This design comes from an exercise in tuning for a short achievable clock period and few clock cycles on the open sky130 flow, not from production work. Function was checked by simulation only, so behaviour that the tests miss may differ from the original. Power figures rest on the tool's default switching activity, not on a simulated workload.

**I/O nets highlighted**

Scale: 1 px per micron.
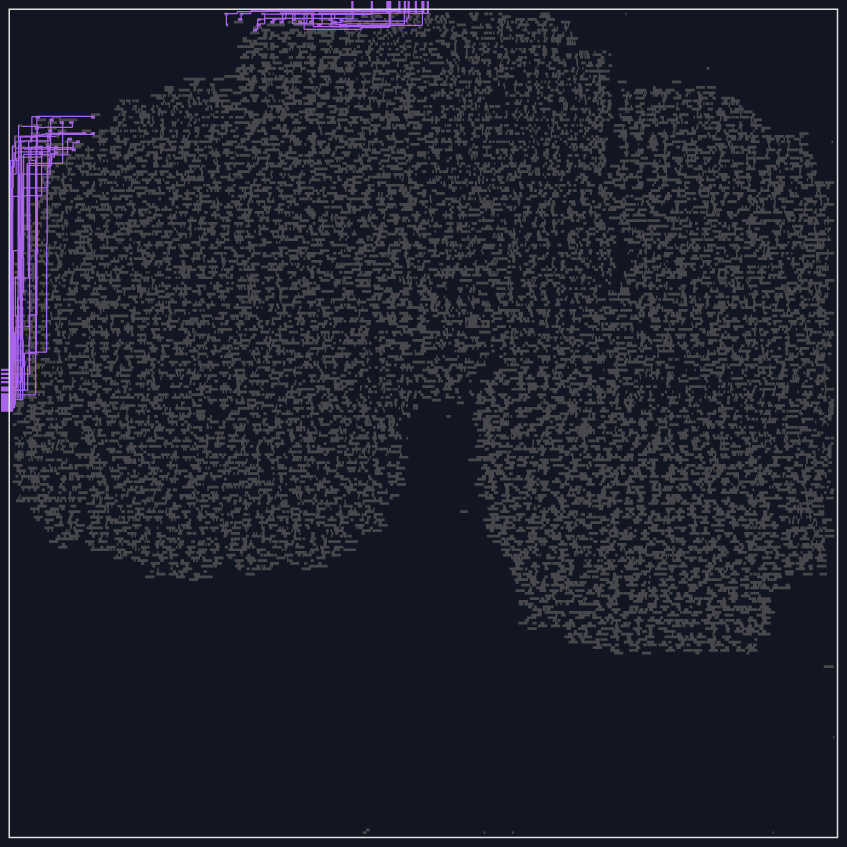
**Cell density map**

Scale: 0.5 px per micron. The die is cut into 21 by 21 equal tiles; white is low, dark blue is high, 0 to 100% covered.
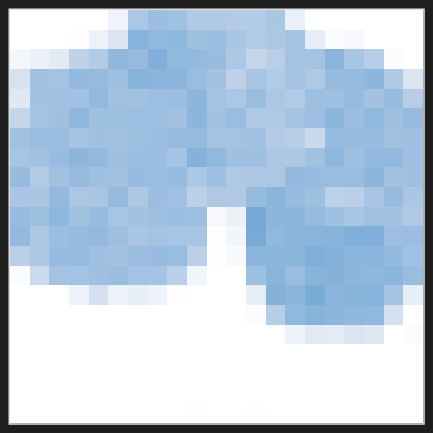
**Met2 routing**

Scale: 1 px per micron. Cells faint in the background.
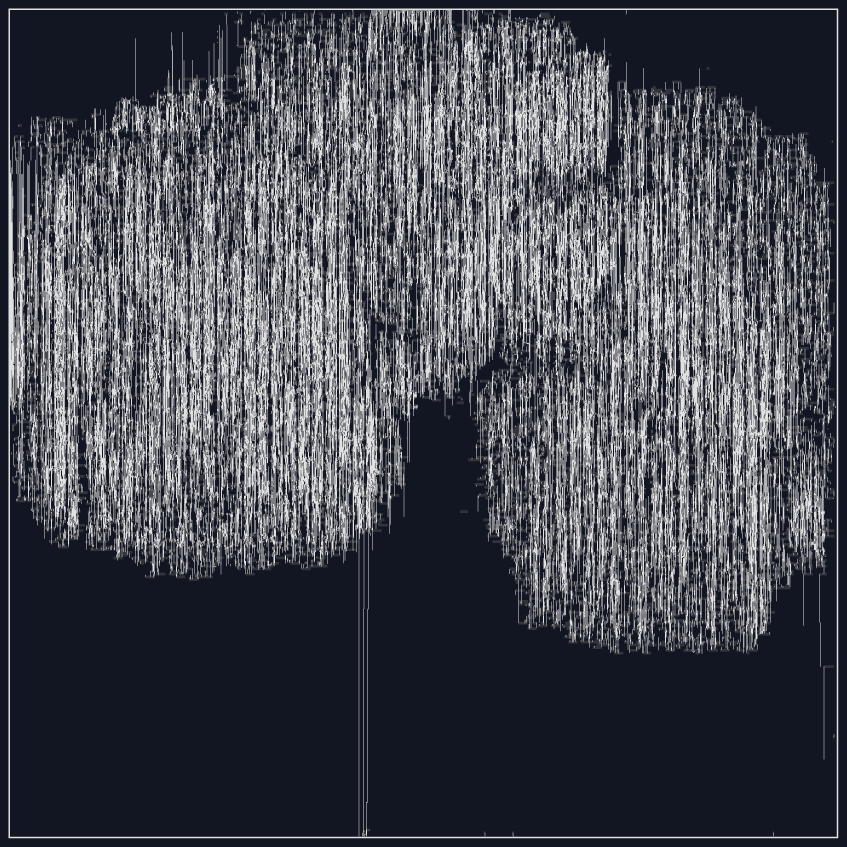
**Clock nets**

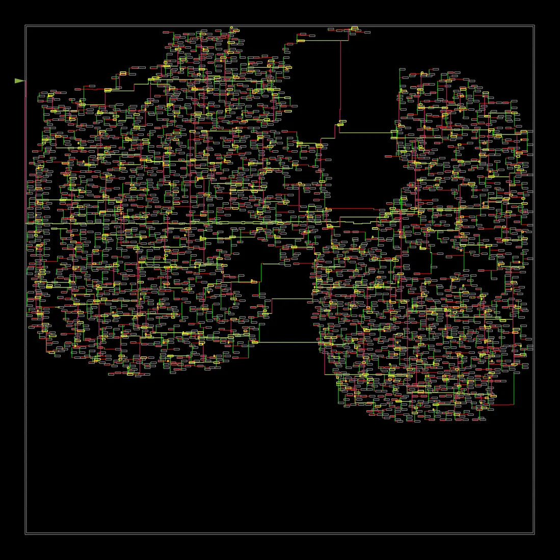
[design/flow/config.mk]
export PLATFORM = sky130hd
export DESIGN_NAME = CoreTop
export DESIGN_NICKNAME = CoreTop
export VERILOG_FILES = /design/flow/design.v
export SDC_FILE = /design/flow/constraint.sdc
export NUM_CORES = 4
export LEC_CHECK = 0
export CAP_MARGIN = 20
export CORE_MARGIN = 2
export CORE_UTILIZATION = 22
export PLACE_DENSITY = 0.4
export SLEW_MARGIN = 20
[design/flow/constraint.sdc]
create_clock -name core_clock -period 15.0 [get_ports {CLK}]
set_input_delay 3.0000 -clock core_clock [delete_from_list [all_inputs] [get_ports {CLK}]]
set_output_delay 3.0000 -clock core_clock [all_outputs]
set_load 0.01 [all_outputs]
[design/flow/design.v]
module TypeDecoder (
   output reg         dec_type_vld
  ,output reg  [11:0] dec_csr_addr  
  ,output reg  [31:0] dec_csr_imm   
  ,output wire        rs1_ren
  ,output wire        rs2_ren
  ,output reg         rd_wen
  ,output reg  [31:0] imm
  ,output reg  [ 6:0] funct7
  ,output reg  [ 6:0] funct7_p
  ,output reg  [ 4:0] rs2   
  ,output reg  [ 4:0] rs1   
  ,output reg  [ 4:0] rs2_p
  ,output reg  [ 4:0] rs1_p
  ,output reg  [ 4:0] rd_p
  ,output reg  [ 2:0] funct3
  ,output reg  [ 2:0] funct3_p
  ,output reg  [ 4:0] rd    
  ,output reg  [ 6:0] opcode
  ,output wire        is_OP    
  ,output wire        is_OP_IMM
  ,output wire        is_LUI
  ,output wire        is_AUIPC
  ,output wire        is_JAL
  ,output wire        is_JALR
  ,output wire        is_BRANCH
  ,output wire        is_LOAD
  ,output wire        is_STORE
  ,output wire        is_MISC_MEM
  ,output wire        is_SYSTEM
  , input             dec_freeze
  , input             alu_flush
  , input             nop_insert
  , input             csr_hazard
  , input      [31:0] inst
  , input             inst_vld
  , input             CLK
  , input             RSTN 
);
assign  is_OP       = inst_vld & (inst[6:0] == 7'b0110011      );    
assign  is_OP_IMM   = inst_vld & (inst[6:0] == 7'b0010011  );
assign  is_LUI      = inst_vld & (inst[6:0] == 7'b0110111     );
assign  is_AUIPC    = inst_vld & (inst[6:0] == 7'b0010111   );
assign  is_JAL      = inst_vld & (inst[6:0] == 7'b1101111     );
assign  is_JALR     = inst_vld & (inst[6:0] == 7'b1100111    );
assign  is_BRANCH   = inst_vld & (inst[6:0] == 7'b1100011  );
assign  is_LOAD     = inst_vld & (inst[6:0] == 7'b0000011    );
assign  is_STORE    = inst_vld & (inst[6:0] == 7'b0100011   );
assign  is_MISC_MEM = inst_vld & (inst[6:0] == 7'b0001111);
assign  is_SYSTEM   = inst_vld & (inst[6:0] == 7'b1110011  );
wire r_type_inst = ~nop_insert & ~alu_flush & ~csr_hazard & ~dec_freeze & (is_OP                        );
wire i_type_inst = ~nop_insert & ~alu_flush & ~csr_hazard & ~dec_freeze & (is_OP_IMM | is_JALR | is_LOAD 
                                                                           | is_SYSTEM                  );
wire s_type_inst = ~nop_insert & ~alu_flush & ~csr_hazard & ~dec_freeze & (is_STORE                     );
wire b_type_inst = ~nop_insert & ~alu_flush & ~csr_hazard & ~dec_freeze & (is_BRANCH                    );
wire u_type_inst = ~nop_insert & ~alu_flush & ~csr_hazard & ~dec_freeze & (is_LUI | is_AUIPC            );
wire j_type_inst = ~nop_insert & ~alu_flush & ~csr_hazard & ~dec_freeze & (is_JAL                       );
reg [31:0] imm_p;
reg [ 6:0] opcode_p;
always @(*)
  begin
    if (inst_vld)
      begin
        imm_p    = imm;
        funct7_p = inst[31:25];
        rs2_p    = inst[24:20];
        rs1_p    = inst[19:15];
        funct3_p = inst[14:12];
        rd_p     = inst[11: 7];
        opcode_p = inst[ 6: 0];
        case(1'b1)
          i_type_inst: begin imm_p = {{21{inst[31]}}, inst[30:20]}; end
          s_type_inst: begin imm_p = {{21{inst[31]}}, inst[30:25], inst[11:8], inst[7]}; end
          b_type_inst: begin imm_p = {{20{inst[31]}}, inst[7], inst[30:25], inst[11:8], 1'b0}; end
          u_type_inst: begin imm_p = {inst[31], inst[30:20], inst[19:12], 12'd0}; end
          j_type_inst: begin imm_p = {{12{inst[31]}}, inst[19:12], inst[20], inst[30:21], 1'b0}; end
        endcase
      end
    else
      begin
        imm_p    = 'd0;
        funct7_p = 'd0;
        rs2_p    = 'd0;
        rs1_p    = 'd0;
        funct3_p = 'd0;
        rd_p     = 'd0;
        opcode_p = 'd0;
      end
  end
always @(posedge CLK or negedge RSTN) 
  begin
    if (~RSTN)
      begin
        imm    <= 'd0;
        funct7 <= 'd0;
        rs2    <= 'd0;
        rs1    <= 'd0;
        funct3 <= 'd0;
        rd     <= 'd0;
        opcode <= 'd0;
      end  
    else if (alu_flush | ((csr_hazard | nop_insert) & ~dec_freeze))  
      begin
        imm    <= 'd0;
        funct7 <= 'd0;
        rs2    <= 'd0;
        rs1    <= 'd0;
        funct3 <= 'd0;
        rd     <= 'd0;
        opcode <= 'd0;
      end  
    else if (~dec_freeze)
      begin
        imm    <= imm_p   ;
        funct7 <= funct7_p;
        rs2    <= rs2_p   ;
        rs1    <= rs1_p   ;
        funct3 <= funct3_p;
        rd     <= rd_p    ;
        opcode <= opcode_p;
      end
  end
always @(posedge CLK or negedge RSTN) 
  begin
    if (~RSTN)
      begin
        dec_type_vld <= 'd0;
        rd_wen       <= 'd0;
        dec_csr_addr <= 'd0;
        dec_csr_imm  <= 'd0;
      end
    else if (alu_flush | ((csr_hazard | nop_insert) & ~dec_freeze))  
      begin
        dec_type_vld <= 'd0;
        rd_wen       <= 'd0;
        dec_csr_addr <= 'd0;
        dec_csr_imm  <= 'd0;
      end
    else if (~dec_freeze)
      begin
        dec_type_vld <= inst_vld;
        rd_wen       <= (rd_p != 4'd0) & 
                        (r_type_inst | i_type_inst | u_type_inst | j_type_inst);
        dec_csr_addr <=  imm_p[11:0];
        dec_csr_imm  <=  rs1_p[ 4:0];
      end
  end
assign rs1_ren      = r_type_inst | i_type_inst | s_type_inst | b_type_inst;
assign rs2_ren      = r_type_inst | s_type_inst | b_type_inst;
endmodule
module FunctionDecoeder (
   output reg        dec_funct_vld
  ,output reg [31:0] dec_pc
  ,output reg        dec_auipc     
  ,output reg        dec_jal       
  ,output reg        dec_jalr      
  ,output reg        dec_branch    
  ,output reg        dec_taken
  ,output reg        dec_lsign
  ,output reg        dec_csr_ren   
  ,output reg        dec_csr_wen   
  ,output reg        is_ADD
  ,output reg        is_SUB
  ,output reg        is_AND
  ,output reg        is_OR 
  ,output reg        is_XOR
  ,output reg        is_SLL
  ,output reg        is_SRL
  ,output reg        is_SRA
  ,output reg        is_ASG
  ,output reg        is_EQ 
  ,output reg        is_NE 
  ,output reg        is_LT 
  ,output reg        is_LTU
  ,output reg        is_GT 
  ,output reg        is_GTU
  ,output reg        is_CSR        
  ,output reg        is_CSRI       
  ,output reg        is_CSR_ADD    
  ,output reg        is_CSR_SET    
  ,output reg        is_CSR_CLR    
  ,output reg        rs2_sel
  ,output reg [ 3:0] is_LS  
  ,output            csr_hazard
  , input     [ 4:0] rd_p
  , input     [ 4:0] rs1_p
  , input     [ 2:0] funct3_p
  , input     [ 6:0] funct7_p
  , input            is_OP    
  , input            is_OP_IMM
  , input            is_LUI
  , input            is_AUIPC
  , input            is_JAL
  , input            is_JALR
  , input            is_BRANCH
  , input            is_LOAD
  , input            is_STORE
  , input            is_MISC_MEM
  , input            is_SYSTEM
  , input            dec_freeze
  , input            alu_flush
  , input            nop_insert
  , input     [31:0] inst_pc
  , input            inst_taken
  , input            inst_vld
  , input            CLK
  , input            RSTN
);
wire add_en;
wire slt_en;
wire sltu_en;
wire and_en;
wire or_en;
wire xor_en;
wire sll_en;
wire srl_en;
wire sub_en;
wire sra_en;
assign add_en  = inst_vld & is_OP & (funct3_p == 3'b000 ) & ~funct7_p[5];
assign sub_en  = inst_vld & is_OP & (funct3_p == 3'b000 ) &  funct7_p[5];
assign slt_en  = inst_vld & is_OP & (funct3_p == 3'b010 );
assign sltu_en = inst_vld & is_OP & (funct3_p == 3'b011);
assign and_en  = inst_vld & is_OP & (funct3_p == 3'b111 );
assign or_en   = inst_vld & is_OP & (funct3_p == 3'b110  );
assign xor_en  = inst_vld & is_OP & (funct3_p == 3'b100 );
assign sll_en  = inst_vld & is_OP & (funct3_p == 3'b001 );
assign srl_en  = inst_vld & is_OP & (funct3_p == 3'b101 ) & ~funct7_p[5];
assign sra_en  = inst_vld & is_OP & (funct3_p == 3'b101 ) &  funct7_p[5];
wire addi_en;
wire slti_en;
wire sltiu_en;
wire andi_en;
wire ori_en;
wire xori_en;
wire slli_en;
wire srli_en;
wire srai_en;
wire jalr_en;
wire lb_en;
wire lh_en;
wire lw_en;
wire lbu_en;
wire lhu_en;
wire nop_en;
assign addi_en  = inst_vld & is_OP_IMM & (funct3_p == 3'b000 );
assign slti_en  = inst_vld & is_OP_IMM & (funct3_p == 3'b010 );
assign sltiu_en = inst_vld & is_OP_IMM & (funct3_p == 3'b011);
assign andi_en  = inst_vld & is_OP_IMM & (funct3_p == 3'b111 );
assign ori_en   = inst_vld & is_OP_IMM & (funct3_p == 3'b110  );
assign xori_en  = inst_vld & is_OP_IMM & (funct3_p == 3'b100 );
assign slli_en  = inst_vld & is_OP_IMM & (funct3_p == 3'b001 );
assign srli_en  = inst_vld & is_OP_IMM & (funct3_p == 3'b101 ) & ~funct7_p[5];
assign srai_en  = inst_vld & is_OP_IMM & (funct3_p == 3'b101 ) &  funct7_p[5];
assign jalr_en  = inst_vld & is_JALR   & (funct3_p == 3'b000 );
assign lb_en    = inst_vld & is_LOAD   & (funct3_p == 3'b000   );
assign lh_en    = inst_vld & is_LOAD   & (funct3_p == 3'b001   );
assign lw_en    = inst_vld & is_LOAD   & (funct3_p == 3'b010   );
assign lbu_en   = inst_vld & is_LOAD   & (funct3_p == 3'b100  );
assign lhu_en   = inst_vld & is_LOAD   & (funct3_p == 3'b101  );
wire sb_en;
wire sh_en;
wire sw_en;
assign sb_en = inst_vld & is_STORE & (funct3_p == 3'b000);
assign sh_en = inst_vld & is_STORE & (funct3_p == 3'b001);
assign sw_en = inst_vld & is_STORE & (funct3_p == 3'b010);
wire beq_en;
wire bne_en;
wire blt_en;
wire bltu_en;
wire bge_en;
wire bgeu_en;
wire lui_en;
wire auipc_en;
wire jal_en;
assign beq_en   = inst_vld & is_BRANCH & (funct3_p == 3'b000 );
assign bne_en   = inst_vld & is_BRANCH & (funct3_p == 3'b001 );
assign blt_en   = inst_vld & is_BRANCH & (funct3_p == 3'b100 );
assign bltu_en  = inst_vld & is_BRANCH & (funct3_p == 3'b110);
assign bge_en   = inst_vld & is_BRANCH & (funct3_p == 3'b101 );
assign bgeu_en  = inst_vld & is_BRANCH & (funct3_p == 3'b111);
assign lui_en   = inst_vld & is_LUI;
assign auipc_en = inst_vld & is_AUIPC;
assign jal_en   = inst_vld & is_JAL;
assign csrrw_en  = inst_vld & is_SYSTEM & (funct3_p == 3'b001 );
assign csrrs_en  = inst_vld & is_SYSTEM & (funct3_p == 3'b010 );
assign csrrc_en  = inst_vld & is_SYSTEM & (funct3_p == 3'b011 );
assign csrrwi_en = inst_vld & is_SYSTEM & (funct3_p == 3'b101);
assign csrrsi_en = inst_vld & is_SYSTEM & (funct3_p == 3'b110);
assign csrrci_en = inst_vld & is_SYSTEM & (funct3_p == 3'b111);
assign is_CSR_p     =  csrrw_en |  csrrs_en |  csrrc_en; 
assign is_CSRI_p    = csrrwi_en | csrrsi_en | csrrci_en; 
assign is_CSR_ADD_p =  csrrw_en | csrrwi_en;             
assign is_CSR_SET_p =  csrrs_en | csrrsi_en;             
assign is_CSR_CLR_p =  csrrc_en | csrrci_en;             
assign csr_hazard = (is_CSR   | is_CSRI  ) & 
                    (is_CSR_p | is_CSRI_p);
always @(posedge CLK or negedge RSTN)
  begin
    if (~RSTN)
      begin
        is_ADD     <= 1'b0;
        is_SUB     <= 1'b0;
        is_AND     <= 1'b0;
        is_OR      <= 1'b0;
        is_XOR     <= 1'b0;
        is_SLL     <= 1'b0;
        is_SRL     <= 1'b0;
        is_SRA     <= 1'b0;
        is_ASG     <= 1'b0;
        is_EQ      <= 1'b0;
        is_NE      <= 1'b0;
        is_LT      <= 1'b0;
        is_LTU     <= 1'b0;
        is_GT      <= 1'b0;
        is_GTU     <= 1'b0;
        is_CSR     <= 1'b0; 
        is_CSRI    <= 1'b0; 
        is_CSR_ADD <= 1'b0; 
        is_CSR_SET <= 1'b0; 
        is_CSR_CLR <= 1'b0; 
      end
    else if (alu_flush | ((csr_hazard | nop_insert) & ~dec_freeze))  
      begin
        is_ADD     <= 1'b0;
        is_SUB     <= 1'b0;
        is_AND     <= 1'b0;
        is_OR      <= 1'b0;
        is_XOR     <= 1'b0;
        is_SLL     <= 1'b0;
        is_SRL     <= 1'b0;
        is_SRA     <= 1'b0;
        is_ASG     <= 1'b0;
        is_EQ      <= 1'b0;
        is_NE      <= 1'b0;
        is_LT      <= 1'b0;
        is_LTU     <= 1'b0;
        is_GT      <= 1'b0;
        is_GTU     <= 1'b0;
        is_CSR     <= 1'b0; 
        is_CSRI    <= 1'b0; 
        is_CSR_ADD <= 1'b0; 
        is_CSR_SET <= 1'b0; 
        is_CSR_CLR <= 1'b0; 
      end
    else if (~dec_freeze)
      begin
        is_ADD     <= addi_en |  add_en |
                      jalr_en |  jal_en |
                        sb_en |   sh_en |    sw_en |
                        lb_en |   lh_en |    lw_en | 
                       lbu_en |  lhu_en | auipc_en ;
        is_SUB     <=   sub_en;    
        is_AND     <=  andi_en |  and_en;
        is_OR      <=   ori_en |   or_en;
        is_XOR     <=  xori_en |  xor_en;
        is_SLL     <=  slli_en |  sll_en;
        is_SRL     <=  srli_en |  srl_en;
        is_SRA     <=  srai_en |  sra_en;
        is_ASG     <=   lui_en;     
        is_EQ      <=   beq_en;
        is_NE      <=   bne_en;
        is_LT      <=  slti_en |  slt_en |  blt_en;
        is_LTU     <= sltiu_en | sltu_en | bltu_en;
        is_GT      <=   bge_en;
        is_GTU     <=  bgeu_en;
        is_CSR     <= is_CSR_p;    
        is_CSRI    <= is_CSRI_p;   
        is_CSR_ADD <= is_CSR_ADD_p;
        is_CSR_SET <= is_CSR_SET_p;
        is_CSR_CLR <= is_CSR_CLR_p;
      end
  end
always @(posedge CLK or negedge RSTN)
  begin
    if (~RSTN)
      rs2_sel <= 1'b0;
    else if (alu_flush | ((csr_hazard | nop_insert) & ~dec_freeze))  
      rs2_sel <= 1'b0;
    else if (~dec_freeze)
      begin
        if (is_OP | is_BRANCH)
          rs2_sel <= 1'b0;
        else
          rs2_sel <= 1'b1;  
      end
  end
always @(posedge CLK or negedge RSTN)
  begin
    if (~RSTN)
      begin
        dec_auipc  <= 'd0;
        dec_jal    <= 'd0;
        dec_jalr   <= 'd0;
        dec_branch <= 'd0;
        dec_lsign  <= 'd0;
      end
    else if (alu_flush | ((csr_hazard | nop_insert) & ~dec_freeze))  
      begin
        dec_auipc  <= 'd0;
        dec_jal    <= 'd0;
        dec_jalr   <= 'd0;
        dec_branch <= 'd0;
        dec_lsign  <= 'd0;
      end
    else if (~dec_freeze)
      begin
        dec_auipc  <= auipc_en;
        dec_jal    <= jal_en;
        dec_jalr   <= jalr_en;
        dec_branch <= beq_en  | bne_en | blt_en  |
                      bltu_en | bge_en | bgeu_en ;
        dec_lsign  <= lb_en | lh_en;
      end
  end
always @(posedge CLK or negedge RSTN)
  begin
    if (~RSTN)
      begin
        dec_csr_ren  <= 'd0; 
        dec_csr_wen  <= 'd0; 
      end
    else if (alu_flush | ((csr_hazard | nop_insert) & ~dec_freeze))  
      begin
        dec_csr_ren  <= 'd0; 
        dec_csr_wen  <= 'd0; 
      end
    else if (~dec_freeze)
      begin
        dec_csr_ren  <= (is_CSR_p | is_CSRI_p) & ~( is_CSR_ADD_p                 & ( rd_p == 4'd0));
        dec_csr_wen  <= (is_CSR_p | is_CSRI_p) & ~((is_CSR_SET_p | is_CSR_CLR_p) & (rs1_p == 4'd0));
      end
  end
always @(posedge CLK or negedge RSTN) 
  begin
    if (~RSTN)
      dec_funct_vld <= 'd0;
    else if (alu_flush | ((csr_hazard | nop_insert) & ~dec_freeze))  
      dec_funct_vld <= 'd0;
    else if (~dec_freeze)
      dec_funct_vld <= inst_vld;
  end
always @(posedge CLK or negedge RSTN) 
  begin
    if (~RSTN)
      dec_pc <= 'd0;
    else if (alu_flush | ((csr_hazard | nop_insert) & ~dec_freeze))  
      dec_pc <= 'd0;
    else if (~dec_freeze)
      dec_pc <= inst_pc;
  end
always @(posedge CLK or negedge RSTN) 
  begin
    if (~RSTN)
      dec_taken <= 'd0;
    else if (alu_flush | ((csr_hazard | nop_insert) & ~dec_freeze))  
      dec_taken <= 'd0;
    else if (~dec_freeze)
      dec_taken <= inst_taken;
  end
always @(posedge CLK or negedge RSTN)
  begin
    if (~RSTN)
      is_LS <= 4'b0;
    else if (alu_flush | ((csr_hazard | nop_insert) & ~dec_freeze))  
      is_LS <= 4'b0;
    else if (~dec_freeze)
      begin
        case(1'b1)
          is_LOAD  : 
            begin
              case(1'b1)
                (lw_en          ) : is_LS <= 4'b1011;
                (lh_en | lhu_en ) : is_LS <= 4'b1010;
                (lb_en | lbu_en ) : is_LS <= 4'b1001;
              endcase
            end
          is_STORE : 
            begin
              case(1'b1)
                sw_en : is_LS <= 4'b1111;
                sh_en : is_LS <= 4'b1110;
                sb_en : is_LS <= 4'b1101;
              endcase
            end
          default  : is_LS <= 4'b0;
        endcase
      end
  end
endmodule
module DecoderTop(
   output wire        dec_funct_vld
  ,output wire        dec_type_vld
  ,output wire        dec_auipc
  ,output wire        dec_jal
  ,output wire        dec_jalr
  ,output wire        dec_branch
  ,output wire        dec_taken
  ,output wire        dec_lsign
  ,output wire [31:0] dec_pc
  ,output wire [11:0] dec_csr_addr  
  ,output wire [31:0] dec_csr_imm   
  ,output wire        dec_csr_ren   
  ,output wire        dec_csr_wen   
  ,output wire        rs1_ren
  ,output wire        rs2_ren
  ,output wire        rd_wen
  ,output wire [31:0] imm
  ,output wire [ 6:0] funct7
  ,output wire [ 4:0] rs2
  ,output wire [ 4:0] rs1   
  ,output wire [ 4:0] rs2_p
  ,output wire [ 4:0] rs1_p 
  ,output wire [ 2:0] funct3
  ,output wire [ 4:0] rd    
  ,output wire [ 6:0] opcode
  ,output wire        is_ADD
  ,output wire        is_SUB
  ,output wire        is_AND
  ,output wire        is_OR 
  ,output wire        is_XOR
  ,output wire        is_SLL
  ,output wire        is_SRL
  ,output wire        is_SRA
  ,output wire        is_ASG
  ,output wire        is_EQ 
  ,output wire        is_NE 
  ,output wire        is_LT 
  ,output wire        is_LTU
  ,output wire        is_GT 
  ,output wire        is_GTU
  ,output wire        is_CSR        
  ,output wire        is_CSRI       
  ,output wire        is_CSR_ADD    
  ,output wire        is_CSR_SET    
  ,output wire        is_CSR_CLR    
  ,output wire        rs2_sel
  ,output wire [ 3:0] is_LS
  , input wire        lsu_ready
  ,output wire        csr_hazard
  , input             alu_flush  
  , input             nop_insert
  , input      [31:0] inst
  , input      [31:0] inst_pc
  , input             inst_taken
  , input             inst_vld
  , input             CLK
  , input             RSTN
);
wire        is_OP;
wire        is_OP_IMM;
wire        is_LUI;
wire        is_AUIPC;
wire        is_JAL;
wire        is_JALR;
wire        is_BRANCH;
wire        is_LOAD;
wire        is_STORE;
wire        is_MISC_MEM;
wire        is_SYSTEM;
wire [ 2:0] funct3_p;
wire [ 6:0] funct7_p;
wire [ 4:0] rd_p;
wire        dec_freeze = ~lsu_ready;
TypeDecoder i0_TypeDecoder(
  .dec_type_vld ( dec_type_vld ),
  .dec_csr_addr ( dec_csr_addr ), 
  .dec_csr_imm  ( dec_csr_imm  ), 
  .rs1_ren      ( rs1_ren      ),
  .rs2_ren      ( rs2_ren      ),
  .rd_wen       ( rd_wen       ),
  .imm          ( imm          ),
  .funct7       ( funct7       ),
  .funct7_p     ( funct7_p     ),
  .rs2          ( rs2          ),
  .rs1          ( rs1          ),
  .rs2_p        ( rs2_p        ),
  .rs1_p        ( rs1_p        ),
  .rd_p         ( rd_p         ),
  .funct3       ( funct3       ),
  .funct3_p     ( funct3_p     ),
  .rd           ( rd           ),
  .opcode       ( opcode       ),
  .is_OP        ( is_OP        ),
  .is_OP_IMM    ( is_OP_IMM    ),
  .is_LUI       ( is_LUI       ),
  .is_AUIPC     ( is_AUIPC     ),
  .is_JAL       ( is_JAL       ),
  .is_JALR      ( is_JALR      ),
  .is_BRANCH    ( is_BRANCH    ),
  .is_LOAD      ( is_LOAD      ),
  .is_STORE     ( is_STORE     ),
  .is_MISC_MEM  ( is_MISC_MEM  ),
  .is_SYSTEM    ( is_SYSTEM    ),
  .dec_freeze   ( dec_freeze   ),
  .alu_flush    ( alu_flush    ),
  .nop_insert   ( nop_insert   ),
  .csr_hazard   ( csr_hazard   ),
  .inst         ( inst         ),
  .inst_vld     ( inst_vld     ),
  .CLK          ( CLK          ),
  .RSTN         ( RSTN         )
);
FunctionDecoeder i1_FunctionDecorder(
  .dec_funct_vld ( dec_funct_vld ),
  .dec_pc        ( dec_pc        ),
  .dec_auipc     ( dec_auipc     ),
  .dec_jal       ( dec_jal       ),
  .dec_jalr      ( dec_jalr      ),
  .dec_branch    ( dec_branch    ),
  .dec_taken     ( dec_taken     ),
  .dec_lsign     ( dec_lsign     ),
  .dec_csr_ren   ( dec_csr_ren   ), 
  .dec_csr_wen   ( dec_csr_wen   ), 
  .is_ADD        ( is_ADD        ),
  .is_SUB        ( is_SUB        ),
  .is_AND        ( is_AND        ),
  .is_OR         ( is_OR         ),
  .is_XOR        ( is_XOR        ),
  .is_SLL        ( is_SLL        ),
  .is_SRL        ( is_SRL        ),
  .is_SRA        ( is_SRA        ),
  .is_ASG        ( is_ASG        ),
  .is_EQ         ( is_EQ         ),
  .is_NE         ( is_NE         ),
  .is_LT         ( is_LT         ),
  .is_LTU        ( is_LTU        ),
  .is_GT         ( is_GT         ),
  .is_GTU        ( is_GTU        ),
  .is_CSR        ( is_CSR        ), 
  .is_CSRI       ( is_CSRI       ), 
  .is_CSR_ADD    ( is_CSR_ADD    ), 
  .is_CSR_SET    ( is_CSR_SET    ), 
  .is_CSR_CLR    ( is_CSR_CLR    ), 
  .rs2_sel       ( rs2_sel       ),
  .is_LS         ( is_LS         ),
  .csr_hazard    ( csr_hazard    ),
  .rd_p          ( rd_p          ),
  .rs1_p         ( rs1_p         ),  
  .funct3_p      ( funct3_p      ),
  .funct7_p      ( funct7_p      ),
  .is_OP         ( is_OP         ),
  .is_OP_IMM     ( is_OP_IMM     ),
  .is_LUI        ( is_LUI        ),
  .is_AUIPC      ( is_AUIPC      ),
  .is_JAL        ( is_JAL        ),
  .is_JALR       ( is_JALR       ),
  .is_BRANCH     ( is_BRANCH     ),
  .is_LOAD       ( is_LOAD       ),
  .is_STORE      ( is_STORE      ),
  .is_MISC_MEM   ( is_MISC_MEM   ),
  .is_SYSTEM     ( is_SYSTEM     ),
  .dec_freeze    ( dec_freeze    ),
  .alu_flush     ( alu_flush     ),
  .nop_insert    ( nop_insert    ),
  .inst_pc       ( inst_pc       ),
  .inst_taken    ( inst_taken    ),
  .inst_vld      ( inst_vld      ),
  .CLK           ( CLK           ),
  .RSTN          ( RSTN          )
);
endmodule
module PcGen(
     output reg  [31:0] pc
    ,output wire [31:0] pc_nxt
    ,output wire        pc_vld
    , input wire [31:0] pc_ret
    , input      [31:0] pc_imm
    , input             pc_freeze
    , input             bp_taken
    , input      [31:0] bp_pc
    , input             mem_rvld
    , input      [31:0] mem_addr
    , input wire [31:0] boot_addr
    , input             CLK
    , input             RSTN
);
reg mem_rvld_hold;
assign pc_nxt = mem_addr + 3'd4;
assign pc_vld = ~pc_freeze & (mem_rvld | mem_rvld_hold);
always @(posedge CLK or negedge RSTN)
    begin
        if (~RSTN)
            mem_rvld_hold <= 'd1;
        else if (pc_vld)
            mem_rvld_hold <= 'd0;
        else if (mem_rvld)
            mem_rvld_hold <= 'd1;
    end
always @(posedge CLK or negedge RSTN)
    begin
        if (~RSTN)
            pc <= 32'hFFFF_0000;  
        else if (pc_vld)
            pc <= pc_nxt;
    end
endmodule
module BranchPredict #(
     parameter BHT_DEPTH = 16
    ,parameter BHT_WIDTH = 4
    ,parameter BTB_DEPTH = 1023
    ,parameter BTB_WIDTH = 10 
    ,parameter TAG_WIDTH = 22  
    ,parameter RAS_DEPTH = 4
    ,parameter RAS_WIDTH = 2
)(  
     output wire        bp_taken
    ,output wire [31:0] bp_pc
    , input             pc_freeze
    , input             pc_vld
    , input      [31:0] pc
    , input             alu_branch
    , input             alu_call
    , input             alu_return
    , input             alu_taken
    , input             alu_flush
    , input      [31:0] alu_target
    , input      [31:0] alu_pc
    , input             CLK
    , input             RSTN
);
integer i;
parameter [1:0] STRONGLY_TAKEN     = 2'b11;
parameter [1:0] WEAKLY_TAKEN       = 2'b10;
parameter [1:0] WEAKLY_NOT_TAKEN   = 2'b01;
parameter [1:0] STRONGLY_NOT_TAKEN = 2'b00;
reg  [BHT_WIDTH-1:0] bht_queue;
reg  [BHT_WIDTH-1:0] bht_queue_spec;  
reg  [          1:0] bht_counter [BHT_DEPTH-1:0];  
wire [BHT_WIDTH-1:0] bht_alu_idx = bht_queue      ^ alu_pc[BTB_WIDTH+:BHT_WIDTH];
wire [BHT_WIDTH-1:0] bht_pc_idx  = bht_queue_spec ^     pc[BTB_WIDTH+:BHT_WIDTH];
wire pc_taken;
wire pc_n_taken;
always @(posedge CLK or negedge RSTN)
  begin : BHT_QUEUE;
    if (~RSTN)
      bht_queue <= 'd0;
    else if (alu_branch)
      bht_queue <= {bht_queue[BHT_WIDTH-2:0], alu_taken};
  end
always @(posedge CLK or negedge RSTN)
  begin : BHT_QUEUE_SPEC;
    if (~RSTN)
      bht_queue_spec <= 'd0;
    else if (alu_flush)  
      bht_queue_spec <= {bht_queue[BHT_WIDTH-2:0], alu_taken};
    else if (pc_taken || pc_n_taken)
      bht_queue_spec <= {bht_queue_spec[BHT_WIDTH-2:0], pc_taken};
  end
always @(posedge CLK or negedge RSTN)
  begin : BHT_COUNTER;
    if (~RSTN)
      begin
        for (i=0; i<BHT_DEPTH; i=i+1)
          bht_counter[i] <= STRONGLY_TAKEN; 
      end
    else if (alu_branch)
      begin
        case (bht_counter[bht_alu_idx])
          STRONGLY_TAKEN : 
            if (~alu_taken) 
              bht_counter[bht_alu_idx] <= WEAKLY_TAKEN;
          WEAKLY_TAKEN : 
            if (~alu_taken) 
              bht_counter[bht_alu_idx] <= STRONGLY_NOT_TAKEN;
            else            
              bht_counter[bht_alu_idx] <= STRONGLY_TAKEN;
          WEAKLY_NOT_TAKEN : 
            if ( alu_taken) 
              bht_counter[bht_alu_idx] <= STRONGLY_TAKEN;
            else            
              bht_counter[bht_alu_idx] <= STRONGLY_NOT_TAKEN;
          STRONGLY_NOT_TAKEN : 
            if ( alu_taken) 
              bht_counter[bht_alu_idx] <= WEAKLY_NOT_TAKEN;
        endcase
      end
  end
reg [32:0] ras_stack      [RAS_DEPTH-1:0];
reg [32:0] ras_stack_spec [RAS_DEPTH-1:0];  
wire       pc_call; 
wire       pc_return;
always @(posedge CLK or negedge RSTN)
  begin : RAS_STACK
    if (~RSTN)
      for (i=0; i<RAS_DEPTH; i=i+1)
        ras_stack[i] <= 'd0;
    else if (alu_branch)
      begin
        if (alu_call & ~alu_return)  
          begin
            ras_stack[RAS_DEPTH-1][31:0] <= (alu_pc + 3'd4);
            ras_stack[RAS_DEPTH-1][32  ] <= 1'b1;  
            for (i=0; i<RAS_DEPTH-1; i=i+1)
              begin
                ras_stack[i] <= ras_stack[i+1];   
              end
          end
        else if (~alu_call & alu_return)  
          begin
            ras_stack[0] <= 'd0;
            for (i=1; i<RAS_DEPTH; i=i+1)
              ras_stack[i] <= ras_stack[i-1];   
          end
        else if (alu_call & alu_return)  
          begin
            ras_stack[RAS_DEPTH-1][31:0] <= (alu_pc + 3'd4);
            ras_stack[RAS_DEPTH-1][32  ] <= 1'b1;  
          end
      end
  end
always @(posedge CLK or negedge RSTN)
  begin : RAS_STACK_SPEC
    if (~RSTN)
      for (i=0; i<RAS_DEPTH; i=i+1)
        ras_stack_spec[i] <= 'd0;
    else if (alu_flush)  
      begin
        if (alu_call & ~alu_return)  
          begin
            ras_stack_spec[RAS_DEPTH-1][31:0] <= (alu_pc + 3'd4);
            ras_stack_spec[RAS_DEPTH-1][32  ] <= 1'b1;  
            for (i=0; i<RAS_DEPTH-1; i=i+1)
              ras_stack_spec[i] <= ras_stack[i+1];   
          end
        else if (~alu_call & alu_return)  
          begin
            ras_stack_spec[0] <= 'd0;
            for (i=1; i<RAS_DEPTH; i=i+1)
              ras_stack_spec[i] <= ras_stack[i-1];   
          end
        else if (alu_call & alu_return)
          begin
            ras_stack_spec[RAS_DEPTH-1][31:0] <= (alu_pc + 3'd4);
            ras_stack_spec[RAS_DEPTH-1][32  ] <= 1'b1;  
            for (i=1; i<RAS_DEPTH; i=i+1)
              ras_stack_spec[i] <= ras_stack[i];   
          end
        else  
          begin
            for (i=0; i<RAS_DEPTH; i=i+1)
              ras_stack_spec[i] <= ras_stack[i];   
          end
      end
    else  
      begin
        if (pc_call & ~pc_return)  
          begin
            ras_stack_spec[RAS_DEPTH-1][31:0] <= (pc + 3'd4);
            ras_stack_spec[RAS_DEPTH-1][32  ] <= 1'b1;
            for (i=0; i<RAS_DEPTH-1; i=i+1)
              begin
                ras_stack_spec[i] <= ras_stack_spec[i+1];   
              end
          end
        else if (~pc_call & pc_return)  
          begin
            ras_stack_spec[0] <= 'd0;
            for (i=1; i<RAS_DEPTH; i=i+1)
              ras_stack_spec[i] <= ras_stack_spec[i-1];   
          end
        else if (~pc_call & pc_return)  
          begin
            ras_stack_spec[RAS_DEPTH-1][31:0] <= (pc + 3'd4);
            ras_stack_spec[RAS_DEPTH-1][32  ] <= 1'b1;  
          end
      end
  end
reg                  btb_valid  [BTB_DEPTH-1:0];
reg                  btb_call   [BTB_DEPTH-1:0];
reg                  btb_return [BTB_DEPTH-1:0];
reg [ TAG_WIDTH-1:0] btb_tag    [BTB_DEPTH-1:0];
reg [          31:0] btb_target [BTB_DEPTH-1:0];
assign tag_match  = btb_tag   [pc[0+:BTB_WIDTH]] == pc[BTB_WIDTH+:TAG_WIDTH]; 
assign tag_valid  = btb_valid [pc[0+:BTB_WIDTH]] & tag_match;
assign pc_taken   =  bht_counter[bht_pc_idx][1] & pc_vld & ~pc_freeze & tag_valid;
assign pc_n_taken = ~bht_counter[bht_pc_idx][1] & pc_vld & ~pc_freeze & tag_valid;
assign bp_taken   = pc_taken;
assign bp_pc      = (pc_return & ras_stack_spec[RAS_DEPTH-1][32]) ? 
                     ras_stack_spec[RAS_DEPTH-1][31:0] : btb_target[pc[0+:BTB_WIDTH]];
assign pc_call    = btb_call   [pc[0+:BTB_WIDTH]];
assign pc_return  = btb_return [pc[0+:BTB_WIDTH]];
always @(posedge CLK or negedge RSTN)
  begin : BTB_VALID
    if (~RSTN)
      for (i=0; i<BTB_DEPTH; i=i+1)
        btb_valid[i] <= 'd0;
    else if (alu_branch)
        btb_valid[alu_pc[0+:BTB_WIDTH]] <= 1'b1;
  end
always @(posedge CLK or negedge RSTN)
  begin : BTB_CALL
    if (~RSTN)
      for (i=0; i<BTB_DEPTH; i=i+1)
        btb_call[i] <= 'd0;
    else if (alu_branch)
        btb_call[alu_pc[0+:BTB_WIDTH]] <= alu_call;
  end
always @(posedge CLK or negedge RSTN)
  begin : BTB_RETURN
    if (~RSTN)
      for (i=0; i<BTB_DEPTH; i=i+1)
        btb_return[i] <= 'd0;
    else if (alu_branch)
        btb_return[alu_pc[0+:BTB_WIDTH]] <= alu_return;
  end
always @(posedge CLK or negedge RSTN)
  begin : BTB_TAG
    if (~RSTN)
      for (i=0; i<BTB_DEPTH; i=i+1)
        btb_tag[i] <= 'd0;
    else if (alu_branch)
        btb_tag[alu_pc[0+:BTB_WIDTH]] <= alu_pc[BTB_WIDTH+:TAG_WIDTH];
  end
always @(posedge CLK or negedge RSTN)
  begin : BTB_TARGET
    if (~RSTN)
      for (i=0; i<BTB_DEPTH; i=i+1)
        btb_target[i] <= 'd0;
    else if (alu_branch)
        btb_target[alu_pc[0+:BTB_WIDTH]] <= alu_target;
  end
endmodule
module InstFetch (
     output wire [31:0] inst
    ,output reg  [31:0] inst_pc
    ,output reg         inst_taken
    ,output wire        inst_vld
    ,output wire        mem_en
    ,output wire [31:0] mem_addr
    ,output wire [31:0] mem_wdata
    ,output wire [ 3:0] mem_wen
    , input wire [31:0] mem_rdata
    , input wire        mem_rvld
    ,output wire [31:0] pc
    ,output wire [31:0] pc_nxt
    , input wire [31:0] pc_ret
    , input wire [31:0] pc_imm
    , input wire        alu_branch
    , input wire        alu_call
    , input wire        alu_return
    , input wire        alu_taken 
    , input wire        alu_flush 
    , input wire [31:0] alu_target
    , input wire [31:0] alu_pc    
    , input wire        lsu_ready
    , input wire        csr_hazard
    , input wire        nop_insert
    , input wire [31:0] boot_addr
    , input wire        CLK
    , input wire        RSTN
);
wire        bp_taken;
wire [31:0] bp_pc;
wire        pc_freeze;
reg         inst_vld_hold;
reg         alu_branch_hold;
reg         alu_taken_hold;
reg         alu_flush_hold;
reg  [31:0] alu_target_hold;
reg  [31:0] alu_pc_hold; 
PcGen i0_PcGen(
    .pc        ( pc        ),
    .pc_nxt    ( pc_nxt    ),
    .pc_vld    ( pc_vld    ),
    .pc_ret    ( pc_ret    ),
    .pc_freeze ( pc_freeze ),
    .pc_imm    ( pc_imm    ),
    .bp_taken  ( bp_taken  ),
    .bp_pc     ( bp_pc     ),
    .mem_rvld  ( mem_rvld  ),
    .mem_addr  ( mem_addr  ),
    .boot_addr ( boot_addr ),
    .CLK       ( CLK       ),
    .RSTN      ( RSTN      )
);
BranchPredict #(
    .BHT_DEPTH ( 16   ),
    .BHT_WIDTH ( 4    ),
    .BTB_DEPTH ( 16   ),
    .BTB_WIDTH ( 4    ),
    .TAG_WIDTH ( 6    ) 
) i1_BranchPredict (  
    .bp_taken   ( bp_taken   ),
    .bp_pc      ( bp_pc      ),
    .pc_freeze  ( pc_freeze  ),
    .pc_vld     ( inst_vld   ),
    .pc         ( inst_pc    ),
    .alu_branch ( alu_branch ),
    .alu_call   ( alu_call   ),
    .alu_return ( alu_return ),
    .alu_taken  ( alu_taken  ),
    .alu_flush  ( alu_flush  ),
    .alu_target ( alu_target ),
    .alu_pc     ( alu_pc     ),
    .CLK        ( CLK        ),
    .RSTN       ( RSTN       )
);
assign inst       = mem_rdata;
assign inst_vld   = mem_rvld | inst_vld_hold;
assign inst_taken = bp_taken;
assign mem_en    = pc_vld;
assign mem_addr  = alu_flush      ? 
                   alu_taken      ? alu_target      :
                                    alu_pc + 4      : 
                   alu_flush_hold ? 
                   alu_taken_hold ? alu_target_hold :
                                    alu_pc_hold + 4 :  
                   bp_taken       ? bp_pc           : pc;
assign mem_wdata = 'd0;  
assign mem_wen   = 'd0;  
assign pc_freeze = nop_insert | ~lsu_ready | csr_hazard;
always @(posedge CLK or negedge RSTN)
    begin
        if (~RSTN)
            inst_vld_hold <= 'd0;
        else if (alu_flush)  
            inst_vld_hold <= 'd0;
        else if (~pc_freeze)
            inst_vld_hold <= 'd0; 
        else if ( pc_freeze)
            inst_vld_hold <= inst_vld;
    end
always @(posedge CLK or negedge RSTN)
    begin
        if (~RSTN)
            begin
                alu_branch_hold <= 'd0;
                alu_taken_hold  <= 'd0;
                alu_flush_hold  <= 'd0;
                alu_target_hold <= 'd0;
                alu_pc_hold     <= 'd0;
            end
        else if (pc_vld)
            begin
                alu_branch_hold <= 'd0;
                alu_taken_hold  <= 'd0;
                alu_flush_hold  <= 'd0;
                alu_target_hold <= 'd0;
                alu_pc_hold     <= 'd0;
            end
        else if (alu_flush)
            begin
                alu_branch_hold <= alu_branch;
                alu_taken_hold  <= alu_taken ;
                alu_flush_hold  <= alu_flush ;
                alu_target_hold <= alu_target;
                alu_pc_hold     <= alu_pc    ;
            end
    end
always @(posedge CLK or negedge RSTN)
    begin
        if (~RSTN)
            inst_pc    <= 'd0;
        else if (mem_en)
            inst_pc    <= mem_addr;
    end
endmodule
module Register32(
   output reg [31:0] x31
  ,output reg [31:0] x30
  ,output reg [31:0] x29
  ,output reg [31:0] x28
  ,output reg [31:0] x27
  ,output reg [31:0] x26
  ,output reg [31:0] x25
  ,output reg [31:0] x24
  ,output reg [31:0] x23
  ,output reg [31:0] x22
  ,output reg [31:0] x21
  ,output reg [31:0] x20
  ,output reg [31:0] x19
  ,output reg [31:0] x18
  ,output reg [31:0] x17
  ,output reg [31:0] x16
  ,output reg [31:0] x15
  ,output reg [31:0] x14
  ,output reg [31:0] x13
  ,output reg [31:0] x12
  ,output reg [31:0] x11
  ,output reg [31:0] x10
  ,output reg [31:0] x09
  ,output reg [31:0] x08
  ,output reg [31:0] x07
  ,output reg [31:0] x06
  ,output reg [31:0] x05
  ,output reg [31:0] x04
  ,output reg [31:0] x03
  ,output reg [31:0] x02
  ,output reg [31:0] x01
  ,output reg [31:0] x00
  , input            x31_wen
  , input            x30_wen
  , input            x29_wen
  , input            x28_wen
  , input            x27_wen
  , input            x26_wen
  , input            x25_wen
  , input            x24_wen
  , input            x23_wen
  , input            x22_wen
  , input            x21_wen
  , input            x20_wen
  , input            x19_wen
  , input            x18_wen
  , input            x17_wen
  , input            x16_wen
  , input            x15_wen
  , input            x14_wen
  , input            x13_wen
  , input            x12_wen
  , input            x11_wen
  , input            x10_wen
  , input            x09_wen
  , input            x08_wen
  , input            x07_wen
  , input            x06_wen
  , input            x05_wen
  , input            x04_wen
  , input            x03_wen
  , input            x02_wen
  , input            x01_wen
  , input     [31:0] x_wdata
  , input            CLK
  , input            RSTN
);
always @(posedge CLK or negedge RSTN)
  begin
    if (~RSTN)
      x00 <= 'd0;
    else
      x00 <= 'd0;
  end
always @(posedge CLK or negedge RSTN)
  begin
    if (~RSTN)
      x01 <= 'd0;
    else if (x01_wen)
      x01 <= x_wdata;
  end
always @(posedge CLK or negedge RSTN)
  begin
    if (~RSTN)
      x02 <= 'd0;
    else if (x02_wen)
      x02 <= x_wdata;
  end
always @(posedge CLK or negedge RSTN)
  begin
    if (~RSTN)
      x03 <= 'd0;
    else if (x03_wen)
      x03 <= x_wdata;
  end
always @(posedge CLK or negedge RSTN)
  begin
    if (~RSTN)
      x04 <= 'd0;
    else if (x04_wen)
      x04 <= x_wdata;
  end
always @(posedge CLK or negedge RSTN)
  begin
    if (~RSTN)
      x05 <= 'd0;
    else if (x05_wen)
      x05 <= x_wdata;
  end
always @(posedge CLK or negedge RSTN)
  begin
    if (~RSTN)
      x06 <= 'd0;
    else if (x06_wen)
      x06 <= x_wdata;
  end
always @(posedge CLK or negedge RSTN)
  begin
    if (~RSTN)
      x07 <= 'd0;
    else if (x07_wen)
      x07 <= x_wdata;
  end
always @(posedge CLK or negedge RSTN)
  begin
    if (~RSTN)
      x08 <= 'd0;
    else if (x08_wen)
      x08 <= x_wdata;
  end
always @(posedge CLK or negedge RSTN)
  begin
    if (~RSTN)
      x09 <= 'd0;
    else if (x09_wen)
      x09 <= x_wdata;
  end
always @(posedge CLK or negedge RSTN)
  begin
    if (~RSTN)
      x10 <= 'd0;
    else if (x10_wen)
      x10 <= x_wdata;
  end
always @(posedge CLK or negedge RSTN)
  begin
    if (~RSTN)
      x11 <= 'd0;
    else if (x11_wen)
      x11 <= x_wdata;
  end
always @(posedge CLK or negedge RSTN)
  begin
    if (~RSTN)
      x12 <= 'd0;
    else if (x12_wen)
      x12 <= x_wdata;
  end
always @(posedge CLK or negedge RSTN)
  begin
    if (~RSTN)
      x13 <= 'd0;
    else if (x13_wen)
      x13 <= x_wdata;
  end
always @(posedge CLK or negedge RSTN)
  begin
    if (~RSTN)
      x14 <= 'd0;
    else if (x14_wen)
      x14 <= x_wdata;
  end
always @(posedge CLK or negedge RSTN)
  begin
    if (~RSTN)
      x15 <= 'd0;
    else if (x15_wen)
      x15 <= x_wdata;
  end
always @(posedge CLK or negedge RSTN)
  begin
    if (~RSTN)
      x16 <= 'd0;
    else if (x16_wen)
      x16 <= x_wdata;
  end
always @(posedge CLK or negedge RSTN)
  begin
    if (~RSTN)
      x17 <= 'd0;
    else if (x17_wen)
      x17 <= x_wdata;
  end
always @(posedge CLK or negedge RSTN)
  begin
    if (~RSTN)
      x18 <= 'd0;
    else if (x18_wen)
      x18 <= x_wdata;
  end
always @(posedge CLK or negedge RSTN)
  begin
    if (~RSTN)
      x19 <= 'd0;
    else if (x19_wen)
      x19 <= x_wdata;
  end
always @(posedge CLK or negedge RSTN)
  begin
    if (~RSTN)
      x20 <= 'd0;
    else if (x20_wen)
      x20 <= x_wdata;
  end
always @(posedge CLK or negedge RSTN)
  begin
    if (~RSTN)
      x21 <= 'd0;
    else if (x21_wen)
      x21 <= x_wdata;
  end
always @(posedge CLK or negedge RSTN)
  begin
    if (~RSTN)
      x22 <= 'd0;
    else if (x22_wen)
      x22 <= x_wdata;
  end
always @(posedge CLK or negedge RSTN)
  begin
    if (~RSTN)
      x23 <= 'd0;
    else if (x23_wen)
      x23 <= x_wdata;
  end
always @(posedge CLK or negedge RSTN)
  begin
    if (~RSTN)
      x24 <= 'd0;
    else if (x24_wen)
      x24 <= x_wdata;
  end
always @(posedge CLK or negedge RSTN)
  begin
    if (~RSTN)
      x25 <= 'd0;
    else if (x25_wen)
      x25 <= x_wdata;
  end
always @(posedge CLK or negedge RSTN)
  begin
    if (~RSTN)
      x26 <= 'd0;
    else if (x26_wen)
      x26 <= x_wdata;
  end
always @(posedge CLK or negedge RSTN)
  begin
    if (~RSTN)
      x27 <= 'd0;
    else if (x27_wen)
      x27 <= x_wdata;
  end
always @(posedge CLK or negedge RSTN)
  begin
    if (~RSTN)
      x28 <= 'd0;
    else if (x28_wen)
      x28 <= x_wdata;
  end
always @(posedge CLK or negedge RSTN)
  begin
    if (~RSTN)
      x29 <= 'd0;
    else if (x29_wen)
      x29 <= x_wdata;
  end
always @(posedge CLK or negedge RSTN)
  begin
    if (~RSTN)
      x30 <= 'd0;
    else if (x30_wen)
      x30 <= x_wdata;
  end
always @(posedge CLK or negedge RSTN)
  begin
    if (~RSTN)
      x31 <= 'd0;
    else if (x31_wen)
      x31 <= x_wdata;
  end
endmodule
module RegisterTop (
   output reg [31:0] rs1_data 
  ,output reg [31:0] rs2_data
  , input     [31:0] rd_data
  , input     [ 4:0] rd
  , input            rd_wen     
  , input     [ 4:0] rs1
  , input     [ 4:0] rs2
  , input            rs1_ren
  , input            rs2_ren
  , input     [ 0:0] rs1_forward
  , input     [31:0] rs1_forward_data
  , input     [ 0:0] rs2_forward
  , input     [31:0] rs2_forward_data
  , input            CLK
  , input            RSTN
);
wire [31:0] x31;
wire [31:0] x30;
wire [31:0] x29;
wire [31:0] x28;
wire [31:0] x27;
wire [31:0] x26;
wire [31:0] x25;
wire [31:0] x24;
wire [31:0] x23;
wire [31:0] x22;
wire [31:0] x21;
wire [31:0] x20;
wire [31:0] x19;
wire [31:0] x18;
wire [31:0] x17;
wire [31:0] x16;
wire [31:0] x15;
wire [31:0] x14;
wire [31:0] x13;
wire [31:0] x12;
wire [31:0] x11;
wire [31:0] x10;
wire [31:0] x09;
wire [31:0] x08;
wire [31:0] x07;
wire [31:0] x06;
wire [31:0] x05;
wire [31:0] x04;
wire [31:0] x03;
wire [31:0] x02;
wire [31:0] x01;
wire [31:0] x00;
wire        x31_wen = rd_wen & (rd == 'd31);
wire        x30_wen = rd_wen & (rd == 'd30);
wire        x29_wen = rd_wen & (rd == 'd29);
wire        x28_wen = rd_wen & (rd == 'd28);
wire        x27_wen = rd_wen & (rd == 'd27);
wire        x26_wen = rd_wen & (rd == 'd26);
wire        x25_wen = rd_wen & (rd == 'd25);
wire        x24_wen = rd_wen & (rd == 'd24);
wire        x23_wen = rd_wen & (rd == 'd23);
wire        x22_wen = rd_wen & (rd == 'd22);
wire        x21_wen = rd_wen & (rd == 'd21);
wire        x20_wen = rd_wen & (rd == 'd20);
wire        x19_wen = rd_wen & (rd == 'd19);
wire        x18_wen = rd_wen & (rd == 'd18);
wire        x17_wen = rd_wen & (rd == 'd17);
wire        x16_wen = rd_wen & (rd == 'd16);
wire        x15_wen = rd_wen & (rd == 'd15);
wire        x14_wen = rd_wen & (rd == 'd14);
wire        x13_wen = rd_wen & (rd == 'd13);
wire        x12_wen = rd_wen & (rd == 'd12);
wire        x11_wen = rd_wen & (rd == 'd11);
wire        x10_wen = rd_wen & (rd == 'd10);
wire        x09_wen = rd_wen & (rd == 'd09);
wire        x08_wen = rd_wen & (rd == 'd08);
wire        x07_wen = rd_wen & (rd == 'd07);
wire        x06_wen = rd_wen & (rd == 'd06);
wire        x05_wen = rd_wen & (rd == 'd05);
wire        x04_wen = rd_wen & (rd == 'd04);
wire        x03_wen = rd_wen & (rd == 'd03);
wire        x02_wen = rd_wen & (rd == 'd02);
wire        x01_wen = rd_wen & (rd == 'd01);
wire [31:0] x_wdata = rd_data;
wire [31:0] rs1_p = (rs1 == 'd31) ? x31 :
                    (rs1 == 'd30) ? x30 :
                    (rs1 == 'd29) ? x29 :
                    (rs1 == 'd28) ? x28 :
                    (rs1 == 'd27) ? x27 :
                    (rs1 == 'd26) ? x26 :
                    (rs1 == 'd25) ? x25 :
                    (rs1 == 'd24) ? x24 :
                    (rs1 == 'd23) ? x23 :
                    (rs1 == 'd22) ? x22 :
                    (rs1 == 'd21) ? x21 :
                    (rs1 == 'd20) ? x20 :
                    (rs1 == 'd19) ? x19 :
                    (rs1 == 'd18) ? x18 :
                    (rs1 == 'd17) ? x17 :
                    (rs1 == 'd16) ? x16 :
                    (rs1 == 'd15) ? x15 :
                    (rs1 == 'd14) ? x14 :
                    (rs1 == 'd13) ? x13 :
                    (rs1 == 'd12) ? x12 :
                    (rs1 == 'd11) ? x11 :
                    (rs1 == 'd10) ? x10 :
                    (rs1 == 'd09) ? x09 :
                    (rs1 == 'd08) ? x08 :
                    (rs1 == 'd07) ? x07 :
                    (rs1 == 'd06) ? x06 :
                    (rs1 == 'd05) ? x05 :
                    (rs1 == 'd04) ? x04 :
                    (rs1 == 'd03) ? x03 :
                    (rs1 == 'd02) ? x02 :
                    (rs1 == 'd01) ? x01 :
                                    x00 ;
always @(posedge CLK or negedge RSTN)
  begin
    if (~RSTN)
        rs1_data <= 'd0;
    else if (rs1_ren)
        rs1_data <= rs1_forward ? rs1_forward_data : rs1_p;
  end
wire [31:0] rs2_p = (rs2 == 'd31) ? x31 :
                    (rs2 == 'd30) ? x30 :
                    (rs2 == 'd29) ? x29 :
                    (rs2 == 'd28) ? x28 :
                    (rs2 == 'd27) ? x27 :
                    (rs2 == 'd26) ? x26 :
                    (rs2 == 'd25) ? x25 :
                    (rs2 == 'd24) ? x24 :
                    (rs2 == 'd23) ? x23 :
                    (rs2 == 'd22) ? x22 :
                    (rs2 == 'd21) ? x21 :
                    (rs2 == 'd20) ? x20 :
                    (rs2 == 'd19) ? x19 :
                    (rs2 == 'd18) ? x18 :
                    (rs2 == 'd17) ? x17 :
                    (rs2 == 'd16) ? x16 :
                    (rs2 == 'd15) ? x15 :
                    (rs2 == 'd14) ? x14 :
                    (rs2 == 'd13) ? x13 :
                    (rs2 == 'd12) ? x12 :
                    (rs2 == 'd11) ? x11 :
                    (rs2 == 'd10) ? x10 :
                    (rs2 == 'd09) ? x09 :
                    (rs2 == 'd08) ? x08 :
                    (rs2 == 'd07) ? x07 :
                    (rs2 == 'd06) ? x06 :
                    (rs2 == 'd05) ? x05 :
                    (rs2 == 'd04) ? x04 :
                    (rs2 == 'd03) ? x03 :
                    (rs2 == 'd02) ? x02 :
                    (rs2 == 'd01) ? x01 :
                                    x00 ;
always @(posedge CLK or negedge RSTN)
  begin
    if (~RSTN)
        rs2_data <= 'd0;
    else if (rs2_ren)
        rs2_data <= rs2_forward ? rs2_forward_data : rs2_p;
  end
Register32 i0_Register32(
  .x31     ( x31     ),
  .x30     ( x30     ),
  .x29     ( x29     ),
  .x28     ( x28     ),
  .x27     ( x27     ),
  .x26     ( x26     ),
  .x25     ( x25     ),
  .x24     ( x24     ),
  .x23     ( x23     ),
  .x22     ( x22     ),
  .x21     ( x21     ),
  .x20     ( x20     ),
  .x19     ( x19     ),
  .x18     ( x18     ),
  .x17     ( x17     ),
  .x16     ( x16     ),
  .x15     ( x15     ),
  .x14     ( x14     ),
  .x13     ( x13     ),
  .x12     ( x12     ),
  .x11     ( x11     ),
  .x10     ( x10     ),
  .x09     ( x09     ),
  .x08     ( x08     ),
  .x07     ( x07     ),
  .x06     ( x06     ),
  .x05     ( x05     ),
  .x04     ( x04     ),
  .x03     ( x03     ),
  .x02     ( x02     ),
  .x01     ( x01     ),
  .x00     ( x00     ),
  .x31_wen ( x31_wen ),
  .x30_wen ( x30_wen ),
  .x29_wen ( x29_wen ),
  .x28_wen ( x28_wen ),
  .x27_wen ( x27_wen ),
  .x26_wen ( x26_wen ),
  .x25_wen ( x25_wen ),
  .x24_wen ( x24_wen ),
  .x23_wen ( x23_wen ),
  .x22_wen ( x22_wen ),
  .x21_wen ( x21_wen ),
  .x20_wen ( x20_wen ),
  .x19_wen ( x19_wen ),
  .x18_wen ( x18_wen ),
  .x17_wen ( x17_wen ),
  .x16_wen ( x16_wen ),
  .x15_wen ( x15_wen ),
  .x14_wen ( x14_wen ),
  .x13_wen ( x13_wen ),
  .x12_wen ( x12_wen ),
  .x11_wen ( x11_wen ),
  .x10_wen ( x10_wen ),
  .x09_wen ( x09_wen ),
  .x08_wen ( x08_wen ),
  .x07_wen ( x07_wen ),
  .x06_wen ( x06_wen ),
  .x05_wen ( x05_wen ),
  .x04_wen ( x04_wen ),
  .x03_wen ( x03_wen ),
  .x02_wen ( x02_wen ),
  .x01_wen ( x01_wen ),
  .x_wdata ( x_wdata ),
  .CLK     ( CLK     ),
  .RSTN    ( RSTN    ) 
);
endmodule
function [31:0] ADD;
  input [31:0] din1;
  input [31:0] din2;
  ADD = din1 + din2;
endfunction
function [31:0] AND;
  input [31:0] din1;
  input [31:0] din2;
  AND = din1 & din2;
endfunction
function [31:0] OR;
  input [31:0] din1;
  input [31:0] din2;
  OR = din1 | din2;
endfunction
function [31:0] XOR;
  input [31:0] din1;
  input [31:0] din2;
  XOR = din1 ^ din2;
endfunction
function [31:0] SLL;
  input [31:0] din1;
  input [31:0] din2;
  SLL = din1 << din2[4:0];
endfunction
function [31:0] SRL;
  input [31:0] din1;
  input [31:0] din2;
  SRL = din1 >> din2[4:0];
endfunction
function [31:0] SRA;
  input [31:0] din1;
  input [31:0] din2;
  reg [62:0] ext_din1;
  reg [62:0] ext_shf1;
  ext_din1 = {{31{din1[31]}}, din1};
  ext_shf1 = ext_din1 >> din2[4:0];
  SRA = ext_shf1[31:0];
endfunction
function [31:0] SUB;
  input [31:0] din1;
  input [31:0] din2;
  SUB = din1 - din2;
endfunction
function [31:0] NPC;
  input [31:0] pc_i;
  NPC = pc_i + 3'd4;
endfunction
function EQ;
  input [31:0] din1;
  input [31:0] din2;
  EQ = (din1 == din2);
endfunction
function NE;
  input [31:0] din1;
  input [31:0] din2;
  NE = (din1 != din2);
endfunction
function LT;
  input [31:0] din1;
  input [31:0] din2;
  reg lt0, lt1, lt2, lt3;
  lt0 = din1[31] & ~din2[31];
  lt1 = din1[31] & din2[31];
  lt2 = ~din1[31] & ~din2[31];
  lt3 = din1 < din2;
  LT = lt0 | ((lt1 | lt2) & lt3);
endfunction
function LTU;
  input [31:0] din1;
  input [31:0] din2;
  LTU = (din1 < din2);
endfunction
function GE;
  input [31:0] din1;
  input [31:0] din2;
  reg lt0, lt1, lt2, lt3;
  lt0 = ~din1[31] & din2[31];
  lt1 = din1[31] & din2[31];
  lt2 = ~din1[31] & ~din2[31];
  lt3 = din1 >= din2;
  GE = lt0 | ((lt1 | lt2) & lt3);
endfunction
function GEU;
  input [31:0] din1;
  input [31:0] din2;
  GEU = (din1 >= din2);
endfunction
function [31:0] ASG;
  input [31:0] din1;
  ASG = din1;
endfunction
module ALUTop(
     output reg [31:0] alu_rs2_data
    ,output reg [31:0] alu_out
    ,output reg        alu_out_vld
    ,output reg [ 4:0] alu_rd
    ,output reg        alu_rd_wen
    ,output reg [ 3:0] alu_LS
    ,output reg        alu_branch  
    ,output reg        alu_call    
    ,output reg        alu_return  
    ,output reg        alu_taken   
    ,output reg        alu_flush   
    ,output reg [31:0] alu_target  
    ,output reg [31:0] alu_pc      
    ,output reg        alu_lsign
    , input            lsu_ready
    , input            dec_vld
    , input     [ 4:0] dec_rs1
    , input     [ 4:0] dec_rs2
    , input     [31:0] dec_rs1_data
    , input     [31:0] dec_rs2_data
    , input     [31:0] dec_imm
    , input            dec_rd_wen
    , input     [ 4:0] dec_rd
    , input     [ 3:0] dec_LS
    , input     [31:0] dec_pc
    , input            dec_auipc
    , input            dec_jal
    , input            dec_jalr
    , input            dec_branch
    , input            dec_taken
    , input            dec_lsign
    , input     [31:0] inst_pc  
    , input            is_ADD
    , input            is_SUB
    , input            is_AND
    , input            is_OR 
    , input            is_XOR
    , input            is_SLL
    , input            is_SRL
    , input            is_SRA
    , input            is_ASG
    , input            is_EQ 
    , input            is_NE 
    , input            is_LT 
    , input            is_LTU
    , input            is_GT 
    , input            is_GTU
    , input            rs2_sel
    , input            CLK
    , input            RSTN
);
wire [31:0] alu_din1   =   dec_jal ?  dec_pc :
                          dec_jalr ?  dec_pc : 
                         dec_auipc ?  dec_pc : dec_rs1_data;  
wire [31:0] alu_din2   =   dec_jal ?     'd4 :
                          dec_jalr ?     'd4 : 
                         dec_auipc ? dec_imm :
                           rs2_sel ? dec_imm : dec_rs2_data;
wire        alu_freeze  = ~lsu_ready;
wire [31:0] alu_out_nxt = is_ADD ? ADD(alu_din1, alu_din2) :
                          is_SUB ? SUB(alu_din1, alu_din2) :
                          is_AND ? AND(alu_din1, alu_din2) :
                          is_OR  ? OR (alu_din1, alu_din2) :
                          is_XOR ? XOR(alu_din1, alu_din2) :
                          is_SLL ? SLL(alu_din1, alu_din2) :
                          is_SRL ? SRL(alu_din1, alu_din2) :
                          is_SRA ? SRA(alu_din1, alu_din2) :
                          is_ASG ? ASG(          alu_din2) :
                          is_EQ  ? EQ (alu_din1, alu_din2) :
                          is_NE  ? NE (alu_din1, alu_din2) :
                          is_LT  ? LT (alu_din1, alu_din2) :
                          is_LTU ? LTU(alu_din1, alu_din2) :
                          is_GT  ? GE (alu_din1, alu_din2) :
                          is_GTU ? GEU(alu_din1, alu_din2) : 'd0;
always @(posedge CLK or negedge RSTN) 
    begin
        if (~RSTN)
            alu_out <= 'd0;
        else if (alu_flush & ~alu_freeze)  
            alu_out <= 'd0;
        else if (~alu_freeze)
            alu_out <= alu_out_nxt;
    end
always @(posedge CLK or negedge RSTN)
    begin
        if (~RSTN)
            alu_out_vld <= 1'b0;
        else if (alu_flush & ~alu_freeze)  
            alu_out_vld <= 1'b0;
        else if (~alu_freeze)
            alu_out_vld <= dec_vld;
    end
always @(posedge CLK or negedge RSTN)
    begin
        if (~RSTN)
            begin
                alu_rs2_data <= 'd0;
                alu_rd_wen   <= 'd0;
                alu_rd       <= 'd0;
                alu_LS       <= 'd0;
                alu_lsign    <= 'd0;
            end
        else if (alu_flush & ~alu_freeze)  
            begin
                alu_rs2_data <= 'd0;
                alu_rd_wen   <= 'd0;
                alu_rd       <= 'd0;
                alu_LS       <= 'd0;
                alu_lsign    <= 'd0;
            end
        else if (~alu_freeze)
            begin
                alu_rs2_data <= dec_rs2_data;
                alu_rd_wen   <= dec_rd_wen;
                alu_rd       <= dec_rd;
                alu_LS       <= dec_LS;
                alu_lsign    <= dec_lsign;
            end
    end
always @(posedge CLK or negedge RSTN)
    begin
        if (~RSTN)
            begin
                alu_branch <= 'd0;
                alu_call   <= 'd0;
                alu_return <= 'd0;
                alu_taken  <= 'd0;
                alu_flush  <= 'd0;
                alu_target <= 'd0;
                alu_pc     <= 'd0;
            end
        else if (alu_flush)
            begin
                alu_branch <= 'd0;
                alu_call   <= 'd0;
                alu_return <= 'd0;
                alu_taken  <= 'd0;
                alu_flush  <= 'd0;
                alu_target <= 'd0;
                alu_pc     <= 'd0;
            end
        else if (~alu_freeze)
            begin
                alu_branch <= (dec_branch | dec_jal | dec_jalr);
                alu_call   <= ((( dec_rd == 4'd1) | ( dec_rd ==  4'd5)) & dec_jal ) |
                              ((( dec_rd == 4'd1) | ( dec_rd ==  4'd5)) &
                               ((dec_rs1 != 4'd1) & (dec_rs1 !=  4'd5)) & dec_jalr) |
                              ((( dec_rd == 4'd1) | ( dec_rd ==  4'd5)) &
                               ((dec_rs1 == 4'd1) | (dec_rs1 ==  4'd5)) &          
                               (                     dec_rs1 != dec_rd) & dec_jalr) |
                              ((( dec_rd == 4'd1) | ( dec_rd ==  4'd5)) &
                               ((dec_rs1 == 4'd1) | (dec_rs1 ==  4'd5)) &          
                               (                     dec_rs1 == dec_rd) & dec_jalr) ;
                alu_return <= 
                             ((( dec_rd != 4'd1) & ( dec_rd !=  4'd5)) &
                              ((dec_rs1 == 4'd1) | (dec_rs1 ==  4'd5)) & dec_jalr) |
                             ((( dec_rd == 4'd1) | ( dec_rd ==  4'd5)) &
                              ((dec_rs1 == 4'd1) | (dec_rs1 ==  4'd5)) & 
                              (                     dec_rs1 != dec_rd) & dec_jalr);
                alu_taken  <= ((dec_branch & alu_out_nxt[0]) | dec_jal | dec_jalr);
                alu_flush  <= (((dec_branch & alu_out_nxt[0]) | dec_jal) ^ dec_taken) |
                              ((((dec_rs1_data + dec_imm) & ~32'd1) != inst_pc) & dec_jalr) |
                              (((dec_pc +      dec_imm) != inst_pc) & dec_jal ) |
                              (((dec_pc +      dec_imm) != inst_pc) & dec_branch & alu_out_nxt[0]);
                alu_target <=  dec_branch ? (dec_pc       + dec_imm) :
                                  dec_jal ? (dec_pc       + dec_imm) :
                                 dec_jalr ? ((dec_rs1_data + dec_imm) & ~32'd1) : 'd0;
                alu_pc     <=  dec_pc;  
            end
    end
endmodule
module LSU(
      input     [31:0] alu_rs2_data
    , input     [31:0] alu_out
    , input            alu_out_vld
    , input     [ 4:0] alu_rd
    , input            alu_rd_wen
    , input     [ 3:0] alu_LS       
    , input            alu_lsign
    , input            alu_csr_vld  
    , input     [31:0] alu_csr_out  
    ,output reg [31:0] lsu_out
    ,output reg        lsu_out_vld
    ,output reg [ 4:0] lsu_rd
    ,output reg        lsu_rd_wen
    ,output reg [ 3:0] lsu_rstrb
    ,output reg        lsu_lsign
    ,output            lsu_ready
    , input     [31:0] mem_rdata
    , input            mem_rvld
    ,output reg        mem_en
    ,output reg [ 3:0] mem_wen
    ,output reg [31:0] mem_addr
    ,output reg [31:0] mem_wdata
    , input            CLK
    , input            RSTN
);
localparam WORD_MODE = 2'b11;
localparam HALF_MODE = 2'b10;
localparam BYTE_MODE = 2'b01;
wire load  = lsu_ready & alu_LS[3] & ~alu_LS[2];
wire store = lsu_ready & alu_LS[3] &  alu_LS[2];
reg [3:0] mem_rstrb;
reg       lsu_ready_hold;
assign lsu_ready = mem_rvld | lsu_ready_hold;
always @(posedge CLK or negedge RSTN)
    begin
        if (~RSTN)
            lsu_ready_hold <= 'd1;
        else if (load)
            lsu_ready_hold <= 'd0;
        else if (mem_rvld)
            lsu_ready_hold <= 'd1;
    end
always @(posedge CLK)
    if (lsu_ready)
        begin
            lsu_out     <=  alu_csr_vld ? alu_csr_out : alu_out;
            lsu_out_vld <= (alu_csr_vld | alu_out_vld) & ~load;
            lsu_rd_wen  <= alu_rd_wen;
            lsu_rd      <= alu_rd;
            lsu_rstrb   <= mem_rstrb;
            lsu_lsign   <= alu_lsign;
        end
always @(*)
    begin
        mem_en    = 'd0;
        mem_wen   = 'd0;
        mem_addr  = 'd0;
        mem_wdata = 'd0;
        mem_rstrb = 'd0;
        case (1'b1)
            load : 
                begin
                    mem_en   = 'd1;
                    case (alu_LS[1:0])
                    WORD_MODE : 
                        begin
                            mem_addr = {alu_out[31:2], 2'b00};
                            mem_rstrb = 4'b1111;
                        end
                    HALF_MODE : 
                        begin  
                            mem_addr = {alu_out[31:1], 1'b0};
                            case (alu_out[1])
                                1'b0 : mem_rstrb = 4'b0011;
                                1'b1 : mem_rstrb = 4'b1100;
                            endcase
                        end
                    BYTE_MODE : 
                        begin  
                            mem_addr = alu_out[31:0];
                            case (alu_out[1:0])
                                2'b00 : mem_rstrb = 4'b0001;
                                2'b01 : mem_rstrb = 4'b0010;
                                2'b10 : mem_rstrb = 4'b0100;
                                2'b11 : mem_rstrb = 4'b1000;
                            endcase
                        end
                    endcase
                end
            store : 
                begin
                    mem_en    = 'd1;
                    case (alu_LS[1:0])
                    WORD_MODE : 
                        begin
                            mem_addr  = {alu_out[31:2], 2'b00};
                            mem_wen   = 4'b1111;
                            mem_wdata = alu_rs2_data;
                        end
                    HALF_MODE : 
                        begin  
                            mem_addr = {alu_out[31:1], 1'b0};
                            case (alu_out[1])
                                1'b0 : begin
                                    mem_wen   = 4'b0011;
                                    mem_wdata = {16'b0, alu_rs2_data[15:00]};
                                end
                                1'b1 : begin
                                    mem_wen   = 4'b1100;
                                    mem_wdata = {alu_rs2_data[15:00], 16'b0};
                                end
                            endcase
                        end
                    BYTE_MODE : 
                        begin  
                            mem_addr = alu_out[31:0];
                            case (alu_out[1:0])
                                2'b00 : begin
                                    mem_wen   = 4'b0001;
                                    mem_wdata = {24'b0, alu_rs2_data[07:00]};
                                end
                                2'b01 : begin
                                    mem_wen   = 4'b0010;
                                    mem_wdata = {16'b0, alu_rs2_data[07:00], 8'b0};
                                end
                                2'b10 : begin
                                    mem_wen   = 4'b0100;
                                    mem_wdata = {8'b0, alu_rs2_data[07:00], 16'b0};
                                end
                                2'b11 : begin
                                    mem_wen   = 4'b1000;
                                    mem_wdata = {alu_rs2_data[07:00], 24'b0};
                                end
                            endcase
                        end
                    endcase
                end
        endcase
    end
endmodule
module CSR (
   output wire [31:0] csr_rdata
  , input wire [31:0] csr_wdata
  , input wire        csr_ren    
  , input wire        csr_wen    
  , input wire [11:0] csr_addr   
  , input wire        CLK
  , input wire        RSTN
);
reg [31:0]     mvendorid;
wire       hit_mvendorid = csr_addr == 12'hF11;
always @(posedge CLK or negedge RSTN)
  begin
    if (~RSTN)
      mvendorid <= 'd0;
    else if (hit_mvendorid && csr_wen)
      mvendorid <= csr_wdata;
  end
reg [31:0]     marchid;
wire       hit_marchid = csr_addr == 12'hF12;
always @(posedge CLK or negedge RSTN)
  begin
    if (~RSTN)
      marchid <= 'd0;
    else if (hit_marchid && csr_wen)
      marchid <= csr_wdata;
  end
reg [31:0]     mimpid;
wire       hit_mimpid = csr_addr == 12'hF13;
always @(posedge CLK or negedge RSTN)
  begin
    if (~RSTN)
      mimpid <= 'd0;
    else if (hit_mimpid && csr_wen)
      mimpid <= csr_wdata;
  end
reg [31:0]     mhartid;
wire       hit_mhartid = csr_addr == 12'hF14;
always @(posedge CLK or negedge RSTN)
  begin
    if (~RSTN)
      mhartid <= 'd0;
    else if (hit_mhartid && csr_wen)
      mhartid <= csr_wdata;
  end
reg [31:0]     mconfigptr;
wire       hit_mconfigptr = csr_addr == 12'hF15;
always @(posedge CLK or negedge RSTN)
  begin
    if (~RSTN)
      mconfigptr <= 'd0;
    else if (hit_mconfigptr && csr_wen)
      mconfigptr <= csr_wdata;
  end
reg  [31:0]     mscratch;
wire        hit_mscratch = csr_addr == 12'h340;
always @(posedge CLK or negedge RSTN)
  begin
    if (~RSTN)
      mscratch <= 'd0;
    else if (hit_mscratch && csr_wen)
      mscratch <= csr_wdata;
  end
assign csr_rdata = (hit_mvendorid  && csr_ren) ? mvendorid  :
                   (hit_marchid    && csr_ren) ? marchid    :
                   (hit_mimpid     && csr_ren) ? mimpid     :
                   (hit_mhartid    && csr_ren) ? mhartid    :
                   (hit_mconfigptr && csr_ren) ? mconfigptr :
                   (hit_mscratch   && csr_ren) ? mscratch   : 'd0;
endmodule
module CSRTop (
   output reg         alu_csr_vld
  ,output reg  [31:0] alu_csr_out
  , input      [31:0] dec_rs1_data
  , input      [31:0] dec_csr_imm
  , input      [11:0] dec_csr_addr
  , input             dec_csr_ren
  , input             dec_csr_wen
  , input             lsu_ready  
  , input             alu_flush  
  , input             is_CSR
  , input             is_CSRI
  , input             is_CSR_ADD
  , input             is_CSR_SET
  , input             is_CSR_CLR
  , input             CLK
  , input             RSTN
);
reg  [11:0] alu_csr_addr;
reg         alu_csr_wen;
reg  [31:0] alu_csr_wb;
wire [31:0] dec_csr_out;
wire [31:0] rs1_data;
wire [31:0] imm_data;
wire        csr_freeze;
assign rs1_data   = dec_rs1_data;
assign imm_data   = dec_csr_imm;
assign csr_freeze = ~lsu_ready;
always @(posedge CLK or negedge RSTN)
  begin
    if (~RSTN)
      begin
        alu_csr_vld  <= 'd0;
        alu_csr_out  <= 'd0;
      end
    else if (alu_flush & ~csr_freeze)  
      begin
        alu_csr_vld  <= 'd0;
        alu_csr_out  <= 'd0;
      end
    else if (~csr_freeze)
      begin
        alu_csr_vld  <=  is_CSR | is_CSRI;
        alu_csr_out  <= (is_CSR | is_CSRI) ? dec_csr_out : alu_csr_out;
      end
  end
always @(posedge CLK or negedge RSTN)
  begin
    if (~RSTN)
      begin
        alu_csr_wen  <= 'd0;
        alu_csr_addr <= 'd0;
        alu_csr_wb   <= 'd0;
      end
    else if (alu_flush)
      begin
        alu_csr_wen  <= 'd0;
        alu_csr_addr <= 'd0;
        alu_csr_wb   <= 'd0;
      end
    else
      begin
        alu_csr_wen  <= alu_csr_wen ? 1'b0 : (~csr_freeze & dec_csr_wen) ? 1'b1 : 1'b0;
        alu_csr_addr <= dec_csr_addr;
        alu_csr_wb   <= (is_CSR  & is_CSR_ADD) ?               rs1_data :
                        (is_CSR  & is_CSR_SET) ? dec_csr_out | rs1_data :
                        (is_CSR  & is_CSR_CLR) ? dec_csr_out & ~rs1_data :
                        (is_CSRI & is_CSR_ADD) ?               imm_data :
                        (is_CSRI & is_CSR_SET) ? dec_csr_out | imm_data :
                        (is_CSRI & is_CSR_CLR) ? dec_csr_out & ~imm_data : 'd0;
      end
  end
wire [11:0] csr_addr = dec_csr_ren ? dec_csr_addr :
                       alu_csr_wen ? alu_csr_addr : 'd0;
CSR i0_CSR (
  .csr_rdata ( dec_csr_out ),
  .csr_wdata ( alu_csr_wb  ),
  .csr_ren   ( dec_csr_ren ),  
  .csr_wen   ( alu_csr_wen ),  
  .csr_addr  ( csr_addr    ),  
  .CLK       ( CLK         ),
  .RSTN      ( RSTN        )
);
endmodule
module WriteBack(
      input [31:0] lsu_out
    , input        lsu_out_vld
    , input [31:0] lsu_mem_rdata
    , input        lsu_mem_rvld
    , input [ 3:0] lsu_rstrb
    , input [ 4:0] lsu_rd
    , input        lsu_rd_wen
    , input        lsu_lsign
    ,output [ 4:0] wb_rd
    ,output [31:0] wb_rd_data
    ,output        wb_rd_wen
    , input        CLK
    , input        RSTN
);
wire [31:0] mem_rdata = lsu_rstrb == 4'b0000 ?                                         lsu_mem_rdata         :
                        lsu_rstrb == 4'b0011 ? {{16{(lsu_lsign & lsu_mem_rdata[15])}}, lsu_mem_rdata[15: 0]} :
                        lsu_rstrb == 4'b1100 ? {{16{(lsu_lsign & lsu_mem_rdata[31])}}, lsu_mem_rdata[31:16]} :
                        lsu_rstrb == 4'b0001 ? {{24{(lsu_lsign & lsu_mem_rdata[07])}}, lsu_mem_rdata[ 7: 0]} :
                        lsu_rstrb == 4'b0010 ? {{24{(lsu_lsign & lsu_mem_rdata[15])}}, lsu_mem_rdata[15: 8]} :
                        lsu_rstrb == 4'b0100 ? {{24{(lsu_lsign & lsu_mem_rdata[23])}}, lsu_mem_rdata[23:16]} :
                        lsu_rstrb == 4'b1000 ? {{24{(lsu_lsign & lsu_mem_rdata[31])}}, lsu_mem_rdata[31:24]} : 
                                                                                       lsu_mem_rdata         ;
assign wb_rd      = lsu_rd;
assign wb_rd_wen  = (lsu_out_vld | lsu_mem_rvld) & lsu_rd_wen;
assign wb_rd_data = lsu_out_vld ? lsu_out : lsu_mem_rvld ? mem_rdata : 1'd0;
endmodule
module CoreBus #(
   parameter INST_BASE_ADDR = 32'hFFFF_0000
  ,parameter INST_ADDR_LEN  = 32'h0000_1000
  ,parameter DATA_BASE_ADDR = 32'hFFFF_1000
  ,parameter DATA_ADDR_LEN  = 32'h0000_1000
  ,parameter BYTE_WIDTH = 8
  ,parameter DATA_WIDTH = 32
  ,parameter ADDR_WIDTH = 32
  ,parameter STRB_WIDTH = DATA_WIDTH / BYTE_WIDTH
)(
   output reg  [DATA_WIDTH-1:0] inst_mem_rdata          
  ,output reg                   inst_mem_rvld
  , input wire                  inst_mem_en
  , input wire [ADDR_WIDTH-1:0] inst_mem_addr
  , input wire [DATA_WIDTH-1:0] inst_mem_wdata
  , input wire [STRB_WIDTH-1:0] inst_mem_wen
  , input wire [DATA_WIDTH-1:0] core_bus_inst_mem_rdata
  , input wire                  core_bus_inst_mem_rvld
  ,output reg                   core_bus_inst_mem_en
  ,output reg  [ADDR_WIDTH-1:0] core_bus_inst_mem_addr
  ,output reg  [DATA_WIDTH-1:0] core_bus_inst_mem_wdata
  ,output reg  [STRB_WIDTH-1:0] core_bus_inst_mem_wen
  ,output reg  [DATA_WIDTH-1:0] lsu_mem_rdata
  ,output reg                   lsu_mem_rvld
  , input wire                  lsu_mem_en
  , input wire [ADDR_WIDTH-1:0] lsu_mem_addr
  , input wire [DATA_WIDTH-1:0] lsu_mem_wdata
  , input wire [STRB_WIDTH-1:0] lsu_mem_wen
  , input wire [DATA_WIDTH-1:0] core_bus_lsu_mem_rdata
  , input wire                  core_bus_lsu_mem_rvld
  ,output reg                   core_bus_lsu_mem_en
  ,output reg  [ADDR_WIDTH-1:0] core_bus_lsu_mem_addr
  ,output reg  [DATA_WIDTH-1:0] core_bus_lsu_mem_wdata
  ,output reg  [STRB_WIDTH-1:0] core_bus_lsu_mem_wen
  , input                       CLK
  , input                       RSTN
);
  parameter INST_END_ADDR = INST_BASE_ADDR + INST_ADDR_LEN - 1;
  parameter DATA_END_ADDR = DATA_BASE_ADDR + DATA_ADDR_LEN - 1;
  always @(*)
    begin : CoreBus_INST
      core_bus_inst_mem_en    = 'd0;
      core_bus_inst_mem_addr  = 'd0;
      core_bus_inst_mem_wdata = 'd0;
      core_bus_inst_mem_wen   = 'd0;
      inst_mem_rdata = 'd0;
      inst_mem_rvld  = 'd0;
      if (inst_mem_addr >= INST_BASE_ADDR
            && inst_mem_addr <= INST_END_ADDR)
      begin
        core_bus_inst_mem_en    = inst_mem_en    ;
        core_bus_inst_mem_addr  = inst_mem_addr  ;
        core_bus_inst_mem_wdata = inst_mem_wdata ;
        core_bus_inst_mem_wen   = inst_mem_wen   ;
      end
      inst_mem_rdata = core_bus_inst_mem_rdata;
      inst_mem_rvld  = core_bus_inst_mem_rvld;
    end
  always @(*)
    begin : CoreBus_LSU
      core_bus_lsu_mem_en    = 'd0;
      core_bus_lsu_mem_addr  = 'd0;
      core_bus_lsu_mem_wdata = 'd0;
      core_bus_lsu_mem_wen   = 'd0;
      if (lsu_mem_addr >= DATA_BASE_ADDR
            && lsu_mem_addr <= DATA_END_ADDR)
      begin
        core_bus_lsu_mem_en    = lsu_mem_en    ;
        core_bus_lsu_mem_addr  = lsu_mem_addr  ;
        core_bus_lsu_mem_wdata = lsu_mem_wdata ;
        core_bus_lsu_mem_wen   = lsu_mem_wen   ;
      end
    end
  always @(posedge CLK or negedge RSTN)
    begin
      if (~RSTN)
        lsu_mem_rdata <= 'd0;
      else if (core_bus_lsu_mem_rvld)
        lsu_mem_rdata <= core_bus_lsu_mem_rdata;
    end
  always @(posedge CLK or negedge RSTN)
    begin
      if (~RSTN)
        lsu_mem_rvld <= 'd0;
      else
        lsu_mem_rvld <= core_bus_lsu_mem_rvld;
    end 
endmodule
module ForwardUnit (
      input [ 4:0] dec_rs1_p
    , input [ 4:0] dec_rs2_p
    , input        dec_rd_wen
    , input [ 4:0] dec_rd
    , input [ 4:0] dec_rs2
    , input [ 4:0] dec_rs1
    , input [ 3:0] dec_LS
    , input        lsu_mem_rvld
    , input        alu_flush
    , input [ 3:0] alu_LS
    , input [ 4:0] alu_rd
    , input        alu_rd_wen
    , input [31:0] alu_out
    , input        alu_csr_vld  
    , input [31:0] alu_csr_out  
    , input [ 4:0] wb_rd        
    , input        wb_rd_wen    
    , input [31:0] wb_rd_data   
    ,output        nop_insert
    ,output [ 0:0] rs1_forward
    ,output [31:0] rs1_forward_data
    ,output [ 0:0] rs2_forward
    ,output [31:0] rs2_forward_data
    , input        CLK
    , input        RSTN
);
reg nop_insert_hold;
assign rs1_alu_forward_valid   = (alu_rd == dec_rs1_p && alu_rd_wen) & (~alu_LS[3] |  alu_LS[2]);  
assign rs2_alu_forward_valid   = (alu_rd == dec_rs2_p && alu_rd_wen) & (~alu_LS[3] |  alu_LS[2]);  
assign rs1_alu_forward_invalid = (alu_rd == dec_rs1_p && alu_rd_wen) & ( alu_LS[3] & ~alu_LS[2]);  
assign rs2_alu_forward_invalid = (alu_rd == dec_rs2_p && alu_rd_wen) & ( alu_LS[3] & ~alu_LS[2]);  
assign rs1_forward = (alu_rd == dec_rs1_p && alu_rd_wen) | ( wb_rd == dec_rs1_p &&  wb_rd_wen);
assign rs2_forward = (alu_rd == dec_rs2_p && alu_rd_wen) | ( wb_rd == dec_rs2_p &&  wb_rd_wen);
assign rs1_forward_data = rs1_alu_forward_valid ? alu_csr_vld ? alu_csr_out : alu_out :
                          ( wb_rd == dec_rs1_p &&  wb_rd_wen) ?  wb_rd_data : 'd0;
assign rs2_forward_data = rs2_alu_forward_valid ? alu_csr_vld ? alu_csr_out : alu_out :
                          ( wb_rd == dec_rs2_p &&  wb_rd_wen) ?  wb_rd_data : 'd0; 
assign dec_rs_collide = (dec_rs1_p == dec_rd && dec_rd_wen) | 
                        (dec_rs2_p == dec_rd && dec_rd_wen);
assign dec_mem_read   = dec_rs_collide & (dec_LS[3] & (~dec_LS[2]));
assign alu_mem_read   =  rs1_alu_forward_invalid | 
                         rs2_alu_forward_invalid;
assign nop_insert = ~alu_flush & ((nop_insert_hold & ~lsu_mem_rvld) | dec_rs_collide | dec_mem_read | alu_mem_read);
always @(posedge CLK or negedge RSTN)
  begin
    if (~RSTN)
      nop_insert_hold <= 'd0;
    else if (lsu_mem_rvld | alu_flush)
      nop_insert_hold <= 'd0;
    else if (nop_insert & (dec_mem_read | alu_mem_read))
      nop_insert_hold <= 'd1;
  end
endmodule
module CoreTop (
     output wire        imem_en
    ,output wire [31:0] imem_addr
    ,input  wire [31:0] imem_rdata
    ,input  wire        imem_rvld
    ,output wire        dmem_en
    ,output wire [ 3:0] dmem_wen
    ,output wire [31:0] dmem_addr
    ,output wire [31:0] dmem_wdata
    ,input  wire [31:0] dmem_rdata
    ,input  wire        dmem_rvld
    ,input  wire        CLK
    ,input  wire        RSTN
);
wire [31:0] boot_addr = 32'hFFFF_0000;
wire        inst_mem_en;
wire [ 3:0] inst_mem_wen;
wire [31:0] inst_mem_addr;
wire [31:0] inst_mem_wdata;
wire [31:0] inst_mem_rdata;
wire        inst_mem_rvld;
wire [31:0] inst;
wire [31:0] inst_pc;
wire        inst_vld;
wire [31:0] pc;
wire [31:0] pc_nxt;
wire [31:0] pc_ret;
wire [31:0] pc_imm;
wire        dec_vld;
wire [ 4:0] dec_rs1;
wire [ 4:0] dec_rs2;
wire [ 4:0] dec_rs1_p;
wire [ 4:0] dec_rs2_p;
wire        dec_rs1_ren;
wire        dec_rs2_ren;
wire [ 4:0] dec_rd;
wire        dec_rd_wen;
wire [31:0] dec_rs1_data;
wire [31:0] dec_rs2_data;
wire [31:0] dec_imm_data;
wire [ 3:0] dec_LS;
wire [31:0] dec_pc;
wire [11:0] dec_csr_addr;  
wire [31:0] dec_csr_imm;   
wire        dec_csr_ren;   
wire        dec_csr_wen;   
wire        csr_hazard;    
wire [31:0] alu_rs2_data;
wire [31:0] alu_out;
wire [ 0:0] alu_out_vld;
wire [ 4:0] alu_rd;
wire [ 0:0] alu_rd_wen;
wire [ 3:0] alu_LS;
wire        alu_branch;
wire        alu_taken;
wire        alu_flush;
wire [31:0] alu_target;
wire [31:0] alu_pc;
wire        alu_csr_vld;
wire [31:0] alu_csr_out;
wire        lsu_ready;
wire [31:0] lsu_mem_rdata;
wire        lsu_mem_rvld;
wire        lsu_mem_en;
wire [ 3:0] lsu_mem_wen;
wire [31:0] lsu_mem_addr;
wire [31:0] lsu_mem_wdata;
wire [31:0] lsu_out;
wire        lsu_out_vld;
wire [ 4:0] lsu_rd;
wire [ 3:0] lsu_rstrb;
wire        lsu_rd_wen;
wire [31:0] wb_rd_data;
wire [ 4:0] wb_rd;
wire        wb_rd_wen; 
wire [31:0] core_bus_inst_mem_rdata;
wire        core_bus_inst_mem_rvld;
wire        core_bus_inst_mem_en;
wire [31:0] core_bus_inst_mem_addr;
wire [31:0] core_bus_inst_mem_wdata;
wire [ 3:0] core_bus_inst_mem_wen;
wire [31:0] core_bus_lsu_mem_rdata;
wire        core_bus_lsu_mem_rvld;
wire        core_bus_lsu_mem_en;
wire [31:0] core_bus_lsu_mem_addr;
wire [31:0] core_bus_lsu_mem_wdata;
wire [ 3:0] core_bus_lsu_mem_wen;
wire [ 0:0] nop_insert;
wire [ 0:0] rs1_forward;
wire [31:0] rs1_forward_data;
wire [ 0:0] rs2_forward;
wire [31:0] rs2_forward_data;
InstFetch i0_InstFetch(
    .lsu_ready  ( lsu_ready      ),
    .inst       ( inst           ),
    .inst_pc    ( inst_pc        ),
    .inst_taken ( inst_taken     ),
    .inst_vld   ( inst_vld       ),
    .mem_en     ( inst_mem_en    ),
    .mem_addr   ( inst_mem_addr  ),
    .mem_wdata  ( inst_mem_wdata ),
    .mem_wen    ( inst_mem_wen   ),
    .mem_rdata  ( inst_mem_rdata ),
    .mem_rvld   ( inst_mem_rvld  ),
    .pc         ( pc             ),
    .pc_nxt     ( pc_nxt         ),
    .pc_ret     ( pc_ret         ),
    .pc_imm     ( pc_imm         ), 
    .alu_branch ( alu_branch     ),
    .alu_call   ( alu_call       ),
    .alu_return ( alu_return     ),
    .alu_taken  ( alu_taken      ),
    .alu_flush  ( alu_flush      ),
    .alu_target ( alu_target     ),
    .alu_pc     ( alu_pc         ),
    .csr_hazard ( csr_hazard     ),
    .nop_insert ( nop_insert     ),
    .boot_addr  ( boot_addr      ),
    .CLK        ( CLK            ),
    .RSTN       ( RSTN           )
);
assign imem_en    = core_bus_inst_mem_en;
assign imem_addr  = core_bus_inst_mem_addr;
assign core_bus_inst_mem_rdata = imem_rdata;
assign core_bus_inst_mem_rvld  = imem_rvld;
DecoderTop i2_DecoderTop(
  .lsu_ready     ( lsu_ready    ),
  .dec_funct_vld ( dec_vld      ),
  .dec_type_vld  (              ),
  .dec_auipc     ( dec_auipc    ),
  .dec_jal       ( dec_jal      ),
  .dec_jalr      ( dec_jalr     ),
  .dec_branch    ( dec_branch   ),
  .dec_taken     ( dec_taken    ),
  .dec_lsign     ( dec_lsign    ),
  .dec_csr_addr  ( dec_csr_addr ), 
  .dec_csr_imm   ( dec_csr_imm  ), 
  .dec_csr_ren   ( dec_csr_ren  ), 
  .dec_csr_wen   ( dec_csr_wen  ), 
  .dec_pc        ( dec_pc       ),
  .rs1_ren       ( dec_rs1_ren  ),
  .rs2_ren       ( dec_rs2_ren  ),
  .rd_wen        ( dec_rd_wen   ),
  .imm           ( dec_imm_data ),
  .funct7        (              ),
  .rs2           ( dec_rs2      ),
  .rs1           ( dec_rs1      ),
  .rs2_p         ( dec_rs2_p    ),
  .rs1_p         ( dec_rs1_p    ),
  .funct3        (              ),           
  .rd            ( dec_rd       ),
  .opcode        (              ),           
  .is_ADD        ( is_ADD       ),
  .is_SUB        ( is_SUB       ),
  .is_AND        ( is_AND       ),
  .is_OR         ( is_OR        ),
  .is_XOR        ( is_XOR       ),
  .is_SLL        ( is_SLL       ),
  .is_SRL        ( is_SRL       ),
  .is_SRA        ( is_SRA       ),
  .is_ASG        ( is_ASG       ),
  .is_EQ         ( is_EQ        ),
  .is_NE         ( is_NE        ),
  .is_LT         ( is_LT        ),
  .is_LTU        ( is_LTU       ),
  .is_GT         ( is_GT        ),
  .is_GTU        ( is_GTU       ),
  .is_CSR        ( is_CSR       ), 
  .is_CSRI       ( is_CSRI      ), 
  .is_CSR_ADD    ( is_CSR_ADD   ), 
  .is_CSR_SET    ( is_CSR_SET   ), 
  .is_CSR_CLR    ( is_CSR_CLR   ), 
  .rs2_sel       ( rs2_sel      ),
  .is_LS         ( dec_LS       ),
  .csr_hazard    ( csr_hazard   ),
  .nop_insert    ( nop_insert   ),
  .alu_flush     ( alu_flush    ),
  .inst          ( inst         ),
  .inst_pc       ( inst_pc      ),
  .inst_taken    ( inst_taken   ),
  .inst_vld      ( inst_vld     ),
  .CLK           ( CLK          ),
  .RSTN          ( RSTN         ) 
);
RegisterTop i3_RegisterTop(
  .rs1_data         ( dec_rs1_data     ),
  .rs2_data         ( dec_rs2_data     ),
  .rd_data          ( wb_rd_data       ),
  .rd               ( wb_rd            ),
  .rd_wen           ( wb_rd_wen        ), 
  .rs1              ( dec_rs1_p        ),
  .rs2              ( dec_rs2_p        ),
  .rs1_ren          ( dec_rs1_ren      ),
  .rs2_ren          ( dec_rs2_ren      ),
  .rs1_forward      ( rs1_forward      ),
  .rs1_forward_data ( rs1_forward_data ),
  .rs2_forward      ( rs2_forward      ),
  .rs2_forward_data ( rs2_forward_data ),
  .CLK              ( CLK              ),
  .RSTN             ( RSTN             )
);
ALUTop i4_ALUTop(
    .lsu_ready        ( lsu_ready        ),
    .alu_rs2_data     ( alu_rs2_data     ),
    .alu_out          ( alu_out          ),
    .alu_out_vld      ( alu_out_vld      ),
    .alu_rd_wen       ( alu_rd_wen       ),
    .alu_rd           ( alu_rd           ),
    .alu_LS           ( alu_LS           ),
    .alu_branch       ( alu_branch       ), 
    .alu_call         ( alu_call         ), 
    .alu_return       ( alu_return       ), 
    .alu_taken        ( alu_taken        ), 
    .alu_flush        ( alu_flush        ), 
    .alu_target       ( alu_target       ), 
    .alu_pc           ( alu_pc           ), 
    .alu_lsign        ( alu_lsign        ),
    .dec_vld          ( dec_vld          ),              
    .dec_rs1          ( dec_rs1          ),
    .dec_rs2          ( dec_rs2          ),
    .dec_rs1_data     ( dec_rs1_data     ),
    .dec_rs2_data     ( dec_rs2_data     ),
    .dec_imm          ( dec_imm_data     ),
    .dec_rd_wen       ( dec_rd_wen       ),
    .dec_rd           ( dec_rd           ),
    .dec_LS           ( dec_LS           ),
    .dec_pc           ( dec_pc           ),
    .dec_auipc        ( dec_auipc        ),
    .dec_jal          ( dec_jal          ),
    .dec_jalr         ( dec_jalr         ),
    .dec_branch       ( dec_branch       ),
    .dec_taken        ( dec_taken        ),
    .dec_lsign        ( dec_lsign        ),
    .inst_pc          ( inst_pc          ),
    .is_ADD           ( is_ADD           ),
    .is_SUB           ( is_SUB           ),
    .is_AND           ( is_AND           ),
    .is_OR            ( is_OR            ),
    .is_XOR           ( is_XOR           ),
    .is_SLL           ( is_SLL           ),
    .is_SRL           ( is_SRL           ),
    .is_SRA           ( is_SRA           ),
    .is_ASG           ( is_ASG           ),
    .is_EQ            ( is_EQ            ),
    .is_NE            ( is_NE            ),
    .is_LT            ( is_LT            ),
    .is_LTU           ( is_LTU           ),
    .is_GT            ( is_GT            ),
    .is_GTU           ( is_GTU           ),
    .rs2_sel          ( rs2_sel          ),
    .CLK              ( CLK              ),
    .RSTN             ( RSTN             ) 
);
LSU i5_LSU(
    .alu_rs2_data( alu_rs2_data  ),
    .alu_out     ( alu_out       ),
    .alu_out_vld ( alu_out_vld   ),
    .alu_rd      ( alu_rd        ),
    .alu_rd_wen  ( alu_rd_wen    ),
    .alu_LS      ( alu_LS        ), 
    .alu_lsign   ( alu_lsign     ),
    .alu_csr_vld ( alu_csr_vld   ),
    .alu_csr_out ( alu_csr_out   ),
    .lsu_out     ( lsu_out       ),
    .lsu_out_vld ( lsu_out_vld   ),
    .lsu_rd_wen  ( lsu_rd_wen    ),
    .lsu_rd      ( lsu_rd        ),
    .lsu_rstrb   ( lsu_rstrb     ),
    .lsu_lsign   ( lsu_lsign     ),
    .lsu_ready   ( lsu_ready     ),
    .mem_rdata   ( lsu_mem_rdata ),
    .mem_rvld    ( lsu_mem_rvld  ),
    .mem_en      ( lsu_mem_en    ),
    .mem_wen     ( lsu_mem_wen   ),
    .mem_addr    ( lsu_mem_addr  ),
    .mem_wdata   ( lsu_mem_wdata ),
    .CLK         ( CLK           ),
    .RSTN        ( RSTN          )
);
assign dmem_en    = core_bus_lsu_mem_en;
assign dmem_wen   = core_bus_lsu_mem_wen;
assign dmem_addr  = core_bus_lsu_mem_addr;
assign dmem_wdata = core_bus_lsu_mem_wdata;
assign core_bus_lsu_mem_rdata = dmem_rdata;
assign core_bus_lsu_mem_rvld  = dmem_rvld;
WriteBack i7_WriteBack(
    .lsu_out       ( lsu_out       ),
    .lsu_out_vld   ( lsu_out_vld   ),
    .lsu_mem_rdata ( lsu_mem_rdata ),
    .lsu_mem_rvld  ( lsu_mem_rvld  ),
    .lsu_rstrb     ( lsu_rstrb     ),
    .lsu_rd        ( lsu_rd        ),
    .lsu_rd_wen    ( lsu_rd_wen    ),
    .lsu_lsign     ( lsu_lsign     ),
    .wb_rd         ( wb_rd         ),
    .wb_rd_data    ( wb_rd_data    ),
    .wb_rd_wen     ( wb_rd_wen     ),
    .CLK           ( CLK           ),
    .RSTN          ( RSTN          )
);
CoreBus#(
  .INST_BASE_ADDR ( 32'hFFFF_0000 ),
  .INST_ADDR_LEN  ( 32'h0000_1000 ),
  .DATA_BASE_ADDR ( 32'hFFFF_1000 ),
  .DATA_ADDR_LEN  ( 32'h0000_1000 ) 
) i8_CoreBus (
  .inst_mem_rdata          ( inst_mem_rdata           ),
  .inst_mem_rvld           ( inst_mem_rvld            ),
  .inst_mem_en             ( inst_mem_en              ),
  .inst_mem_addr           ( inst_mem_addr            ),
  .inst_mem_wdata          ( inst_mem_wdata           ),
  .inst_mem_wen            ( inst_mem_wen             ),
  .core_bus_inst_mem_rdata ( core_bus_inst_mem_rdata  ),
  .core_bus_inst_mem_rvld  ( core_bus_inst_mem_rvld   ),
  .core_bus_inst_mem_en    ( core_bus_inst_mem_en     ),
  .core_bus_inst_mem_addr  ( core_bus_inst_mem_addr   ),
  .core_bus_inst_mem_wdata ( core_bus_inst_mem_wdata  ),
  .core_bus_inst_mem_wen   ( core_bus_inst_mem_wen    ),
  .lsu_mem_rdata           ( lsu_mem_rdata            ),
  .lsu_mem_rvld            ( lsu_mem_rvld             ),
  .lsu_mem_en              ( lsu_mem_en               ),
  .lsu_mem_addr            ( lsu_mem_addr             ),
  .lsu_mem_wdata           ( lsu_mem_wdata            ),
  .lsu_mem_wen             ( lsu_mem_wen              ),
  .core_bus_lsu_mem_rdata  ( core_bus_lsu_mem_rdata   ),
  .core_bus_lsu_mem_rvld   ( core_bus_lsu_mem_rvld    ),
  .core_bus_lsu_mem_en     ( core_bus_lsu_mem_en      ),
  .core_bus_lsu_mem_addr   ( core_bus_lsu_mem_addr    ),
  .core_bus_lsu_mem_wdata  ( core_bus_lsu_mem_wdata   ),
  .core_bus_lsu_mem_wen    ( core_bus_lsu_mem_wen     ),
  .CLK                     ( CLK                      ),
  .RSTN                    ( RSTN                     )
);
ForwardUnit i9_ForwardUnit(
  .dec_rs2_p        ( dec_rs2_p             ),
  .dec_rs1_p        ( dec_rs1_p             ),
  .dec_rd_wen       ( dec_rd_wen            ),
  .dec_rd           ( dec_rd                ),
  .dec_rs2          ( dec_rs2               ),
  .dec_rs1          ( dec_rs1               ),
  .dec_LS           ( dec_LS                ),
  .lsu_mem_rvld     ( lsu_mem_rvld          ),
  .alu_flush        ( alu_flush             ),
  .alu_LS           ( alu_LS                ),
  .alu_rd           ( alu_rd                ),
  .alu_rd_wen       ( alu_rd_wen            ),
  .alu_out          ( alu_out               ),
  .alu_csr_vld      ( alu_csr_vld           ), 
  .alu_csr_out      ( alu_csr_out           ), 
  .wb_rd            ( wb_rd                 ),
  .wb_rd_wen        ( wb_rd_wen             ),
  .wb_rd_data       ( wb_rd_data            ),
  .nop_insert       ( nop_insert            ),
  .rs1_forward      ( rs1_forward           ),
  .rs1_forward_data ( rs1_forward_data      ),
  .rs2_forward      ( rs2_forward           ),
  .rs2_forward_data ( rs2_forward_data      ),
  .CLK              ( CLK                   ),
  .RSTN             ( RSTN                  )
);
CSRTop i10_CSRTop(
  .alu_csr_vld      ( alu_csr_vld      ),
  .alu_csr_out      ( alu_csr_out      ),
  .dec_rs1_data     ( dec_rs1_data     ),
  .dec_csr_imm      ( dec_csr_imm      ),
  .dec_csr_addr     ( dec_csr_addr     ),
  .dec_csr_ren      ( dec_csr_ren      ),
  .dec_csr_wen      ( dec_csr_wen      ),
  .is_CSR           ( is_CSR           ),
  .is_CSRI          ( is_CSRI          ),
  .is_CSR_ADD       ( is_CSR_ADD       ),
  .is_CSR_SET       ( is_CSR_SET       ),
  .is_CSR_CLR       ( is_CSR_CLR       ),
  .lsu_ready        ( lsu_ready        ),
  .alu_flush        ( alu_flush        ),
  .CLK              ( CLK              ),
  .RSTN             ( RSTN             ) 
);
endmodule
[design/flow/run.sh]
#!/bin/bash
# synth_recipe.tcl (not shown) runs the flow's synth.tcl, then flattens the netlist and writes it again
# the make line also repeats each setting of config.mk as NAME=value (left out here)
make -C /OpenROAD-flow-scripts/flow DESIGN_CONFIG=/design/flow/config.mk WORK_HOME=/design/flow/orfs CLKGATE_MAP_FILE= SYNTH_SCRIPT=/design/flow/synth_recipe.tcl finish
==> impl_metrics.csv <==
group,metric,value,unit
worst_setup_path,critPathLaunchType,"input pin",
grt,overflow,0,
clock_tree,cts-resized-gates,0,
worst_setup_path,cp_top_family,"simple AND/OR/NAND/NOR gates",
detailed_routing,dr.max_layer_used,"met5",
detailed_routing,routed-via-count,134148,
detailed_routing,ant_nets,0,
status,status,"finished clean",
finish,multiInputGateArea,74800,sq um
finish,final_nets,15966,
die,fp-row-count,302,
timing,tns,0,ns
worst_setup_path,cp.required,12.00,ns
clock_tree,clkTransAtPathRegs,0.06,ns
timing,period_needed,13.21,ns
worst_setup_path,path_class,"input pin to primary output",
timing,fin_crit_sh,88.1,%
worst_setup_path,slowest_stage,"clkdlybuf4s50_1",
worst_setup_path,crit_buf_inv,6,
synth,synthDistinctLibCells,102,
grt,grt_usage,21.7,%
placement,dpl.cell_count,24356,
synth,yosysSeqAreaShare,46.4,%
detailed_routing,wl_per_cell,30.8,microns
synth,synth.avg_cell_area,9.26,sq um
grt,antenna_found_initial,77,
grt,grt_pass1_vias,129192,
synth,synth_top_area_cell,"dfrtp_1",
detailed_routing,wl_met1,334,mm
synth,synthArstFlopShare,98.4,%
clock_tree,cts_tree,"built",
power_and_ir_drop,vdd.ir_drop.worst,167,uV
detailed_routing,dr.first_iter.drc_count,15349,
Testbench counts, summed over its fixed seeds: cycles 34,006.
Notes on 'I/O nets highlighted' above:
legend:
  `dmem_rdata`:
    colour: purple
    bits: 32
    direction: input
    edge: 20 west, 12 north
    end_cells: 32
    buffers: 32
    wire: 7840 microns

Notes on 'cell density map' above:
emptiest ninth of the die: south-west
nearly empty tiles: 33%
densest ninth of the die: east

Notes on 'met2 routing' above:
nets with wire on the layer: 12750
share of all routed wire: 44%
main direction: vertical
longest straight run: 303 microns
wire length on this layer: 341 mm

Notes on 'clock nets' above:
later-pin clock latency in the skew report: 1.01 ns
CTS buffer count: 327

-- synth_stat cells, types with 62 or more instances --
| cell type | number |
|---|---|
| mux2i_1 | 537 |
| a22oi_1 | 415 |
| ha_1 | 176 |
| a22o_1 | 181 |
| a21oi_1 | 1826 |
| buf_1 | 122 |
| and3_1 | 63 |
| o211ai_1 | 70 |
| nor4_1 | 62 |
| and2_1 | 65 |
| inv_1 | 197 |
| nor2_1 | 2018 |
| clkbuf_1 | 1234 |
| xnor2_1 | 162 |
| nor3_1 | 202 |
| nand3_1 | 227 |
| nand2_1 | 1490 |
| o221ai_1 | 74 |
| nand4_1 | 127 |
| xor2_1 | 92 |
| dfrtp_1 | 2655 |
| nor2b_1 | 81 |
| o21ai_0 | 1061 |
| a31oi_1 | 137 |
| o22ai_1 | 234 |
| mux2_2 | 1012 |
| a222oi_1 | 163 |
| a211oi_1 | 159 |
| a221oi_1 | 225 |
-- power by group --
part / total, uW / internal (uW) / switching [uW]
clock: 8480 / 4860 / 3620
sequential: 8880 / 8020 / 859
combinational: 5460 / 1670 / 3790
total: 22800 / 14600 / 8270
-- worst register-to-register path: stages, from the launching register on --
cell and delay, ns:
dfrtp_1 0.49, inv_1 0.34, ha_2 0.24, buf_4 0.49, a2111o_2 0.75, buf_4 0.55
o21ai_0 0.18, a31oi_1 0.30, and3_1 0.24, and4_1 0.19, buf_4 0.32, nand3_1 0.74
o211ai_1 0.85, ha_1 0.31, inv_1 0.06, a2111oi_1 0.43, o2111ai_1 0.18, buf_4 0.22
nor4_4 0.67, nand4_1 0.20, xnor2_1 0.25, o21ai_1 0.09
-- kinds of logic after synthesis --
| logic type | count (synthesis) | share of synthesized area, % |
|---|---|---|
| AND/OR/NAND/NOR | 4562 | 13.1 |
| adder cells (fa/ha/maj) | 180 | 1.53 |
| XOR/XNOR | 258 | 1.55 |
| other | 1 | 0.00252 |
| multiplexers | 1557 | 11.4 |
| flip-flops | 2749 | 46.4 |
| buffers and inverters | 1627 | 4.20 |
| AO/OA/AOI/OAI | 5138 | 21.9 |
-- area by class of cell --
type	count	share of cell area [%]
repair buffers	733	3.50
diodes	26	0.0376
inverters	205	0.449
multi-input cells	11702	43.2
well taps	8968	6.48
clock inverters	97	0.798
clock buffers	488	5.59
flip-flops and latches	2749	39.9
-- path summary, 6_finish.rpt --
path | startpoint | end | slack [ns] | cells after the start
min in group asynchronous | RSTN | i0_InstFetch.i1_BranchPredict.btb_target[7][10] | 1.97 | 1
max in group asynchronous | RSTN | i10_CSRTop.i0_CSR.mscratch[22] | 9.92 | 4
hold / removal | i4_ALUTop.alu_rd_wen | i5_LSU.lsu_rd_wen | 0.46 | 0
setup / recovery | imem_rdata[21] | imem_addr[2] | 1.79 | 18
hold reg to reg | i4_ALUTop.alu_rd_wen | i5_LSU.lsu_rd_wen | 0.46 | 0
setup reg to reg | i0_InstFetch.inst_pc[2] | i0_InstFetch.i0_PcGen.pc[24] | 6.82 | 21
-- through the flow --
stage,hold WS (ns),worst slack [ns]
2_1_floorplan,0.425,5.25
3_3_place_gp,0.432,2.02
3_5_place_dp,0.445,1.95
4_1_cts,0.459,1.95
5_1_grt,0.473,1.53
6_report,0.459,1.79
-- registers in the layout, indices dropped and copies added (netlist names), 96 cells and up --
name and count:
i0_InstFetch.i1_BranchPredict.btb_target 512, i0_InstFetch.i1_BranchPredict.ras_stack 132, i0_InstFetch.i1_BranchPredict.ras_stack_spec 132, i0_InstFetch.i1_BranchPredict.btb_tag 96
-- placed cells by master (no fill, tap or decap), drive strengths merged, types with 63 or more instances in the layout --
cell / count
dfrtp: 2655
nor2: 2019
a21oi: 1826
nand2: 1490
o21ai: 1076
mux2: 1012
buf: 577
mux2i: 537
clkbuf: 488
a22oi: 415
o22ai: 234
nand3: 227
a221oi: 225
inv: 210
nor3: 204
a22o: 181
ha: 176
a222oi: 163
xnor2: 162
a211oi: 162
clkdlybuf4s50: 156
a31oi: 138
nand4: 127
xor2: 92
nor2b: 81
o221ai: 74
o211ai: 72
and2: 68
nor4: 64
and3: 63
clkinv: 63
-- layer usage --
metal	GRT usage, %	up-vias
met2	33.8	5786
met3	4.19	1301
met4	8.34	22
met1	29.6	69139
li1	-	57900
met5	0	-

[afterwards: timing with drivers on the ports]
The results above use ideal ports. As a check the final layout listed here was re-extracted and re-timed, cells and wires unchanged.
Step 1: set_driving_cell puts a clkbuf_16 on CLK and a buf_2 on each other input, an assumption about the parent block.
Step 2 adds t to the input delays and takes it off the output delays; t is the mean of the earliest and latest rising clock arrival at the registers after step 1. Input paths then give back, and output paths get back, about the clock's delay inside the block.
Three values: ideal ports, drivers, drivers and shift; two values: the first two.
t (ns): 1.119
setup WS [ns]: 1.791 / 1.768 / 1.768
clock arrival spread, ns: 0.082 / 0.082
After both steps this run still meets setup and hold. The setup slack of this run moves by -0.023 ns with the drivers and by -0.023 ns with both steps.
